Context: an optimization exercise on an open-source flow, tuned for small area. The choices shown serve that exercise and are no tape-out recipe. Function was checked by simulation only, so behaviour that the tests miss may differ from the original. The series may have gaps, and a smaller design here may also do less where the tests do not look. Power is estimated from default activity; no workload was simulated.

Figure 1. Gate-type map (run 1).
Bar = 100 um.
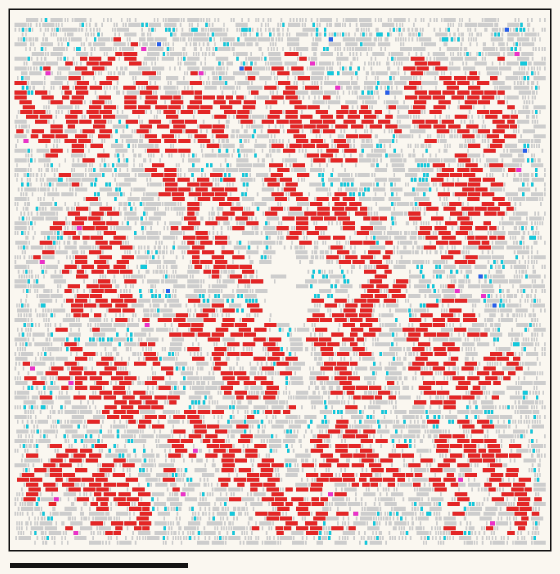
Figure 2. I/O nets highlighted (run 1).
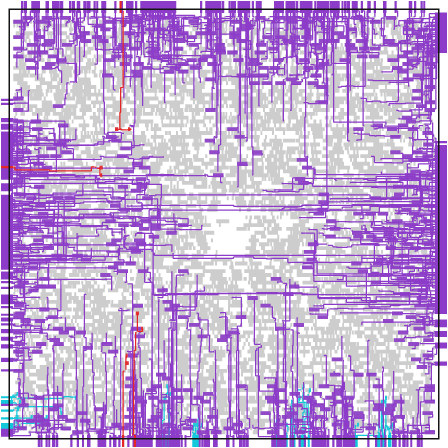
Figure 3. Ports around the boundary (run 1).
Pins as bars across the die edge, other pins in grey.
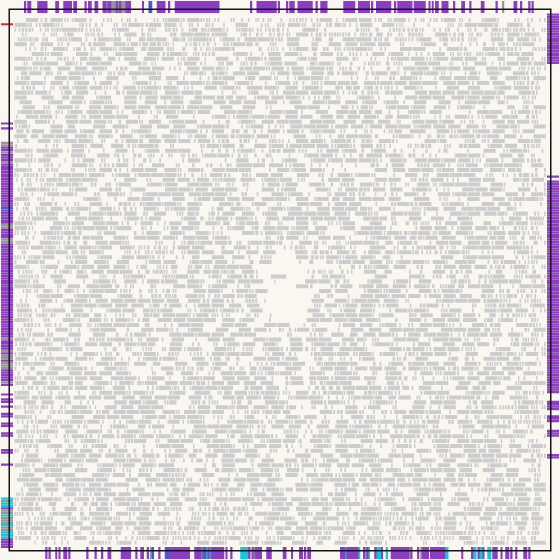
Figure 4. Placed standard cells (run 1).
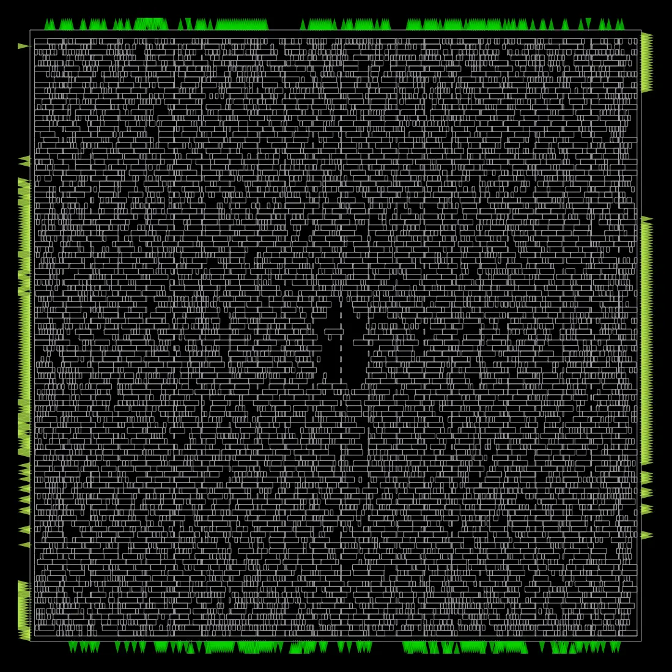
--- design/flow/design.v ---
module mac_e (
    input  logic [7:0]  a_in, b_in,
    input  logic        valid_a, valid_b, reset, clk,
    output logic [7:0]  a_out, b_out,
    output logic [31:0] acc_out,
    output logic        valid_a_out, valid_b_out
);
    logic en;
    logic [7:0] ag;
    logic [15:0] s0;        
    logic [15:0] lo;        
    logic c0;               
    logic [2:0] bc;        
    logic [2:0] ci;        
    logic c16;
    logic [31:0] nxt;
    logic pp0_0;
    logic pp0_1;
    logic pp0_2;
    logic pp0_3;
    logic pp0_4;
    logic pp0_5;
    logic pp0_6;
    logic pp0_7;
    logic pp1_0;
    logic pp1_1;
    logic pp1_2;
    logic pp1_3;
    logic pp1_4;
    logic pp1_5;
    logic pp1_6;
    logic pp1_7;
    logic pp2_0;
    logic pp2_1;
    logic pp2_2;
    logic pp2_3;
    logic pp2_4;
    logic pp2_5;
    logic pp2_6;
    logic pp2_7;
    logic pp3_0;
    logic pp3_1;
    logic pp3_2;
    logic pp3_3;
    logic pp3_4;
    logic pp3_5;
    logic pp3_6;
    logic pp3_7;
    logic pp4_0;
    logic pp4_1;
    logic pp4_2;
    logic pp4_3;
    logic pp4_4;
    logic pp4_5;
    logic pp4_6;
    logic pp4_7;
    logic pp5_0;
    logic pp5_1;
    logic pp5_2;
    logic pp5_3;
    logic pp5_4;
    logic pp5_5;
    logic pp5_6;
    logic pp5_7;
    logic pp6_0;
    logic pp6_1;
    logic pp6_2;
    logic pp6_3;
    logic pp6_4;
    logic pp6_5;
    logic pp6_6;
    logic pp6_7;
    logic pp7_0;
    logic pp7_1;
    logic pp7_2;
    logic pp7_3;
    logic pp7_4;
    logic pp7_5;
    logic pp7_6;
    logic pp7_7;
    logic fa1_s;
    logic fa1_c;
    logic fa2_s;
    logic fa2_c;
    logic fa3_s;
    logic fa3_c;
    logic fa4_s;
    logic fa4_c;
    logic fa5_s;
    logic fa5_c;
    logic fa6_s;
    logic fa6_c;
    logic fa7_s;
    logic fa7_c;
    logic fa8_s;
    logic fa8_c;
    logic fa9_s;
    logic fa9_c;
    logic fa10_s;
    logic fa10_c;
    logic fa11_s;
    logic fa11_c;
    logic fa12_s;
    logic fa12_c;
    logic fa13_s;
    logic fa13_c;
    logic fa14_s;
    logic fa14_c;
    logic fa15_s;
    logic fa15_c;
    logic fa16_s;
    logic fa16_c;
    logic fa17_s;
    logic fa17_c;
    logic fa18_s;
    logic fa18_c;
    logic fa19_s;
    logic fa19_c;
    logic fa20_s;
    logic fa20_c;
    logic fa21_s;
    logic fa21_c;
    logic fa22_s;
    logic fa22_c;
    logic fa23_s;
    logic fa23_c;
    logic fa24_s;
    logic fa24_c;
    logic fa25_s;
    logic fa25_c;
    logic fa26_s;
    logic fa26_c;
    logic fa27_s;
    logic fa27_c;
    logic fa28_s;
    logic fa28_c;
    logic fa29_s;
    logic fa29_c;
    logic fa30_s;
    logic fa30_c;
    logic fa31_s;
    logic fa31_c;
    logic fa32_s;
    logic fa32_c;
    logic fa33_s;
    logic fa33_c;
    logic fa34_s;
    logic fa34_c;
    logic fa35_s;
    logic fa35_c;
    logic fa36_s;
    logic fa36_c;
    logic fa37_s;
    logic fa37_c;
    logic fa38_s;
    logic fa38_c;
    logic fa39_s;
    logic fa39_c;
    logic fa40_s;
    logic fa40_c;
    logic fa41_s;
    logic fa41_c;
    logic fa42_s;
    logic fa42_c;
    logic fa43_s;
    logic fa43_c;
    logic fa44_s;
    logic fa44_c;
    logic fa45_s;
    logic fa45_c;
    logic fa46_s;
    logic fa46_c;
    logic fa47_s;
    logic fa47_c;
    logic fa48_s;
    logic fa48_c;
    logic fa49_s;
    logic fa49_c;
    logic fa50_s;
    logic fa50_c;
    logic fa51_s;
    logic fa51_c;
    logic fa52_s;
    logic fa52_c;
    logic fa53_s;
    logic fa53_c;
    logic fa54_s;
    logic fa54_c;
    logic fa55_s;
    logic fa55_c;
    logic fa56_s;
    logic fa56_c;
    logic ha1_s;
    logic ha1_c;
    logic ha2_s;
    logic ha2_c;
    logic ha3_s;
    logic ha3_c;
    logic ha4_s;
    logic ha4_c;
    logic ha5_s;
    logic ha5_c;
    logic ha6_s;
    logic ha6_c;
    logic ha7_s;
    logic ha7_c;
    logic ha8_s;
    logic ha8_c;
    logic ha9_s;
    logic ha9_c;
    logic fa57_s;
    logic fa57_c;
    logic fa58_s;
    logic fa58_c;
    logic ha10_s;
    logic ha10_c;
    logic fa59_s;
    logic fa59_c;
    logic fa60_s;
    logic fa60_c;
    logic fa61_s;
    logic fa61_c;
    logic fa62_s;
    logic fa62_c;
    assign en = valid_a & valid_b;
    assign ag = a_in & {8{en}};
    assign pp0_0 = ag[0] & b_in[0];
    assign pp0_1 = ag[0] & b_in[1];
    assign pp0_2 = ag[0] & b_in[2];
    assign pp0_3 = ag[0] & b_in[3];
    assign pp0_4 = ag[0] & b_in[4];
    assign pp0_5 = ag[0] & b_in[5];
    assign pp0_6 = ag[0] & b_in[6];
    assign pp0_7 = ag[0] & b_in[7];
    assign pp1_0 = ag[1] & b_in[0];
    assign pp1_1 = ag[1] & b_in[1];
    assign pp1_2 = ag[1] & b_in[2];
    assign pp1_3 = ag[1] & b_in[3];
    assign pp1_4 = ag[1] & b_in[4];
    assign pp1_5 = ag[1] & b_in[5];
    assign pp1_6 = ag[1] & b_in[6];
    assign pp1_7 = ag[1] & b_in[7];
    assign pp2_0 = ag[2] & b_in[0];
    assign pp2_1 = ag[2] & b_in[1];
    assign pp2_2 = ag[2] & b_in[2];
    assign pp2_3 = ag[2] & b_in[3];
    assign pp2_4 = ag[2] & b_in[4];
    assign pp2_5 = ag[2] & b_in[5];
    assign pp2_6 = ag[2] & b_in[6];
    assign pp2_7 = ag[2] & b_in[7];
    assign pp3_0 = ag[3] & b_in[0];
    assign pp3_1 = ag[3] & b_in[1];
    assign pp3_2 = ag[3] & b_in[2];
    assign pp3_3 = ag[3] & b_in[3];
    assign pp3_4 = ag[3] & b_in[4];
    assign pp3_5 = ag[3] & b_in[5];
    assign pp3_6 = ag[3] & b_in[6];
    assign pp3_7 = ag[3] & b_in[7];
    assign pp4_0 = ag[4] & b_in[0];
    assign pp4_1 = ag[4] & b_in[1];
    assign pp4_2 = ag[4] & b_in[2];
    assign pp4_3 = ag[4] & b_in[3];
    assign pp4_4 = ag[4] & b_in[4];
    assign pp4_5 = ag[4] & b_in[5];
    assign pp4_6 = ag[4] & b_in[6];
    assign pp4_7 = ag[4] & b_in[7];
    assign pp5_0 = ag[5] & b_in[0];
    assign pp5_1 = ag[5] & b_in[1];
    assign pp5_2 = ag[5] & b_in[2];
    assign pp5_3 = ag[5] & b_in[3];
    assign pp5_4 = ag[5] & b_in[4];
    assign pp5_5 = ag[5] & b_in[5];
    assign pp5_6 = ag[5] & b_in[6];
    assign pp5_7 = ag[5] & b_in[7];
    assign pp6_0 = ag[6] & b_in[0];
    assign pp6_1 = ag[6] & b_in[1];
    assign pp6_2 = ag[6] & b_in[2];
    assign pp6_3 = ag[6] & b_in[3];
    assign pp6_4 = ag[6] & b_in[4];
    assign pp6_5 = ag[6] & b_in[5];
    assign pp6_6 = ag[6] & b_in[6];
    assign pp6_7 = ag[6] & b_in[7];
    assign pp7_0 = ag[7] & b_in[0];
    assign pp7_1 = ag[7] & b_in[1];
    assign pp7_2 = ag[7] & b_in[2];
    assign pp7_3 = ag[7] & b_in[3];
    assign pp7_4 = ag[7] & b_in[4];
    assign pp7_5 = ag[7] & b_in[5];
    assign pp7_6 = ag[7] & b_in[6];
    assign pp7_7 = ag[7] & b_in[7];
    fa_cell u_fa1 (.a(acc_out[1]), .b(pp0_1), .c(pp1_0), .s(fa1_s), .co(fa1_c));
    fa_cell u_fa2 (.a(acc_out[2]), .b(pp0_2), .c(pp1_1), .s(fa2_s), .co(fa2_c));
    fa_cell u_fa3 (.a(pp2_0), .b(fa1_c), .c(fa2_s), .s(fa3_s), .co(fa3_c));
    fa_cell u_fa4 (.a(acc_out[3]), .b(pp0_3), .c(pp1_2), .s(fa4_s), .co(fa4_c));
    fa_cell u_fa5 (.a(pp2_1), .b(pp3_0), .c(fa2_c), .s(fa5_s), .co(fa5_c));
    fa_cell u_fa6 (.a(fa4_s), .b(fa5_s), .c(fa3_c), .s(fa6_s), .co(fa6_c));
    fa_cell u_fa7 (.a(acc_out[4]), .b(pp0_4), .c(pp1_3), .s(fa7_s), .co(fa7_c));
    fa_cell u_fa8 (.a(pp2_2), .b(pp3_1), .c(pp4_0), .s(fa8_s), .co(fa8_c));
    fa_cell u_fa9 (.a(fa4_c), .b(fa7_s), .c(fa8_s), .s(fa9_s), .co(fa9_c));
    fa_cell u_fa10 (.a(fa5_c), .b(fa9_s), .c(fa6_c), .s(fa10_s), .co(fa10_c));
    fa_cell u_fa11 (.a(acc_out[5]), .b(pp0_5), .c(pp1_4), .s(fa11_s), .co(fa11_c));
    fa_cell u_fa12 (.a(pp2_3), .b(pp3_2), .c(pp4_1), .s(fa12_s), .co(fa12_c));
    fa_cell u_fa13 (.a(pp5_0), .b(fa7_c), .c(fa8_c), .s(fa13_s), .co(fa13_c));
    fa_cell u_fa14 (.a(fa11_s), .b(fa12_s), .c(fa9_c), .s(fa14_s), .co(fa14_c));
    fa_cell u_fa15 (.a(fa13_s), .b(fa14_s), .c(fa10_c), .s(fa15_s), .co(fa15_c));
    fa_cell u_fa16 (.a(acc_out[6]), .b(pp0_6), .c(pp1_5), .s(fa16_s), .co(fa16_c));
    fa_cell u_fa17 (.a(pp2_4), .b(pp3_3), .c(pp4_2), .s(fa17_s), .co(fa17_c));
    fa_cell u_fa18 (.a(pp5_1), .b(pp6_0), .c(fa11_c), .s(fa18_s), .co(fa18_c));
    fa_cell u_fa19 (.a(fa12_c), .b(fa16_s), .c(fa17_s), .s(fa19_s), .co(fa19_c));
    fa_cell u_fa20 (.a(fa13_c), .b(fa18_s), .c(fa19_s), .s(fa20_s), .co(fa20_c));
    fa_cell u_fa21 (.a(fa14_c), .b(fa20_s), .c(fa15_c), .s(fa21_s), .co(fa21_c));
    fa_cell u_fa22 (.a(acc_out[7]), .b(pp0_7), .c(pp1_6), .s(fa22_s), .co(fa22_c));
    fa_cell u_fa23 (.a(pp2_5), .b(pp3_4), .c(pp4_3), .s(fa23_s), .co(fa23_c));
    fa_cell u_fa24 (.a(pp5_2), .b(pp6_1), .c(pp7_0), .s(fa24_s), .co(fa24_c));
    fa_cell u_fa25 (.a(fa16_c), .b(fa17_c), .c(fa22_s), .s(fa25_s), .co(fa25_c));
    fa_cell u_fa26 (.a(fa23_s), .b(fa24_s), .c(fa18_c), .s(fa26_s), .co(fa26_c));
    fa_cell u_fa27 (.a(fa19_c), .b(fa25_s), .c(fa26_s), .s(fa27_s), .co(fa27_c));
    fa_cell u_fa28 (.a(fa20_c), .b(fa27_s), .c(fa21_c), .s(fa28_s), .co(fa28_c));
    fa_cell u_fa29 (.a(acc_out[8]), .b(pp1_7), .c(pp2_6), .s(fa29_s), .co(fa29_c));
    fa_cell u_fa30 (.a(pp3_5), .b(pp4_4), .c(pp5_3), .s(fa30_s), .co(fa30_c));
    fa_cell u_fa31 (.a(pp6_2), .b(pp7_1), .c(fa22_c), .s(fa31_s), .co(fa31_c));
    fa_cell u_fa32 (.a(fa23_c), .b(fa24_c), .c(fa29_s), .s(fa32_s), .co(fa32_c));
    fa_cell u_fa33 (.a(fa30_s), .b(fa31_s), .c(fa25_c), .s(fa33_s), .co(fa33_c));
    fa_cell u_fa34 (.a(fa32_s), .b(fa26_c), .c(fa33_s), .s(fa34_s), .co(fa34_c));
    fa_cell u_fa35 (.a(fa27_c), .b(fa34_s), .c(fa28_c), .s(fa35_s), .co(fa35_c));
    fa_cell u_fa36 (.a(acc_out[9]), .b(pp2_7), .c(pp3_6), .s(fa36_s), .co(fa36_c));
    fa_cell u_fa37 (.a(pp4_5), .b(pp5_4), .c(pp6_3), .s(fa37_s), .co(fa37_c));
    fa_cell u_fa38 (.a(pp7_2), .b(fa29_c), .c(fa30_c), .s(fa38_s), .co(fa38_c));
    fa_cell u_fa39 (.a(fa36_s), .b(fa37_s), .c(fa31_c), .s(fa39_s), .co(fa39_c));
    fa_cell u_fa40 (.a(fa32_c), .b(fa38_s), .c(fa39_s), .s(fa40_s), .co(fa40_c));
    fa_cell u_fa41 (.a(fa33_c), .b(fa40_s), .c(fa34_c), .s(fa41_s), .co(fa41_c));
    fa_cell u_fa42 (.a(acc_out[10]), .b(pp3_7), .c(pp4_6), .s(fa42_s), .co(fa42_c));
    fa_cell u_fa43 (.a(pp5_5), .b(pp6_4), .c(pp7_3), .s(fa43_s), .co(fa43_c));
    fa_cell u_fa44 (.a(fa36_c), .b(fa37_c), .c(fa42_s), .s(fa44_s), .co(fa44_c));
    fa_cell u_fa45 (.a(fa43_s), .b(fa38_c), .c(fa44_s), .s(fa45_s), .co(fa45_c));
    fa_cell u_fa46 (.a(fa39_c), .b(fa45_s), .c(fa40_c), .s(fa46_s), .co(fa46_c));
    fa_cell u_fa47 (.a(acc_out[11]), .b(pp4_7), .c(pp5_6), .s(fa47_s), .co(fa47_c));
    fa_cell u_fa48 (.a(pp6_5), .b(pp7_4), .c(fa42_c), .s(fa48_s), .co(fa48_c));
    fa_cell u_fa49 (.a(fa43_c), .b(fa47_s), .c(fa48_s), .s(fa49_s), .co(fa49_c));
    fa_cell u_fa50 (.a(fa44_c), .b(fa49_s), .c(fa45_c), .s(fa50_s), .co(fa50_c));
    fa_cell u_fa51 (.a(acc_out[12]), .b(pp5_7), .c(pp6_6), .s(fa51_s), .co(fa51_c));
    fa_cell u_fa52 (.a(pp7_5), .b(fa47_c), .c(fa51_s), .s(fa52_s), .co(fa52_c));
    fa_cell u_fa53 (.a(fa48_c), .b(fa52_s), .c(fa49_c), .s(fa53_s), .co(fa53_c));
    fa_cell u_fa54 (.a(acc_out[13]), .b(pp6_7), .c(pp7_6), .s(fa54_s), .co(fa54_c));
    fa_cell u_fa55 (.a(fa51_c), .b(fa54_s), .c(fa52_c), .s(fa55_s), .co(fa55_c));
    fa_cell u_fa56 (.a(acc_out[14]), .b(pp7_7), .c(fa54_c), .s(fa56_s), .co(fa56_c));
    ha_cell u_ha1 (.a(acc_out[0]), .b(pp0_0), .s(ha1_s), .co(ha1_c));
    ha_cell u_ha2 (.a(fa1_s), .b(ha1_c), .s(ha2_s), .co(ha2_c));
    ha_cell u_ha3 (.a(fa3_s), .b(ha2_c), .s(ha3_s), .co(ha3_c));
    ha_cell u_ha4 (.a(fa6_s), .b(ha3_c), .s(ha4_s), .co(ha4_c));
    ha_cell u_ha5 (.a(fa10_s), .b(ha4_c), .s(ha5_s), .co(ha5_c));
    ha_cell u_ha6 (.a(fa15_s), .b(ha5_c), .s(ha6_s), .co(ha6_c));
    ha_cell u_ha7 (.a(fa21_s), .b(ha6_c), .s(ha7_s), .co(ha7_c));
    ha_cell u_ha8 (.a(fa28_s), .b(ha7_c), .s(ha8_s), .co(ha8_c));
    ha_cell u_ha9 (.a(fa35_s), .b(ha8_c), .s(ha9_s), .co(ha9_c));
    fa_cell u_fa57 (.a(fa41_s), .b(fa35_c), .c(ha9_c), .s(fa57_s), .co(fa57_c));
    fa_cell u_fa58 (.a(fa46_s), .b(fa41_c), .c(fa57_c), .s(fa58_s), .co(fa58_c));
    ha_cell u_ha10 (.a(fa50_s), .b(fa46_c), .s(ha10_s), .co(ha10_c));
    fa_cell u_fa59 (.a(fa53_s), .b(fa50_c), .c(ha10_c), .s(fa59_s), .co(fa59_c));
    fa_cell u_fa60 (.a(fa55_s), .b(fa53_c), .c(fa59_c), .s(fa60_s), .co(fa60_c));
    fa_cell u_fa61 (.a(fa56_s), .b(fa55_c), .c(fa60_c), .s(fa61_s), .co(fa61_c));
    fa_cell u_fa62 (.a(acc_out[15]), .b(fa56_c), .c(fa61_c), .s(fa62_s), .co(fa62_c));
    assign s0[0] = ha1_s;
    assign s0[1] = ha2_s;
    assign s0[2] = ha3_s;
    assign s0[3] = ha4_s;
    assign s0[4] = ha5_s;
    assign s0[5] = ha6_s;
    assign s0[6] = ha7_s;
    assign s0[7] = ha8_s;
    assign s0[8] = ha9_s;
    assign s0[9] = fa57_s;
    assign s0[10] = fa58_s;
    assign s0[11] = ha10_s;
    assign s0[12] = fa59_s;
    assign s0[13] = fa60_s;
    assign s0[14] = fa61_s;
    assign s0[15] = fa62_s;
    assign c0 = fa62_c;
    assign bc[1] = fa58_c;
    assign ci[0] = 1'b0;
    assign bc[0] = 1'b0;
    assign lo[10:0] = s0[10:0];
    assign ci[1] = bc[1] | (ci[0] & (&s0[10:0]));
    for (genvar k = 11; k < 16; k++) begin : g_b1
        assign lo[k] = s0[k] ^ (ci[1] & ((k == 11) ? 1'b1 : &s0[k-1:11]));
    end
    assign c16 = c0 | (ci[1] & (&s0[15:11]));
    for (genvar k = 16; k < 32; k++) begin : g_hi
        assign nxt[k] = acc_out[k] ^ (c16 & ((k == 16) ? 1'b1 : &acc_out[k-1:16]));
    end
    assign nxt[15:0] = lo;
    always_ff @(posedge clk) begin : valid_reg
        if (~reset) begin
            valid_a_out <= 0;
            valid_b_out <= 0;
        end
        else begin
            valid_a_out <= valid_a;
            valid_b_out <= valid_b;
        end
    end
    always_ff @(posedge clk) begin : accumulator
        if (~reset) begin
            a_out   <= 0;
            b_out   <= 0;
            acc_out <= 0;
        end
        else begin
            if (en) begin
                a_out <= a_in;
                b_out <= b_in;
            end
            acc_out <= nxt;
        end
    end
endmodule
module mac_i (
    input  logic [7:0]  a_in, b_in,
    input  logic        valid_a, valid_b, reset, clk,
    output logic [7:0]  a_out, b_out,
    output logic [31:0] acc_out,
    output logic        valid_a_out, valid_b_out
);
    logic en;
    logic [7:0] ag;
    logic [15:0] s0;        
    logic [15:0] lo;        
    logic c0;               
    logic [1:0] bc;        
    logic [1:0] ci;        
    logic c16;
    logic [31:0] nxt;
    logic pp0_0;
    logic pp0_1;
    logic pp0_2;
    logic pp0_3;
    logic pp0_4;
    logic pp0_5;
    logic pp0_6;
    logic pp0_7;
    logic pp1_0;
    logic pp1_1;
    logic pp1_2;
    logic pp1_3;
    logic pp1_4;
    logic pp1_5;
    logic pp1_6;
    logic pp1_7;
    logic pp2_0;
    logic pp2_1;
    logic pp2_2;
    logic pp2_3;
    logic pp2_4;
    logic pp2_5;
    logic pp2_6;
    logic pp2_7;
    logic pp3_0;
    logic pp3_1;
    logic pp3_2;
    logic pp3_3;
    logic pp3_4;
    logic pp3_5;
    logic pp3_6;
    logic pp3_7;
    logic pp4_0;
    logic pp4_1;
    logic pp4_2;
    logic pp4_3;
    logic pp4_4;
    logic pp4_5;
    logic pp4_6;
    logic pp4_7;
    logic pp5_0;
    logic pp5_1;
    logic pp5_2;
    logic pp5_3;
    logic pp5_4;
    logic pp5_5;
    logic pp5_6;
    logic pp5_7;
    logic pp6_0;
    logic pp6_1;
    logic pp6_2;
    logic pp6_3;
    logic pp6_4;
    logic pp6_5;
    logic pp6_6;
    logic pp6_7;
    logic pp7_0;
    logic pp7_1;
    logic pp7_2;
    logic pp7_3;
    logic pp7_4;
    logic pp7_5;
    logic pp7_6;
    logic pp7_7;
    logic fa1_s;
    logic fa1_c;
    logic fa2_s;
    logic fa2_c;
    logic fa3_s;
    logic fa3_c;
    logic fa4_s;
    logic fa4_c;
    logic fa5_s;
    logic fa5_c;
    logic fa6_s;
    logic fa6_c;
    logic fa7_s;
    logic fa7_c;
    logic fa8_s;
    logic fa8_c;
    logic fa9_s;
    logic fa9_c;
    logic fa10_s;
    logic fa10_c;
    logic fa11_s;
    logic fa11_c;
    logic fa12_s;
    logic fa12_c;
    logic fa13_s;
    logic fa13_c;
    logic fa14_s;
    logic fa14_c;
    logic fa15_s;
    logic fa15_c;
    logic fa16_s;
    logic fa16_c;
    logic fa17_s;
    logic fa17_c;
    logic fa18_s;
    logic fa18_c;
    logic fa19_s;
    logic fa19_c;
    logic fa20_s;
    logic fa20_c;
    logic fa21_s;
    logic fa21_c;
    logic fa22_s;
    logic fa22_c;
    logic fa23_s;
    logic fa23_c;
    logic fa24_s;
    logic fa24_c;
    logic fa25_s;
    logic fa25_c;
    logic fa26_s;
    logic fa26_c;
    logic fa27_s;
    logic fa27_c;
    logic fa28_s;
    logic fa28_c;
    logic fa29_s;
    logic fa29_c;
    logic fa30_s;
    logic fa30_c;
    logic fa31_s;
    logic fa31_c;
    logic fa32_s;
    logic fa32_c;
    logic fa33_s;
    logic fa33_c;
    logic fa34_s;
    logic fa34_c;
    logic fa35_s;
    logic fa35_c;
    logic fa36_s;
    logic fa36_c;
    logic fa37_s;
    logic fa37_c;
    logic fa38_s;
    logic fa38_c;
    logic fa39_s;
    logic fa39_c;
    logic fa40_s;
    logic fa40_c;
    logic fa41_s;
    logic fa41_c;
    logic fa42_s;
    logic fa42_c;
    logic fa43_s;
    logic fa43_c;
    logic fa44_s;
    logic fa44_c;
    logic fa45_s;
    logic fa45_c;
    logic fa46_s;
    logic fa46_c;
    logic fa47_s;
    logic fa47_c;
    logic fa48_s;
    logic fa48_c;
    logic fa49_s;
    logic fa49_c;
    logic fa50_s;
    logic fa50_c;
    logic fa51_s;
    logic fa51_c;
    logic fa52_s;
    logic fa52_c;
    logic fa53_s;
    logic fa53_c;
    logic fa54_s;
    logic fa54_c;
    logic fa55_s;
    logic fa55_c;
    logic fa56_s;
    logic fa56_c;
    logic ha1_s;
    logic ha1_c;
    logic ha2_s;
    logic ha2_c;
    logic ha3_s;
    logic ha3_c;
    logic ha4_s;
    logic ha4_c;
    logic ha5_s;
    logic ha5_c;
    logic ha6_s;
    logic ha6_c;
    logic ha7_s;
    logic ha7_c;
    logic ha8_s;
    logic ha8_c;
    logic ha9_s;
    logic ha9_c;
    logic fa57_s;
    logic fa57_c;
    logic fa58_s;
    logic fa58_c;
    logic fa59_s;
    logic fa59_c;
    logic fa60_s;
    logic fa60_c;
    logic fa61_s;
    logic fa61_c;
    logic fa62_s;
    logic fa62_c;
    logic fa63_s;
    logic fa63_c;
    assign en = valid_a & valid_b;
    assign ag = a_in & {8{en}};
    assign pp0_0 = ag[0] & b_in[0];
    assign pp0_1 = ag[0] & b_in[1];
    assign pp0_2 = ag[0] & b_in[2];
    assign pp0_3 = ag[0] & b_in[3];
    assign pp0_4 = ag[0] & b_in[4];
    assign pp0_5 = ag[0] & b_in[5];
    assign pp0_6 = ag[0] & b_in[6];
    assign pp0_7 = ag[0] & b_in[7];
    assign pp1_0 = ag[1] & b_in[0];
    assign pp1_1 = ag[1] & b_in[1];
    assign pp1_2 = ag[1] & b_in[2];
    assign pp1_3 = ag[1] & b_in[3];
    assign pp1_4 = ag[1] & b_in[4];
    assign pp1_5 = ag[1] & b_in[5];
    assign pp1_6 = ag[1] & b_in[6];
    assign pp1_7 = ag[1] & b_in[7];
    assign pp2_0 = ag[2] & b_in[0];
    assign pp2_1 = ag[2] & b_in[1];
    assign pp2_2 = ag[2] & b_in[2];
    assign pp2_3 = ag[2] & b_in[3];
    assign pp2_4 = ag[2] & b_in[4];
    assign pp2_5 = ag[2] & b_in[5];
    assign pp2_6 = ag[2] & b_in[6];
    assign pp2_7 = ag[2] & b_in[7];
    assign pp3_0 = ag[3] & b_in[0];
    assign pp3_1 = ag[3] & b_in[1];
    assign pp3_2 = ag[3] & b_in[2];
    assign pp3_3 = ag[3] & b_in[3];
    assign pp3_4 = ag[3] & b_in[4];
    assign pp3_5 = ag[3] & b_in[5];
    assign pp3_6 = ag[3] & b_in[6];
    assign pp3_7 = ag[3] & b_in[7];
    assign pp4_0 = ag[4] & b_in[0];
    assign pp4_1 = ag[4] & b_in[1];
    assign pp4_2 = ag[4] & b_in[2];
    assign pp4_3 = ag[4] & b_in[3];
    assign pp4_4 = ag[4] & b_in[4];
    assign pp4_5 = ag[4] & b_in[5];
    assign pp4_6 = ag[4] & b_in[6];
    assign pp4_7 = ag[4] & b_in[7];
    assign pp5_0 = ag[5] & b_in[0];
    assign pp5_1 = ag[5] & b_in[1];
    assign pp5_2 = ag[5] & b_in[2];
    assign pp5_3 = ag[5] & b_in[3];
    assign pp5_4 = ag[5] & b_in[4];
    assign pp5_5 = ag[5] & b_in[5];
    assign pp5_6 = ag[5] & b_in[6];
    assign pp5_7 = ag[5] & b_in[7];
    assign pp6_0 = ag[6] & b_in[0];
    assign pp6_1 = ag[6] & b_in[1];
    assign pp6_2 = ag[6] & b_in[2];
    assign pp6_3 = ag[6] & b_in[3];
    assign pp6_4 = ag[6] & b_in[4];
    assign pp6_5 = ag[6] & b_in[5];
    assign pp6_6 = ag[6] & b_in[6];
    assign pp6_7 = ag[6] & b_in[7];
    assign pp7_0 = ag[7] & b_in[0];
    assign pp7_1 = ag[7] & b_in[1];
    assign pp7_2 = ag[7] & b_in[2];
    assign pp7_3 = ag[7] & b_in[3];
    assign pp7_4 = ag[7] & b_in[4];
    assign pp7_5 = ag[7] & b_in[5];
    assign pp7_6 = ag[7] & b_in[6];
    assign pp7_7 = ag[7] & b_in[7];
    fa_cell u_fa1 (.a(acc_out[1]), .b(pp0_1), .c(pp1_0), .s(fa1_s), .co(fa1_c));
    fa_cell u_fa2 (.a(acc_out[2]), .b(pp0_2), .c(pp1_1), .s(fa2_s), .co(fa2_c));
    fa_cell u_fa3 (.a(pp2_0), .b(fa1_c), .c(fa2_s), .s(fa3_s), .co(fa3_c));
    fa_cell u_fa4 (.a(acc_out[3]), .b(pp0_3), .c(pp1_2), .s(fa4_s), .co(fa4_c));
    fa_cell u_fa5 (.a(pp2_1), .b(pp3_0), .c(fa2_c), .s(fa5_s), .co(fa5_c));
    fa_cell u_fa6 (.a(fa4_s), .b(fa3_c), .c(fa5_s), .s(fa6_s), .co(fa6_c));
    fa_cell u_fa7 (.a(acc_out[4]), .b(pp0_4), .c(pp1_3), .s(fa7_s), .co(fa7_c));
    fa_cell u_fa8 (.a(pp2_2), .b(pp3_1), .c(pp4_0), .s(fa8_s), .co(fa8_c));
    fa_cell u_fa9 (.a(fa4_c), .b(fa7_s), .c(fa8_s), .s(fa9_s), .co(fa9_c));
    fa_cell u_fa10 (.a(fa5_c), .b(fa9_s), .c(fa6_c), .s(fa10_s), .co(fa10_c));
    fa_cell u_fa11 (.a(acc_out[5]), .b(pp0_5), .c(pp1_4), .s(fa11_s), .co(fa11_c));
    fa_cell u_fa12 (.a(pp2_3), .b(pp3_2), .c(pp4_1), .s(fa12_s), .co(fa12_c));
    fa_cell u_fa13 (.a(pp5_0), .b(fa7_c), .c(fa8_c), .s(fa13_s), .co(fa13_c));
    fa_cell u_fa14 (.a(fa11_s), .b(fa12_s), .c(fa13_s), .s(fa14_s), .co(fa14_c));
    fa_cell u_fa15 (.a(fa9_c), .b(fa14_s), .c(fa10_c), .s(fa15_s), .co(fa15_c));
    fa_cell u_fa16 (.a(acc_out[6]), .b(pp0_6), .c(pp1_5), .s(fa16_s), .co(fa16_c));
    fa_cell u_fa17 (.a(pp2_4), .b(pp3_3), .c(pp4_2), .s(fa17_s), .co(fa17_c));
    fa_cell u_fa18 (.a(pp5_1), .b(pp6_0), .c(fa11_c), .s(fa18_s), .co(fa18_c));
    fa_cell u_fa19 (.a(fa12_c), .b(fa16_s), .c(fa17_s), .s(fa19_s), .co(fa19_c));
    fa_cell u_fa20 (.a(fa13_c), .b(fa18_s), .c(fa19_s), .s(fa20_s), .co(fa20_c));
    fa_cell u_fa21 (.a(fa14_c), .b(fa20_s), .c(fa15_c), .s(fa21_s), .co(fa21_c));
    fa_cell u_fa22 (.a(acc_out[7]), .b(pp0_7), .c(pp1_6), .s(fa22_s), .co(fa22_c));
    fa_cell u_fa23 (.a(pp2_5), .b(pp3_4), .c(pp4_3), .s(fa23_s), .co(fa23_c));
    fa_cell u_fa24 (.a(pp5_2), .b(pp6_1), .c(pp7_0), .s(fa24_s), .co(fa24_c));
    fa_cell u_fa25 (.a(fa16_c), .b(fa17_c), .c(fa22_s), .s(fa25_s), .co(fa25_c));
    fa_cell u_fa26 (.a(fa23_s), .b(fa24_s), .c(fa18_c), .s(fa26_s), .co(fa26_c));
    fa_cell u_fa27 (.a(fa19_c), .b(fa25_s), .c(fa26_s), .s(fa27_s), .co(fa27_c));
    fa_cell u_fa28 (.a(fa20_c), .b(fa27_s), .c(fa21_c), .s(fa28_s), .co(fa28_c));
    fa_cell u_fa29 (.a(acc_out[8]), .b(pp1_7), .c(pp2_6), .s(fa29_s), .co(fa29_c));
    fa_cell u_fa30 (.a(pp3_5), .b(pp4_4), .c(pp5_3), .s(fa30_s), .co(fa30_c));
    fa_cell u_fa31 (.a(pp6_2), .b(pp7_1), .c(fa22_c), .s(fa31_s), .co(fa31_c));
    fa_cell u_fa32 (.a(fa23_c), .b(fa24_c), .c(fa29_s), .s(fa32_s), .co(fa32_c));
    fa_cell u_fa33 (.a(fa30_s), .b(fa25_c), .c(fa31_s), .s(fa33_s), .co(fa33_c));
    fa_cell u_fa34 (.a(fa32_s), .b(fa26_c), .c(fa33_s), .s(fa34_s), .co(fa34_c));
    fa_cell u_fa35 (.a(fa27_c), .b(fa34_s), .c(fa28_c), .s(fa35_s), .co(fa35_c));
    fa_cell u_fa36 (.a(acc_out[9]), .b(pp2_7), .c(pp3_6), .s(fa36_s), .co(fa36_c));
    fa_cell u_fa37 (.a(pp4_5), .b(pp5_4), .c(pp6_3), .s(fa37_s), .co(fa37_c));
    fa_cell u_fa38 (.a(pp7_2), .b(fa29_c), .c(fa30_c), .s(fa38_s), .co(fa38_c));
    fa_cell u_fa39 (.a(fa36_s), .b(fa37_s), .c(fa31_c), .s(fa39_s), .co(fa39_c));
    fa_cell u_fa40 (.a(fa32_c), .b(fa38_s), .c(fa39_s), .s(fa40_s), .co(fa40_c));
    fa_cell u_fa41 (.a(fa33_c), .b(fa40_s), .c(fa34_c), .s(fa41_s), .co(fa41_c));
    fa_cell u_fa42 (.a(acc_out[10]), .b(pp3_7), .c(pp4_6), .s(fa42_s), .co(fa42_c));
    fa_cell u_fa43 (.a(pp5_5), .b(pp6_4), .c(pp7_3), .s(fa43_s), .co(fa43_c));
    fa_cell u_fa44 (.a(fa36_c), .b(fa37_c), .c(fa42_s), .s(fa44_s), .co(fa44_c));
    fa_cell u_fa45 (.a(fa43_s), .b(fa38_c), .c(fa44_s), .s(fa45_s), .co(fa45_c));
    fa_cell u_fa46 (.a(fa39_c), .b(fa45_s), .c(fa40_c), .s(fa46_s), .co(fa46_c));
    fa_cell u_fa47 (.a(acc_out[11]), .b(pp4_7), .c(pp5_6), .s(fa47_s), .co(fa47_c));
    fa_cell u_fa48 (.a(pp6_5), .b(pp7_4), .c(fa42_c), .s(fa48_s), .co(fa48_c));
    fa_cell u_fa49 (.a(fa43_c), .b(fa47_s), .c(fa44_c), .s(fa49_s), .co(fa49_c));
    fa_cell u_fa50 (.a(fa48_s), .b(fa45_c), .c(fa49_s), .s(fa50_s), .co(fa50_c));
    fa_cell u_fa51 (.a(acc_out[12]), .b(pp5_7), .c(pp6_6), .s(fa51_s), .co(fa51_c));
    fa_cell u_fa52 (.a(pp7_5), .b(fa47_c), .c(fa51_s), .s(fa52_s), .co(fa52_c));
    fa_cell u_fa53 (.a(fa48_c), .b(fa52_s), .c(fa49_c), .s(fa53_s), .co(fa53_c));
    fa_cell u_fa54 (.a(acc_out[13]), .b(pp6_7), .c(pp7_6), .s(fa54_s), .co(fa54_c));
    fa_cell u_fa55 (.a(fa51_c), .b(fa54_s), .c(fa52_c), .s(fa55_s), .co(fa55_c));
    fa_cell u_fa56 (.a(acc_out[14]), .b(pp7_7), .c(fa54_c), .s(fa56_s), .co(fa56_c));
    ha_cell u_ha1 (.a(acc_out[0]), .b(pp0_0), .s(ha1_s), .co(ha1_c));
    ha_cell u_ha2 (.a(fa1_s), .b(ha1_c), .s(ha2_s), .co(ha2_c));
    ha_cell u_ha3 (.a(fa3_s), .b(ha2_c), .s(ha3_s), .co(ha3_c));
    ha_cell u_ha4 (.a(fa6_s), .b(ha3_c), .s(ha4_s), .co(ha4_c));
    ha_cell u_ha5 (.a(fa10_s), .b(ha4_c), .s(ha5_s), .co(ha5_c));
    ha_cell u_ha6 (.a(fa15_s), .b(ha5_c), .s(ha6_s), .co(ha6_c));
    ha_cell u_ha7 (.a(fa21_s), .b(ha6_c), .s(ha7_s), .co(ha7_c));
    ha_cell u_ha8 (.a(fa28_s), .b(ha7_c), .s(ha8_s), .co(ha8_c));
    ha_cell u_ha9 (.a(fa35_s), .b(ha8_c), .s(ha9_s), .co(ha9_c));
    fa_cell u_fa57 (.a(fa41_s), .b(fa35_c), .c(ha9_c), .s(fa57_s), .co(fa57_c));
    fa_cell u_fa58 (.a(fa46_s), .b(fa41_c), .c(fa57_c), .s(fa58_s), .co(fa58_c));
    fa_cell u_fa59 (.a(fa50_s), .b(fa46_c), .c(fa58_c), .s(fa59_s), .co(fa59_c));
    fa_cell u_fa60 (.a(fa53_s), .b(fa50_c), .c(fa59_c), .s(fa60_s), .co(fa60_c));
    fa_cell u_fa61 (.a(fa55_s), .b(fa53_c), .c(fa60_c), .s(fa61_s), .co(fa61_c));
    fa_cell u_fa62 (.a(fa56_s), .b(fa55_c), .c(fa61_c), .s(fa62_s), .co(fa62_c));
    fa_cell u_fa63 (.a(acc_out[15]), .b(fa56_c), .c(fa62_c), .s(fa63_s), .co(fa63_c));
    assign s0[0] = ha1_s;
    assign s0[1] = ha2_s;
    assign s0[2] = ha3_s;
    assign s0[3] = ha4_s;
    assign s0[4] = ha5_s;
    assign s0[5] = ha6_s;
    assign s0[6] = ha7_s;
    assign s0[7] = ha8_s;
    assign s0[8] = ha9_s;
    assign s0[9] = fa57_s;
    assign s0[10] = fa58_s;
    assign s0[11] = fa59_s;
    assign s0[12] = fa60_s;
    assign s0[13] = fa61_s;
    assign s0[14] = fa62_s;
    assign s0[15] = fa63_s;
    assign c0 = fa63_c;
    assign ci[0] = 1'b0;
    assign bc[0] = 1'b0;
    assign lo[15:0] = s0[15:0];
    assign c16 = c0;
    for (genvar k = 16; k < 32; k++) begin : g_hi
        assign nxt[k] = acc_out[k] ^ (c16 & ((k == 16) ? 1'b1 : &acc_out[k-1:16]));
    end
    assign nxt[15:0] = lo;
    always_ff @(posedge clk) begin : valid_reg
        if (~reset) begin
            valid_a_out <= 0;
            valid_b_out <= 0;
        end
        else begin
            valid_a_out <= valid_a;
            valid_b_out <= valid_b;
        end
    end
    always_ff @(posedge clk) begin : accumulator
        if (~reset) begin
            a_out   <= 0;
            b_out   <= 0;
            acc_out <= 0;
        end
        else begin
            if (en) begin
                a_out <= a_in;
                b_out <= b_in;
            end
            acc_out <= nxt;
        end
    end
endmodule
module fa_cell (input logic a, b, c, output logic s, co);
    assign s  = a ^ b ^ c;
    assign co = (a & b) | (a & c) | (b & c);
endmodule
module ha_cell (input logic a, b, output logic s, co);
    assign s  = a ^ b;
    assign co = a & b;
endmodule
module systolic #(parameter SIZE = 4) (
    input  logic                     clk, reset,
    input  logic [SIZE*8-1:0]        a_in,
    input  logic [SIZE*8-1:0]        b_in,
    input  logic [SIZE-1:0]          valid_a,
    input  logic [SIZE-1:0]          valid_b,
    output logic [SIZE*SIZE*32-1:0]  out
    );
    logic [7:0] a_bus [SIZE][SIZE+1];
    logic       valid_a_bus [SIZE][SIZE+1];
    logic [7:0] b_bus [SIZE+1][SIZE];
    logic       valid_b_bus [SIZE+1][SIZE];
    genvar i, j;
    generate
        for (i = 0; i < SIZE; i = i + 1) begin : g_edge
            assign a_bus[i][0]       = a_in[8*i +: 8];
            assign valid_a_bus[i][0] = valid_a[i];
            assign b_bus[0][i]       = b_in[8*i +: 8];
            assign valid_b_bus[0][i] = valid_b[i];
        end
        for (i = 0; i < SIZE; i = i + 1) begin : g_systolic_row
            for (j = 0; j < SIZE; j = j + 1) begin : g_systolic_col
                if (i == 0 || j == 0) begin : g_cell
                    mac_e u_mac (
                        .clk(clk),
                        .reset(reset),
                        .a_in(a_bus[i][j]),
                        .valid_a(valid_a_bus[i][j]),
                        .b_in(b_bus[i][j]),
                        .valid_b(valid_b_bus[i][j]),
                        .a_out(a_bus[i][j+1]),
                        .valid_a_out(valid_a_bus[i][j+1]),
                        .b_out(b_bus[i+1][j]),
                        .valid_b_out(valid_b_bus[i+1][j]),
                        .acc_out(out[32*(i*SIZE+j) +: 32])
                    );
                end else begin : g_cell
                    mac_i u_mac (
                        .clk(clk),
                        .reset(reset),
                        .a_in(a_bus[i][j]),
                        .valid_a(valid_a_bus[i][j]),
                        .b_in(b_bus[i][j]),
                        .valid_b(valid_b_bus[i][j]),
                        .a_out(a_bus[i][j+1]),
                        .valid_a_out(valid_a_bus[i][j+1]),
                        .b_out(b_bus[i+1][j]),
                        .valid_b_out(valid_b_bus[i+1][j]),
                        .acc_out(out[32*(i*SIZE+j) +: 32])
                    );
                end
            end
        end
    endgenerate
endmodule
--- design/flow/flow/run.sh ---
#!/bin/bash
# Standard layout (standard.sh), with two changes:
# - the port buffers are the smallest buffer cell (buf_1);
# - clock tree synthesis builds larger sink clusters and inserts no dummy loads.
set -e
export BUFFER_PORTS_ARGS="-buffer_cell sky130_fd_sc_hd__buf_1"
export CTS_ARGS="-sink_clustering_enable -repair_clock_nets -dont_use_dummy_load -buf_list {sky130_fd_sc_hd__clkbuf_4 sky130_fd_sc_hd__clkbuf_8 sky130_fd_sc_hd__clkbuf_16} -sink_clustering_size 18 -sink_clustering_max_diameter 90"
bash standard.sh > standard.log 2>&1
--- design/flow/standard.sh ---
#!/bin/bash
# synth_recipe.tcl (not shown) runs the flow's synth.tcl, then flattens the netlist and writes it again
# the make line also repeats each setting of config.mk as NAME=value (left out here)
make -C /OpenROAD-flow-scripts/flow DESIGN_CONFIG=/design/flow/config.mk WORK_HOME=/design/flow/orfs CLKGATE_MAP_FILE= SYNTH_SCRIPT=/design/flow/synth_recipe.tcl "${@:-finish}"
--- design/flow/config.mk ---
export PLATFORM = sky130hd
export DESIGN_NAME = systolic
export DESIGN_NICKNAME = systolic
export VERILOG_FILES = /design/flow/design.v
export SDC_FILE = /design/flow/constraint.sdc
export NUM_CORES = 4
export LEC_CHECK = 0
export ABC_AREA = 1
export CAP_MARGIN = 20
export CORE_MARGIN = 2
export CORE_UTILIZATION = 60
export SLEW_MARGIN = 20
export SYNTH_HIERARCHICAL = 1
export SYNTH_MINIMUM_KEEP_SIZE = 0
--- design/flow/constraint.sdc ---
create_clock -name core_clock -period 8.0 [get_ports {clk}]
set_input_delay 1.6000 -clock core_clock [delete_from_list [all_inputs] [get_ports {clk}]]
set_output_delay 1.6000 -clock core_clock [all_outputs]
set_load 0.01 [all_outputs]
==> impl_metrics.ini, run 1 <==
[sta]
postLayoutSetupSlackWorst_ps = 307.1
final_min_period_over_clock_period = 0.9616
relative_slew_slack = 0.4301
achievable-frequency_mhz = 130.0
final.setup_skew_ps = 35.61
report.final.setup_viol = 0
final_hold_vios = 0
timing.final.max_slew_violations = 0

[setup_path]
worst_ep_arrival_time_ps = 8270
path_max_fanout = 22
crit_required_ps = 8580
worst_setup_path_start_kind = flip-flop
worst_r2r_path_cells = 27
path_type_of_the_worst_setup_path = reg2reg

[power]
static-leakage-power_nw = 29.12
ir_worst_vdd_v = 0.0001489
power.total_mw = 6.666

[status]
run_status = complete, no violations

[routing]
wl_mm = 133.3
drt-vias-per-instance = 5.287
drtAntennaViolNets = 0
drt-pass1-iter-count = 5
vias = 39750

[floorplan]
dieArea_sq_mm = 0.09210
floorplan.initialDensity = 0.6070

[job]
cap_violations = 0

[layout]
most-common-layout-cells = sky130_fd_sc_hd__nor2_1, sky130_fd_sc_hd__fa_1, sky130_fd_sc_hd__nand2_1, sky130_fd_sc_hd__dfxtp_1, sky130_fd_sc_hd__buf_1
fill_cells = 7567
layout-area-overhead-vs-synth_pct = 9.375
nets = 7602

[clocking]
cts.reportedPaths.clkPinSlew_ps = 80
tritoncts = yes
cts_inserted_buffers = 48
root_buffer = sky130_fd_sc_hd__clkbuf_16
worstSkewPairLatency_ps = 650
cts.path.max_buffers = 3
clock_sinks = 728

[global_route]
grt_max_degree = 165
overflow = 0
grt.busiest_layer = met2
grt_use_met1 = 0.3961
grt_antenna_before_repair = 4
groute.layer.met2.usage = 0.4897
grt_use_total = 0.2974
global_route.usage.met3 = 0.06968
grt_pass1_wl_mm = 216.7
first_global_vias = 41100

[placement]
finalWeightedCongestion = 0.8950
worst_slack_at_placement_ps = 50.02
dp.cells = 7468

[worst_hold_path]
min_path_type = reg2reg

[yosys]
synth_cells = 5735
synth.cell_area_sq_mm = 0.05381
syn_nets = 6984
## Picture notes: Figure 1
AND-OR and OR-AND gates: marked blue, cells 9. adder and majority cells: marked red, cells 1175, where widely spread. XOR/XNOR gates: marked magenta, cells 23, where widely spread. inverting AOI/OAI gates: marked cyan, cells 556, where widely spread.
final non-filler cell total: 7519
most common cell after layout, fill and taps aside: sky130_fd_sc_hd__nor2_1
multi-input gate share of total cell area: 0.6144

## Picture notes: Figure 2
`out`: marked purple, bits 512, direction output, edge 160 top, 126 bottom, 122 right, 104 left, end cells 512, wire 30.6 mm. `valid_a`: marked red, bits 4, direction input, edge 2 bottom, 1 left, 1 top, end cells 8, wire 332 um. `b_in`: marked cyan, bits 32, direction input, edge 24 bottom, 8 left, end cells 32, wire 673 um.
Top Ports: 586
number of input and output port buffers inserted: 585

## Picture notes: Figure 3
`out`: marked purple, pins 512, direction output, edge 160 top, 126 bottom, 122 right, 104 left. `valid_a`: marked blue, pins 4, direction input, edge 2 bottom, 1 left, 1 top. `b_in`: marked cyan, pins 32, direction input, edge 24 bottom, 8 left. `clk`: marked red, pins 1, direction input, edge left.
All pins by edge: 170 top, 156 bottom, 138 left, 122 right.
horizontal die dimension: 303.5 um
overall die height: 303.5 um

## Picture notes: Figure 4
FFs & Latches: 728
TAP cells: 1165
floorplan row count: 109
placeable core region: 0.08865 sq mm
proportion of cell area occupied by registers: 0.2476

[run 1: sequential cells by signal, indices dropped and copies added, names as in the netlist]
signal,count
g_systolic_row.g_systolic_col.g_cell.u_mac.valid_a_out,12
g_systolic_row.g_systolic_col.g_cell.u_mac.b_out,96
g_systolic_row.g_systolic_col.g_cell.u_mac.a_out,96
g_systolic_row.g_systolic_col.g_cell.u_mac.valid_b_out,12
g_systolic_row.g_systolic_col.g_cell.u_mac.acc_out,512
[run 1: per-layer routing]
metal | up-vias | share of wire
li1 | 18710 | -
met1 | 19840 | 0.42
met2 | 1026 | 0.48
met3 | 173 | 0.072
met4 | 2 | 0.028
met5 | - | 0.000098
[run 1: stage by stage]
stage                     area (sq um)  hold WS [ps]
after floorplan                  53810         418.9
after global placement           57480         442.5
after detailed placement         57480         436.1
after CTS                        58680         447.5
after global routing             58850         480.7
final                            58860         448.1
[run 1: cell type report]
type                            count  area share
Multi-Input combinational cell   4244      0.6144
Inverter                          641     0.04092
Clock buffer                       48     0.02041
Sequential cell                   728      0.2476
Timing Repair Buffer              690     0.05172
Tap cell                         1165     0.02477
Antenna cell                        3   0.0001276
[run 1: worst max path at each step]
stage | startpoint | end | slack (ps) | cells past startpoint
after detailed placement | flip-flop | flip-flop | 50 | 26
after floorplan | flip-flop | flip-flop | 390 | 27
after global routing | flip-flop | flip-flop | -10 | 27
after global placement | flip-flop | flip-flop | 210 | 27
final | flip-flop | flip-flop | 310 | 27
after CTS | flip-flop | flip-flop | 100 | 27
[run 1: power by group]
group	internal [mW]	switching [mW]	total, mW
clock network	1.06	1.29	2.35
logic	0.206	0.387	0.593
registers	3.68	0.0498	3.73
[run 1: worst max-delay path: stages, from the launching register on]
cell and delay, ps:
sky130_fd_sc_hd__dfxtp_1 380, sky130_fd_sc_hd__nand2_4 110, sky130_fd_sc_hd__inv_2 130, sky130_fd_sc_hd__buf_6 210, sky130_fd_sc_hd__nand2_2 160, sky130_fd_sc_hd__nor2_1 180
sky130_fd_sc_hd__fa_1 420, sky130_fd_sc_hd__fa_1 470, sky130_fd_sc_hd__fa_1 440, sky130_fd_sc_hd__fa_1 410, sky130_fd_sc_hd__fa_1 400, sky130_fd_sc_hd__fa_1 400
sky130_fd_sc_hd__fa_1 440, sky130_fd_sc_hd__ha_1 220, sky130_fd_sc_hd__fa_1 380, sky130_fd_sc_hd__fa_1 390, sky130_fd_sc_hd__fa_1 380, sky130_fd_sc_hd__fa_1 380
sky130_fd_sc_hd__fa_1 380, sky130_fd_sc_hd__fa_1 400, sky130_fd_sc_hd__fa_2 380, sky130_fd_sc_hd__inv_1 100, sky130_fd_sc_hd__nor2_4 60, sky130_fd_sc_hd__nand2_4 90
sky130_fd_sc_hd__nor2_8 50, sky130_fd_sc_hd__nand2_2 60, sky130_fd_sc_hd__nand2_1 40, sky130_fd_sc_hd__a21oi_1 140
[run 1: repair_timing]
| item | 4_1_cts | 5_1_grt |
|---|---|---|
| gates resized for setup | 0 | 56 |
| hold endpoints to repair | 0 | 0 |
| endpoints found under the setup margin | 0 | 118 |
Figure 5. Where the registers sit (run 1).
Other sequential cells in the stronger grey, the rest of the logic in the fainter grey.
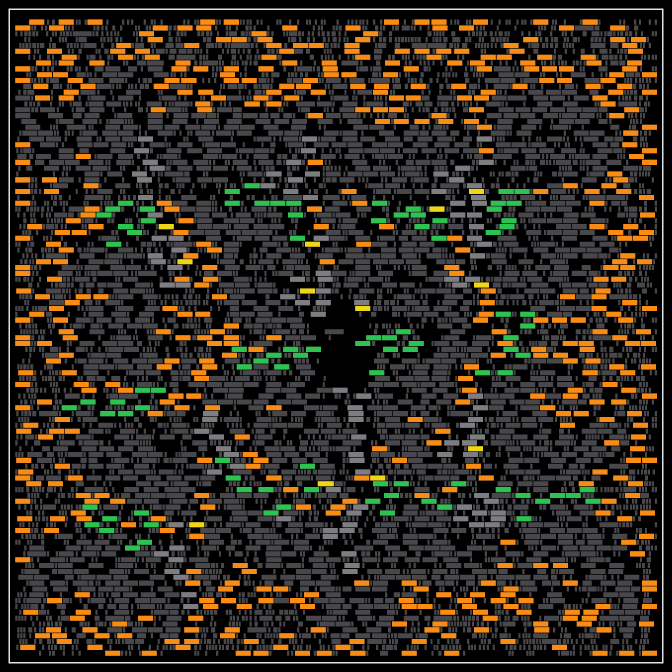

==> run 1 -> run 2 <==
--- a/design/flow/design.v
+++ b/design/flow/design.v
@@ -212,10 +212,10 @@
     logic fa57_c;
     logic fa58_s;
     logic fa58_c;
-    logic ha10_s;
-    logic ha10_c;
     logic fa59_s;
     logic fa59_c;
+    logic ha10_s;
+    logic ha10_c;
     logic fa60_s;
     logic fa60_c;
     logic fa61_s;
@@ -355,9 +355,9 @@
     ha_cell u_ha9 (.a(fa35_s), .b(ha8_c), .s(ha9_s), .co(ha9_c));
     fa_cell u_fa57 (.a(fa41_s), .b(fa35_c), .c(ha9_c), .s(fa57_s), .co(fa57_c));
     fa_cell u_fa58 (.a(fa46_s), .b(fa41_c), .c(fa57_c), .s(fa58_s), .co(fa58_c));
-    ha_cell u_ha10 (.a(fa50_s), .b(fa46_c), .s(ha10_s), .co(ha10_c));
-    fa_cell u_fa59 (.a(fa53_s), .b(fa50_c), .c(ha10_c), .s(fa59_s), .co(fa59_c));
-    fa_cell u_fa60 (.a(fa55_s), .b(fa53_c), .c(fa59_c), .s(fa60_s), .co(fa60_c));
+    fa_cell u_fa59 (.a(fa50_s), .b(fa46_c), .c(fa58_c), .s(fa59_s), .co(fa59_c));
+    ha_cell u_ha10 (.a(fa53_s), .b(fa50_c), .s(ha10_s), .co(ha10_c));
+    fa_cell u_fa60 (.a(fa55_s), .b(fa53_c), .c(ha10_c), .s(fa60_s), .co(fa60_c));
     fa_cell u_fa61 (.a(fa56_s), .b(fa55_c), .c(fa60_c), .s(fa61_s), .co(fa61_c));
     fa_cell u_fa62 (.a(acc_out[15]), .b(fa56_c), .c(fa61_c), .s(fa62_s), .co(fa62_c));
     assign s0[0] = ha1_s;
@@ -371,21 +371,21 @@
     assign s0[8] = ha9_s;
     assign s0[9] = fa57_s;
     assign s0[10] = fa58_s;
-    assign s0[11] = ha10_s;
-    assign s0[12] = fa59_s;
+    assign s0[11] = fa59_s;
+    assign s0[12] = ha10_s;
     assign s0[13] = fa60_s;
     assign s0[14] = fa61_s;
     assign s0[15] = fa62_s;
     assign c0 = fa62_c;
-    assign bc[1] = fa58_c;
+    assign bc[1] = fa59_c;
     assign ci[0] = 1'b0;
     assign bc[0] = 1'b0;
-    assign lo[10:0] = s0[10:0];
-    assign ci[1] = bc[1] | (ci[0] & (&s0[10:0]));
-    for (genvar k = 11; k < 16; k++) begin : g_b1
-        assign lo[k] = s0[k] ^ (ci[1] & ((k == 11) ? 1'b1 : &s0[k-1:11]));
+    assign lo[11:0] = s0[11:0];
+    assign ci[1] = bc[1] | (ci[0] & (&s0[11:0]));
+    for (genvar k = 12; k < 16; k++) begin : g_b1
+        assign lo[k] = s0[k] ^ (ci[1] & ((k == 12) ? 1'b1 : &s0[k-1:12]));
     end
-    assign c16 = c0 | (ci[1] & (&s0[15:11]));
+    assign c16 = c0 | (ci[1] & (&s0[15:12]));
     for (genvar k = 16; k < 32; k++) begin : g_hi
         assign nxt[k] = acc_out[k] ^ (c16 & ((k == 16) ? 1'b1 : &acc_out[k-1:16]));
     end
@@ -427,8 +427,8 @@
     logic [15:0] s0;        
     logic [15:0] lo;        
     logic c0;               
-    logic [1:0] bc;        
-    logic [1:0] ci;        
+    logic [2:0] bc;        
+    logic [2:0] ci;        
     logic c16;
     logic [31:0] nxt;
     logic pp0_0;
@@ -635,10 +635,10 @@
     logic fa60_c;
     logic fa61_s;
     logic fa61_c;
+    logic ha10_s;
+    logic ha10_c;
     logic fa62_s;
     logic fa62_c;
-    logic fa63_s;
-    logic fa63_c;
     assign en = valid_a & valid_b;
     assign ag = a_in & {8{en}};
     assign pp0_0 = ag[0] & b_in[0];
@@ -775,8 +775,8 @@
     fa_cell u_fa59 (.a(fa50_s), .b(fa46_c), .c(fa58_c), .s(fa59_s), .co(fa59_c));
     fa_cell u_fa60 (.a(fa53_s), .b(fa50_c), .c(fa59_c), .s(fa60_s), .co(fa60_c));
     fa_cell u_fa61 (.a(fa55_s), .b(fa53_c), .c(fa60_c), .s(fa61_s), .co(fa61_c));
-    fa_cell u_fa62 (.a(fa56_s), .b(fa55_c), .c(fa61_c), .s(fa62_s), .co(fa62_c));
-    fa_cell u_fa63 (.a(acc_out[15]), .b(fa56_c), .c(fa62_c), .s(fa63_s), .co(fa63_c));
+    ha_cell u_ha10 (.a(fa56_s), .b(fa55_c), .s(ha10_s), .co(ha10_c));
+    fa_cell u_fa62 (.a(acc_out[15]), .b(fa56_c), .c(ha10_c), .s(fa62_s), .co(fa62_c));
     assign s0[0] = ha1_s;
     assign s0[1] = ha2_s;
     assign s0[2] = ha3_s;
@@ -791,13 +791,18 @@
     assign s0[11] = fa59_s;
     assign s0[12] = fa60_s;
     assign s0[13] = fa61_s;
-    assign s0[14] = fa62_s;
-    assign s0[15] = fa63_s;
-    assign c0 = fa63_c;
+    assign s0[14] = ha10_s;
+    assign s0[15] = fa62_s;
+    assign c0 = fa62_c;
+    assign bc[1] = fa61_c;
     assign ci[0] = 1'b0;
     assign bc[0] = 1'b0;
-    assign lo[15:0] = s0[15:0];
-    assign c16 = c0;
+    assign lo[13:0] = s0[13:0];
+    assign ci[1] = bc[1] | (ci[0] & (&s0[13:0]));
+    for (genvar k = 14; k < 16; k++) begin : g_b1
+        assign lo[k] = s0[k] ^ (ci[1] & ((k == 14) ? 1'b1 : &s0[k-1:14]));
+    end
+    assign c16 = c0 | (ci[1] & (&s0[15:14]));
     for (genvar k = 16; k < 32; k++) begin : g_hi
         assign nxt[k] = acc_out[k] ^ (c16 & ((k == 16) ? 1'b1 : &acc_out[k-1:16]));
     end
==> design/flow/flow/run.sh (replaced) <==
#!/bin/bash
# Standard layout (standard.sh), with two changes:
# - the port buffers are the smallest buffer cell (buf_1);
# - clock tree synthesis builds larger sink clusters and inserts no dummy loads.
set -e
export RECOVER_POWER=100
export BUFFER_PORTS_ARGS="-buffer_cell sky130_fd_sc_hd__buf_1"
export CTS_ARGS="-sink_clustering_enable -repair_clock_nets -dont_use_dummy_load -buf_list {sky130_fd_sc_hd__clkbuf_4 sky130_fd_sc_hd__clkbuf_8} -sink_clustering_size 14 -sink_clustering_max_diameter 80"
bash standard.sh > standard.log 2>&1
Figure 6. Where the registers sit (run 2).
Other sequential cells in the stronger grey, the rest of the logic in the fainter grey.
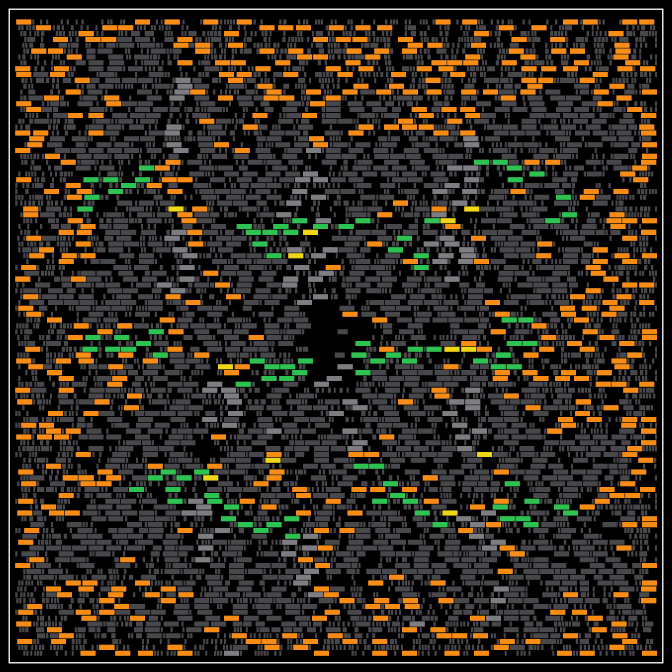
`g_systolic_row.g_systolic_col.g_cell.u_mac.acc_out`: marked orange, placed flops 512, where widely spread. `g_systolic_row.g_systolic_col.g_cell.u_mac.b_out`: marked green, placed flops 96. `g_systolic_row.g_systolic_col.g_cell.u_mac.valid_b_out`: marked yellow, placed flops 12.
Another 108 sequential cells are not coloured.
power consumed by sequential cells: 3.73 mW
area of all sequential standard cells: 0.01457 sq mm
proportion of cell area occupied by registers: 0.2514
final core utilization: 0.6540

==> impl_metrics.ini, run 2 <==
[global_route]
grt_max_degree = 159
overflow = 0
first_global_vias = 40730
grt_use_total = 0.2951
grt_pass1_wl_mm = 215.2
grt_antenna_before_repair = 6

[setup_path]
crit_required_ps = 8630
timing.critical_path.cells = buf_1, nand2_1, inv_1, nand2_1, nor2_1, fa_1, fa_1, fa_1, fa_1, fa_1, fa_1, fa_1, fa_1, ha_1, fa_1, fa_1, fa_1, nand3_1, o21bai_4, ha_1, xnor2_1, nor2_1
critical_path.top_delay_family = adder cells
rrSetupSlack_ps = 340
crit_path_end_kind = flip-flop
path_max_fanout = 22
crit_path_top_delay_cell = sky130_fd_sc_hd__fa_1
worst_r2r_path_cells = 23
path_type_of_the_worst_setup_path = in2reg
crit_path_max_incr_delay_ps = 460
worst-path-buf-inv = 2
worst_ep_arrival_time_ps = 8290
critical-path-top-cell-by-count = sky130_fd_sc_hd__fa_1
worst_setup_path_start_kind = input port

[worst_hold_path]
worst_hold_path.num_cells = 2
min_path_type = reg2reg

[sta]
final_hold_vios = 0
clock_period_minus_final_worst_setup_slack_ps = 7661
achievable-frequency_mhz = 130.5
postLayoutSetupSlackWorst_ps = 339.0
final.setup.tns_ps = 0
relative_slew_slack = -1.119
timing.final.max_slew_violations = 248
final.setup_skew_ps = 62.82
report.final.setup_viol = 0
tightest_slew_ps = 3179
rsz0062_at_grt = no
final_min_period_over_clock_period = 0.9576

[layout]
top_register = g_systolic_row.g_systolic_col.g_cell.u_mac.acc_out
fill_cells = 7673
drive_above_1_share = 0.05657
final_common_cell = sky130_fd_sc_hd__nor2_1
reg_top3 = g_systolic_row.g_systolic_col.g_cell.u_mac.acc_out: 512 flops, g_systolic_row.g_systolic_col.g_cell.u_mac.a_out: 96 flops, g_systolic_row.g_systolic_col.g_cell.u_mac.b_out: 96 flops
largest_register_ff_count = 512
layout-area-overhead-vs-synth_pct = 7.806
nets = 7571
most-common-layout-cells = sky130_fd_sc_hd__nor2_1, sky130_fd_sc_hd__fa_1, sky130_fd_sc_hd__nand2_1, sky130_fd_sc_hd__dfxtp_1, sky130_fd_sc_hd__buf_1

[floorplan]
floorplan.initialDensity = 0.6067
design.portCount = 586
floorplan.rows = 109
core_area_sq_mm = 0.08865
dieArea_sq_mm = 0.09204

[yosys]
ys_warn_count = 17
synth_cells = 5714
synth.cell_area_sq_mm = 0.05378
syn_nets = 6972
synthesis.area_per_instance_sq_um = 9.412

[routing]
drt-pass1-iter-count = 5
remaining_drc_errors = 0
wl_met2_mm = 64.16
met3_wirelength_mm = 8.832
route.layer.met1.wl_mm = 55.34
wl_mm = 132.8
wl_per_cell_um = 17.76
detail_route.iter0.violations = 2499
maxUsedRoutingLayer = met5
drtAntennaViolNets = 0
drt-vias-per-instance = 5.314
vias = 39750

[placement]
port_buffers = 585
finalWeightedCongestion = 0.9058
hpwl_mm = 104.7
worst_slack_at_placement_ps = -122.5

[power]
ir_worst_vdd_v = 0.0001389
power_density_mw_per_mm2 = 107.3
static-leakage-power_nw = 28.58

[clocking]
ctsHoldBuffers = 0
cts.repair.resized = 0
root_buffer = sky130_fd_sc_hd__clkbuf_8
worstSkewPairLatency_ps = 800
cts_inserted_buffers = 59
clock_sinks = 728
cts.path.max_buffers = 3
cts.reportedPaths.clkPinSlew_ps = 90
cts_setup_buffers = 0
ctsHtreeMaxLevel = 2
tritoncts = yes

[status]
run_status = failed layout checks
so.violations = capacitance limit, slew limit

[job]
cap_violations = 3
Figure 7. Ports around the boundary (run 2).
Pins as bars across the die edge, other pins in grey.
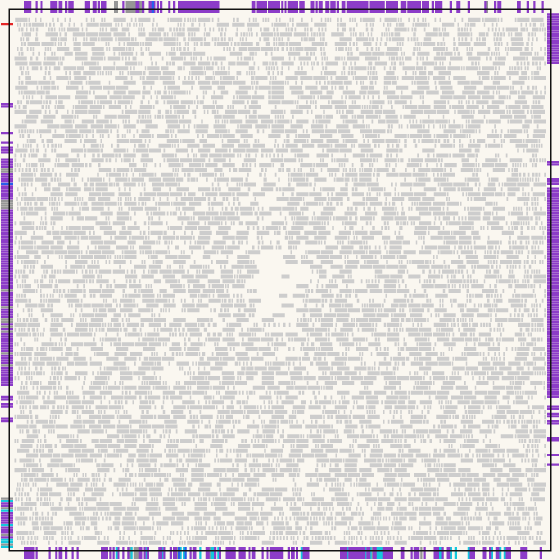
overall die height: 303.4 um
horizontal die dimension: 303.4 um

-- run 2: tightest hold or removal path: stages, from the launching register on --
cell and delay, ps:
sky130_fd_sc_hd__dfxtp_1 340, sky130_fd_sc_hd__nand2_1 60, sky130_fd_sc_hd__inv_1 30
-- run 2: worst max-delay path by stage --
| stage | startpoint | end | slack (ps) | depth (start not counted) |
|---|---|---|---|---|
| 5_1_grt | flip-flop | flip-flop | 50 | 23 |
| 2_1_floorplan | valid_a[1] | flip-flop | 430 | 23 |
| 3_5_place_dp | valid_a[1] | flip-flop | -120 | 22 |
| 4_1_cts | flip-flop | flip-flop | 230 | 23 |
| 3_3_place_gp | valid_a[2] | flip-flop | 140 | 22 |
| 6_report | valid_a[2] | flip-flop | 340 | 22 |
-- run 2: metrics by stage --
stage | std cells | area, sq um | hold slack (ps) | power (mW)
after detailed placement | 7417 | 57300 | 430.4 | 4.411
after global placement | 7417 | 57300 | 422.5 | 4.408
after floorplan | 5714 | 53780 | 418.9 | 4.198
final | 7480 | 57980 | 419.6 | 6.223
after CTS | 7476 | 58110 | 416.7 | 6.318
after global routing | 7480 | 57980 | 435.5 | 6.499
-- run 2: where the power goes --
| group | internal (mW) | leakage, nW | switching, mW |
|---|---|---|---|
| combinational | 0.206 | 22.3 | 0.388 |
| clock | 0.654 | 0.424 | 1.25 |
| sequential | 3.68 | 5.88 | 0.0507 |
| total | 4.54 | 28.6 | 1.69 |
-- run 2: final cells by class --
cell class | count | area, sq um | area share
Timing Repair Buffer | 669 | 2825 | 0.04873
Sequential cell | 728 | 14570 | 0.2514
Inverter | 590 | 2222 | 0.03833
Tap cell | 1165 | 1458 | 0.02514
Multi-Input combinational cell | 4265 | 36080 | 0.6222
Antenna cell | 4 | 10.01 | 0.0001726
Clock buffer | 59 | 812.0 | 0.01401
-- run 2: per-layer routing --
metal | GRT usage | vias up
li1 | - | 18670
met1 | 0.3936 | 19740
met2 | 0.4902 | 1120
met3 | 0.05611 | 219
met4 | 0.09535 | 6
met5 | 0 | -
Figure 8. I/O nets highlighted (run 2).
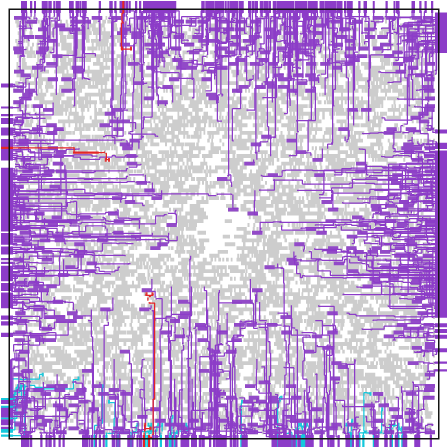

==> run 2 -> run 3 <==
==> design/flow/flow/run.sh (replaced) <==
#!/bin/bash
# Standard layout (standard.sh), with two changes:
# - the port buffers are the smallest buffer cell (buf_1);
# - clock tree synthesis builds larger sink clusters and inserts no dummy loads.
set -e
export BUFFER_PORTS_ARGS="-buffer_cell sky130_fd_sc_hd__buf_1"
export CTS_ARGS="-sink_clustering_enable -repair_clock_nets -dont_use_dummy_load -buf_list {sky130_fd_sc_hd__clkbuf_4 sky130_fd_sc_hd__clkbuf_8} -sink_clustering_size 14 -sink_clustering_max_diameter 80"
bash standard.sh > standard.log 2>&1
--- a/design/flow/config.mk
+++ b/design/flow/config.mk
@@ -9,6 +9,7 @@
 export CAP_MARGIN = 20
 export CORE_MARGIN = 2
 export CORE_UTILIZATION = 60
+export GPL_TIMING_DRIVEN = 0
 export SLEW_MARGIN = 20
 export SYNTH_HIERARCHICAL = 1
 export SYNTH_MINIMUM_KEEP_SIZE = 0
Figure 9. I/O nets highlighted (run 3).
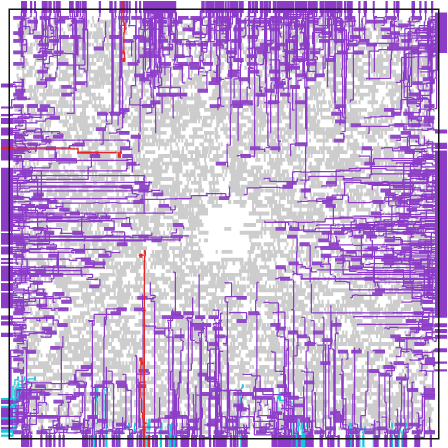

==> impl_metrics.ini, run 3 <==
[routing]
drt-pass1-iter-count = 5
drtAntennaViolNets = 0
wl_mm = 136.8
drt-vias-per-instance = 5.352
detail_route.iter0.violations = 2530
vias = 40290

[floorplan]
die_w_um = 303.4
floorplan.rows = 109
core_area_sq_mm = 0.08865
dieArea_sq_mm = 0.09204

[sta]
timing.final.max_slew_violations = 0
final.setup_skew_ps = 70.17
tightest_slew_ps = 759.3
hold-worst-slack_ps = 420.4
final.setup.tns_ps = 0
clock_period_minus_final_worst_setup_slack_ps = 7722
final_min_period_over_clock_period = 0.9652
postLayoutSetupSlackWorst_ps = 278.5
rsz0062_at_grt = no
achievable-frequency_mhz = 129.5

[setup_path]
crit_path_top_delay_cell = sky130_fd_sc_hd__fa_1
crit_required_ps = 8750
path_type_of_the_worst_setup_path = reg2reg
crit_path_max_incr_delay_ps = 480
worst_r2r_path_cells = 25
path_max_fanout = 10
worst_ep_arrival_time_ps = 8470

[layout]
nets = 7620
reg_top3 = g_systolic_row.g_systolic_col.g_cell.u_mac.acc_out: 512 flops, g_systolic_row.g_systolic_col.g_cell.u_mac.a_out: 96 flops, g_systolic_row.g_systolic_col.g_cell.u_mac.b_out: 96 flops
drive_above_1_share = 0.06384
top_register = g_systolic_row.g_systolic_col.g_cell.u_mac.acc_out
multi_input_comb_area_sq_mm = 0.03622
finalInstanceArea_sq_mm = 0.05834
fill_cells = 7587
final_common_cell = sky130_fd_sc_hd__nor2_1
layout-area-overhead-vs-synth_pct = 8.483
most-common-layout-cells = sky130_fd_sc_hd__nor2_1, sky130_fd_sc_hd__fa_1, sky130_fd_sc_hd__nand2_1, sky130_fd_sc_hd__dfxtp_1, sky130_fd_sc_hd__buf_1

[clocking]
tritoncts = yes
ctsHtreeMaxLevel = 2
cts_setup_buffers = 0
clock_sinks = 728
cts.reportedPaths.clkPinSlew_ps = 100

[placement]
port_buffers = 585
hpwl_mm = 107.7
finalWeightedCongestion = 0.8888
dp.cells = 7466

[power]
ir_worst_vdd_v = 0.0001296

[global_route]
grt_max_degree = 22
overflow = 0
grt_pass1_wl_mm = 219.0
grt_use_total = 0.3032

[yosys]
synth_cells = 5714
synth.cell_area_sq_mm = 0.05378
ys_warn_count = 17

[worst_hold_path]
worst_hold_path.num_cells = 2
min_path_type = reg2reg

[job]
cap_violations = 0

[status]
run_status = complete, no violations
Figure 10. Placed standard cells (run 3).
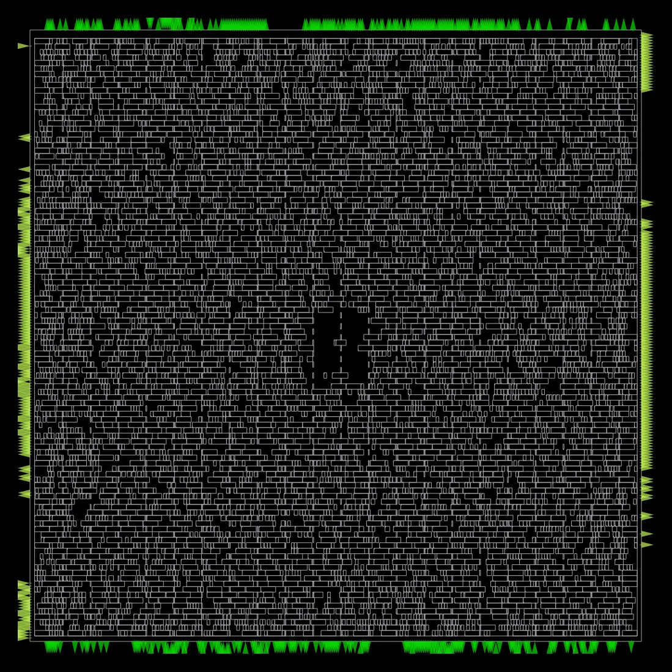
final core utilization: 0.6581
final non-filler cell total: 7527

## run 3: changes by cell type in the layout (fill, tap and decap cells not counted), moves of 10 or more
cell	delta
sky130_fd_sc_hd__nand3_2	+10
sky130_fd_sc_hd__buf_4	-50
sky130_fd_sc_hd__o21ai_0	-52
sky130_fd_sc_hd__o21ai_1	+52
sky130_fd_sc_hd__buf_6	+24
sky130_fd_sc_hd__nand3_1	-10
sky130_fd_sc_hd__nand2_2	+14
sky130_fd_sc_hd__buf_1	+35
sky130_fd_sc_hd__nand2_1	-19
sky130_fd_sc_hd__buf_2	+36
## run 3: final cells by class
| type | instances | share of cell area |
|---|---|---|
| Inverter | 590 | 0.03822 |
| Buffer | 131 | 0.01381 |
| Antenna cell | 2 | 0.00008579 |
| Sequential cell | 728 | 0.2499 |
| Multi-Input combinational cell | 4265 | 0.6208 |
| Tap cell | 1165 | 0.02499 |
| Clock buffer | 59 | 0.01392 |
| Timing Repair Buffer | 587 | 0.03835 |
## run 3: how the worst max path moves through the flow
stage / from / endpoint / slack [ps] / cells past startpoint
2_1_floorplan: valid_a[1] / flip-flop / 430 / 23
3_3_place_gp: valid_b[0] / flip-flop / -260 / 24
3_5_place_dp: valid_b[2] / flip-flop / -330 / 24
4_1_cts: flip-flop / flip-flop / 200 / 25
5_1_grt: flip-flop / flip-flop / 2 / 25
6_report: flip-flop / flip-flop / 280 / 25
## run 3: where the power goes
part           leakage (nW)  internal [mW]  switching, mW
Combinational          22.4          0.204          0.401
Sequential             5.88           3.68         0.0504
Clock                 0.424          0.654           1.26
Total                  28.7           4.54           1.71
## run 3: layer usage
layer  up-vias  wire [um]  global-route usage  part of all wire
met1     20170      55960              0.3963              0.41
li1      18790          -                   -                 -
met3       227       9477             0.06475             0.069
met5         -         13                   0          0.000095
met2      1107      66290              0.5027              0.48
met4         2       5028              0.1075             0.037
## run 3: per-stage QoR
step / total power [mW] / util
finish: 6.246 / 0.6581
global route: 6.514 / 0.6581
CTS: 6.325 / 0.6575
detailed placement: 4.418 / 0.6483
global placement: 4.413 / 0.6479
floorplan: 4.198 / -
## run 3: timing repair
action | in CTS | in global routing
gates resized for setup | 0 | 14
endpoints found under the setup margin | 0 | 25
hold buffers | 0 | 0
## run 3: worst max-delay path: cells and delay by family (launching register included)
kind            cells  cell delay, ps
fa+ha+maj          14            5540
simple gates        7             920
buf+inv             3             620
flops               1             370
compound gates      1             230
Figure 11. Gate-type map (run 3).
Bar = 100 um.
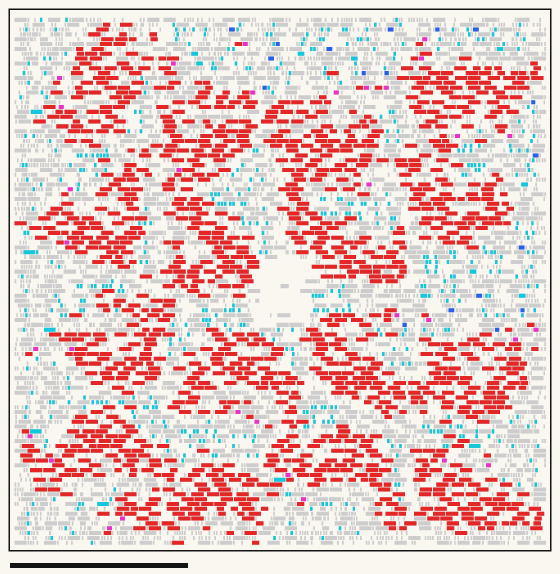

==> run 3 -> run 4 <==
--- a/design/flow/config.mk
+++ b/design/flow/config.mk
@@ -9,7 +9,6 @@
 export CAP_MARGIN = 20
 export CORE_MARGIN = 2
 export CORE_UTILIZATION = 60
-export GPL_TIMING_DRIVEN = 0
 export SLEW_MARGIN = 20
 export SYNTH_HIERARCHICAL = 1
 export SYNTH_MINIMUM_KEEP_SIZE = 0
Figure 12. Gate-type map (run 4).
Bar = 100 um.
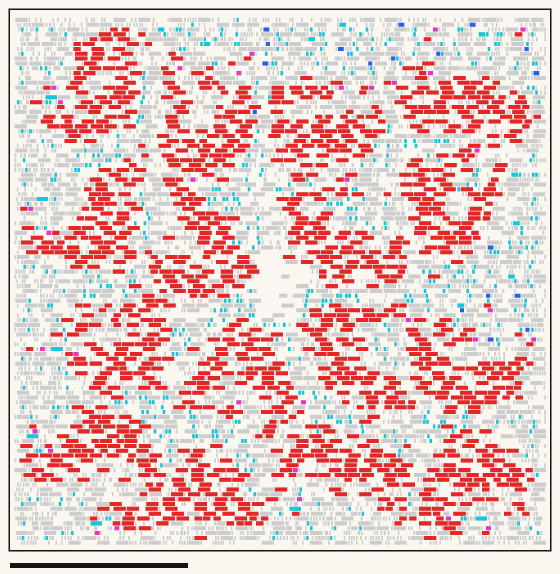
multi-input gate share of total cell area: 0.6225
final non-filler cell total: 7480

==> impl_metrics.ini, run 4 <==
[status]
run_status = complete, no violations

[sta]
final_hold_vios = 0
report.final.setup_viol = 0
tightest_slew_ps = 760.4
final.setup_skew_ps = 64.31
achievable-frequency_mhz = 130.7
clock_period_minus_final_worst_setup_slack_ps = 7649
timing.final.max_slew_violations = 0
hold-worst-slack_ps = 421.9
final_min_period_over_clock_period = 0.9562

[setup_path]
critical-path-top-cell-by-count = sky130_fd_sc_hd__fa_1
crit_path_top_delay_cell = sky130_fd_sc_hd__fa_1
timing.critical_path.cells = nand2_2, clkinvlp_4, nand2_2, nor2_1, fa_1, fa_1, fa_1, fa_1, fa_1, fa_1, fa_1, fa_1, ha_1, fa_1, fa_1, fa_1, fa_1, fa_1, nand3_1, nand2_2, nand3_2, nand2_1, o21ba_2
path_type_of_the_worst_setup_path = reg2reg
critical_path.top_delay_family = adder cells
worst-path-stages = 23
rrSetupSlack_ps = 350
worst_setup_path_start_kind = flip-flop
crit_path_max_incr_delay_ps = 480
crit_required_ps = 8700
crit_path_end_kind = flip-flop
worst-path-buf-inv = 1

[power]
power.total_mw = 6.230
power_density_mw_per_mm2 = 107.2
static-leakage-power_nw = 28.60
ir_worst_vdd_v = 0.0001385

[global_route]
first_global_vias = 40730
grt_use_total = 0.2951
grt_max_degree = 159
grt_antenna_before_repair = 6
overflow = 0

[floorplan]
core_area_sq_mm = 0.08865
design.portCount = 586
die_w_um = 303.4
floorplan.initialDensity = 0.6067
die_height_um = 303.4
floorplan.rows = 109
dieArea_sq_mm = 0.09204

[clocking]
tritoncts = yes
ctsHtreeMaxLevel = 2
cts_inserted_buffers = 59
root_buffer = sky130_fd_sc_hd__clkbuf_8
cts_setup_buffers = 0

[layout]
layout-area-overhead-vs-synth_pct = 8.094
drive_above_1_share = 0.06322
largest_register_ff_count = 512
reg_top3 = g_systolic_row.g_systolic_col.g_cell.u_mac.acc_out: 512 flops, g_systolic_row.g_systolic_col.g_cell.u_mac.a_out: 96 flops, g_systolic_row.g_systolic_col.g_cell.u_mac.b_out: 96 flops
final_common_cell = sky130_fd_sc_hd__nor2_1
nets = 7571

[yosys]
syn_nets = 6972

[placement]
hpwl_mm = 104.7
finalWeightedCongestion = 0.9058
port_buffers = 585

[routing]
vias = 39790
drt-pass1-iter-count = 5
drt-vias-per-instance = 5.319
remaining_drc_errors = 0
wl_per_cell_um = 17.75
wl_mm = 132.8

[worst_hold_path]
worst_hold_path.num_cells = 2

[job]
cap_violations = 0
Figure 13. Where the registers sit (run 4).
Other sequential cells in the stronger grey, the rest of the logic in the fainter grey.
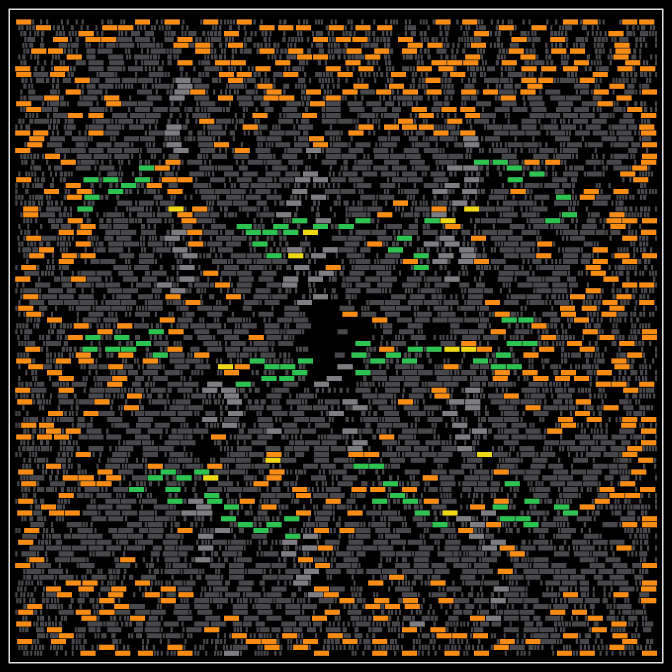
`g_systolic_row.g_systolic_col.g_cell.u_mac.acc_out`: marked orange, placed flops 512, where widely spread. `g_systolic_row.g_systolic_col.g_cell.u_mac.valid_b_out`: marked yellow, placed flops 12. `g_systolic_row.g_systolic_col.g_cell.u_mac.b_out`: marked green, placed flops 96.
Another 108 sequential cells are not coloured.
final core utilization: 0.6558
proportion of cell area occupied by registers: 0.2507

run 4: worst register-to-register path: stages, from the launching register on:
cell and delay (ps):
sky130_fd_sc_hd__dfxtp_1 330, sky130_fd_sc_hd__nand2_2 180, sky130_fd_sc_hd__clkinvlp_4 280, sky130_fd_sc_hd__nand2_2 270, sky130_fd_sc_hd__nor2_1 90, sky130_fd_sc_hd__fa_1 480, sky130_fd_sc_hd__fa_1 400, sky130_fd_sc_hd__fa_1 430
sky130_fd_sc_hd__fa_1 390, sky130_fd_sc_hd__fa_1 430, sky130_fd_sc_hd__fa_1 420, sky130_fd_sc_hd__fa_1 420, sky130_fd_sc_hd__fa_1 450, sky130_fd_sc_hd__ha_1 220, sky130_fd_sc_hd__fa_1 390, sky130_fd_sc_hd__fa_1 400
sky130_fd_sc_hd__fa_1 400, sky130_fd_sc_hd__fa_1 390, sky130_fd_sc_hd__fa_1 410, sky130_fd_sc_hd__nand3_1 110, sky130_fd_sc_hd__nand2_2 160, sky130_fd_sc_hd__nand3_2 250, sky130_fd_sc_hd__nand2_1 70, sky130_fd_sc_hd__o21ba_2 240
run 4: layout make-up:
type,instances,area [sq um],share of cell area
antenna,4,10.01,0.0001722
clock buffer,59,812.0,0.01397
multi-input combinational,4265,36190,0.6225
timing repair buffer,669,2868,0.04933
sequential,728,14570,0.2507
tap,1165,1458,0.02507
inverter,590,2222,0.03823
run 4: report_power, final:
part           internal [mW]  total, mW  switching [mW]
clock                  0.654       1.90            1.25
combinational          0.206      0.597           0.391
sequential              3.68       3.73          0.0514
total                   4.54       6.23            1.69
run 4: worst max path at each step:
stage	start	slack [ps]	end
finish	flip-flop	350	flip-flop
global route	flip-flop	60	flip-flop
CTS	flip-flop	230	flip-flop
detailed placement	valid_a[1]	-120	flip-flop
global placement	valid_a[2]	140	flip-flop
floorplan	valid_a[1]	430	flip-flop
run 4: metal layers:
metal | vias to the layer above | global-route usage | part of all wire
li1 | 18680 | - | -
met1 | 19740 | 0.3936 | 0.42
met2 | 1125 | 0.4902 | 0.48
met3 | 230 | 0.05611 | 0.067
met4 | 6 | 0.09535 | 0.034
met5 | - | 0 | 0.00034
run 4: timing repair:
item,CTS,global route
hold endpoints to repair,0,0
endpoints found under the setup margin,0,7
hold buffers,0,0
resized for setup,0,2
run 4: through the flow:
stage	cells	util	instance area (sq um)	worst slack, ps	setup TNS, ps
3_3_place_gp	7417	0.6464	57300	142.6	0
6_report	7480	0.6558	58130	350.5	0
5_1_grt	7480	0.6558	58130	56.99	0
4_1_cts	7476	0.6556	58110	230.9	0
2_1_floorplan	5714	-	53780	426.3	0
3_5_place_dp	7417	0.6464	57300	-122.5	-237.4

-- what the ideal ports hide --
The results above use ideal ports. As a check the final layouts listed here were re-extracted and re-timed, cells and wires unchanged.
Step 1, drivers: a clkbuf_16 drives clk and a buf_2 each remaining input, both assumed.
Step 2, shift: input delay + t, output delay - t, t = (earliest + latest rising clock arrival at the registers) / 2. This alone moves slack from input paths to output paths.
a / b / c = ideal / step 1 / step 2; a / b = the first two.
| run | shift t [ns] | setup slack, ns | hold WS [ns] | latest minus earliest clock arrival (ns) | worst register clock-pin slew, ns |
|---|---|---|---|---|---|
| run 1 | 0.705 | 0.307 / 0.307 / 0.206 | 0.448 / 0.448 / 0.448 | 0.043 / 0.043 | 0.09 / 0.09 |
| run 2 | 0.839 | 0.339 / 0.326 / -0.513 | 0.420 / 0.420 / 0.420 | 0.064 / 0.064 | 0.10 / 0.10 |
| run 3 | 0.829 | 0.278 / 0.278 / -0.347 | 0.420 / 0.420 / 0.420 | 0.070 / 0.071 | 0.11 / 0.11 |
| run 4 | 0.838 | 0.351 / 0.351 / -0.184 | 0.422 / 0.422 / 0.422 | 0.067 / 0.066 | 0.10 / 0.10 |
For run 2, which loses most, drivers alone change the setup slack by -0.013 ns; drivers and shift together by -0.852 ns.
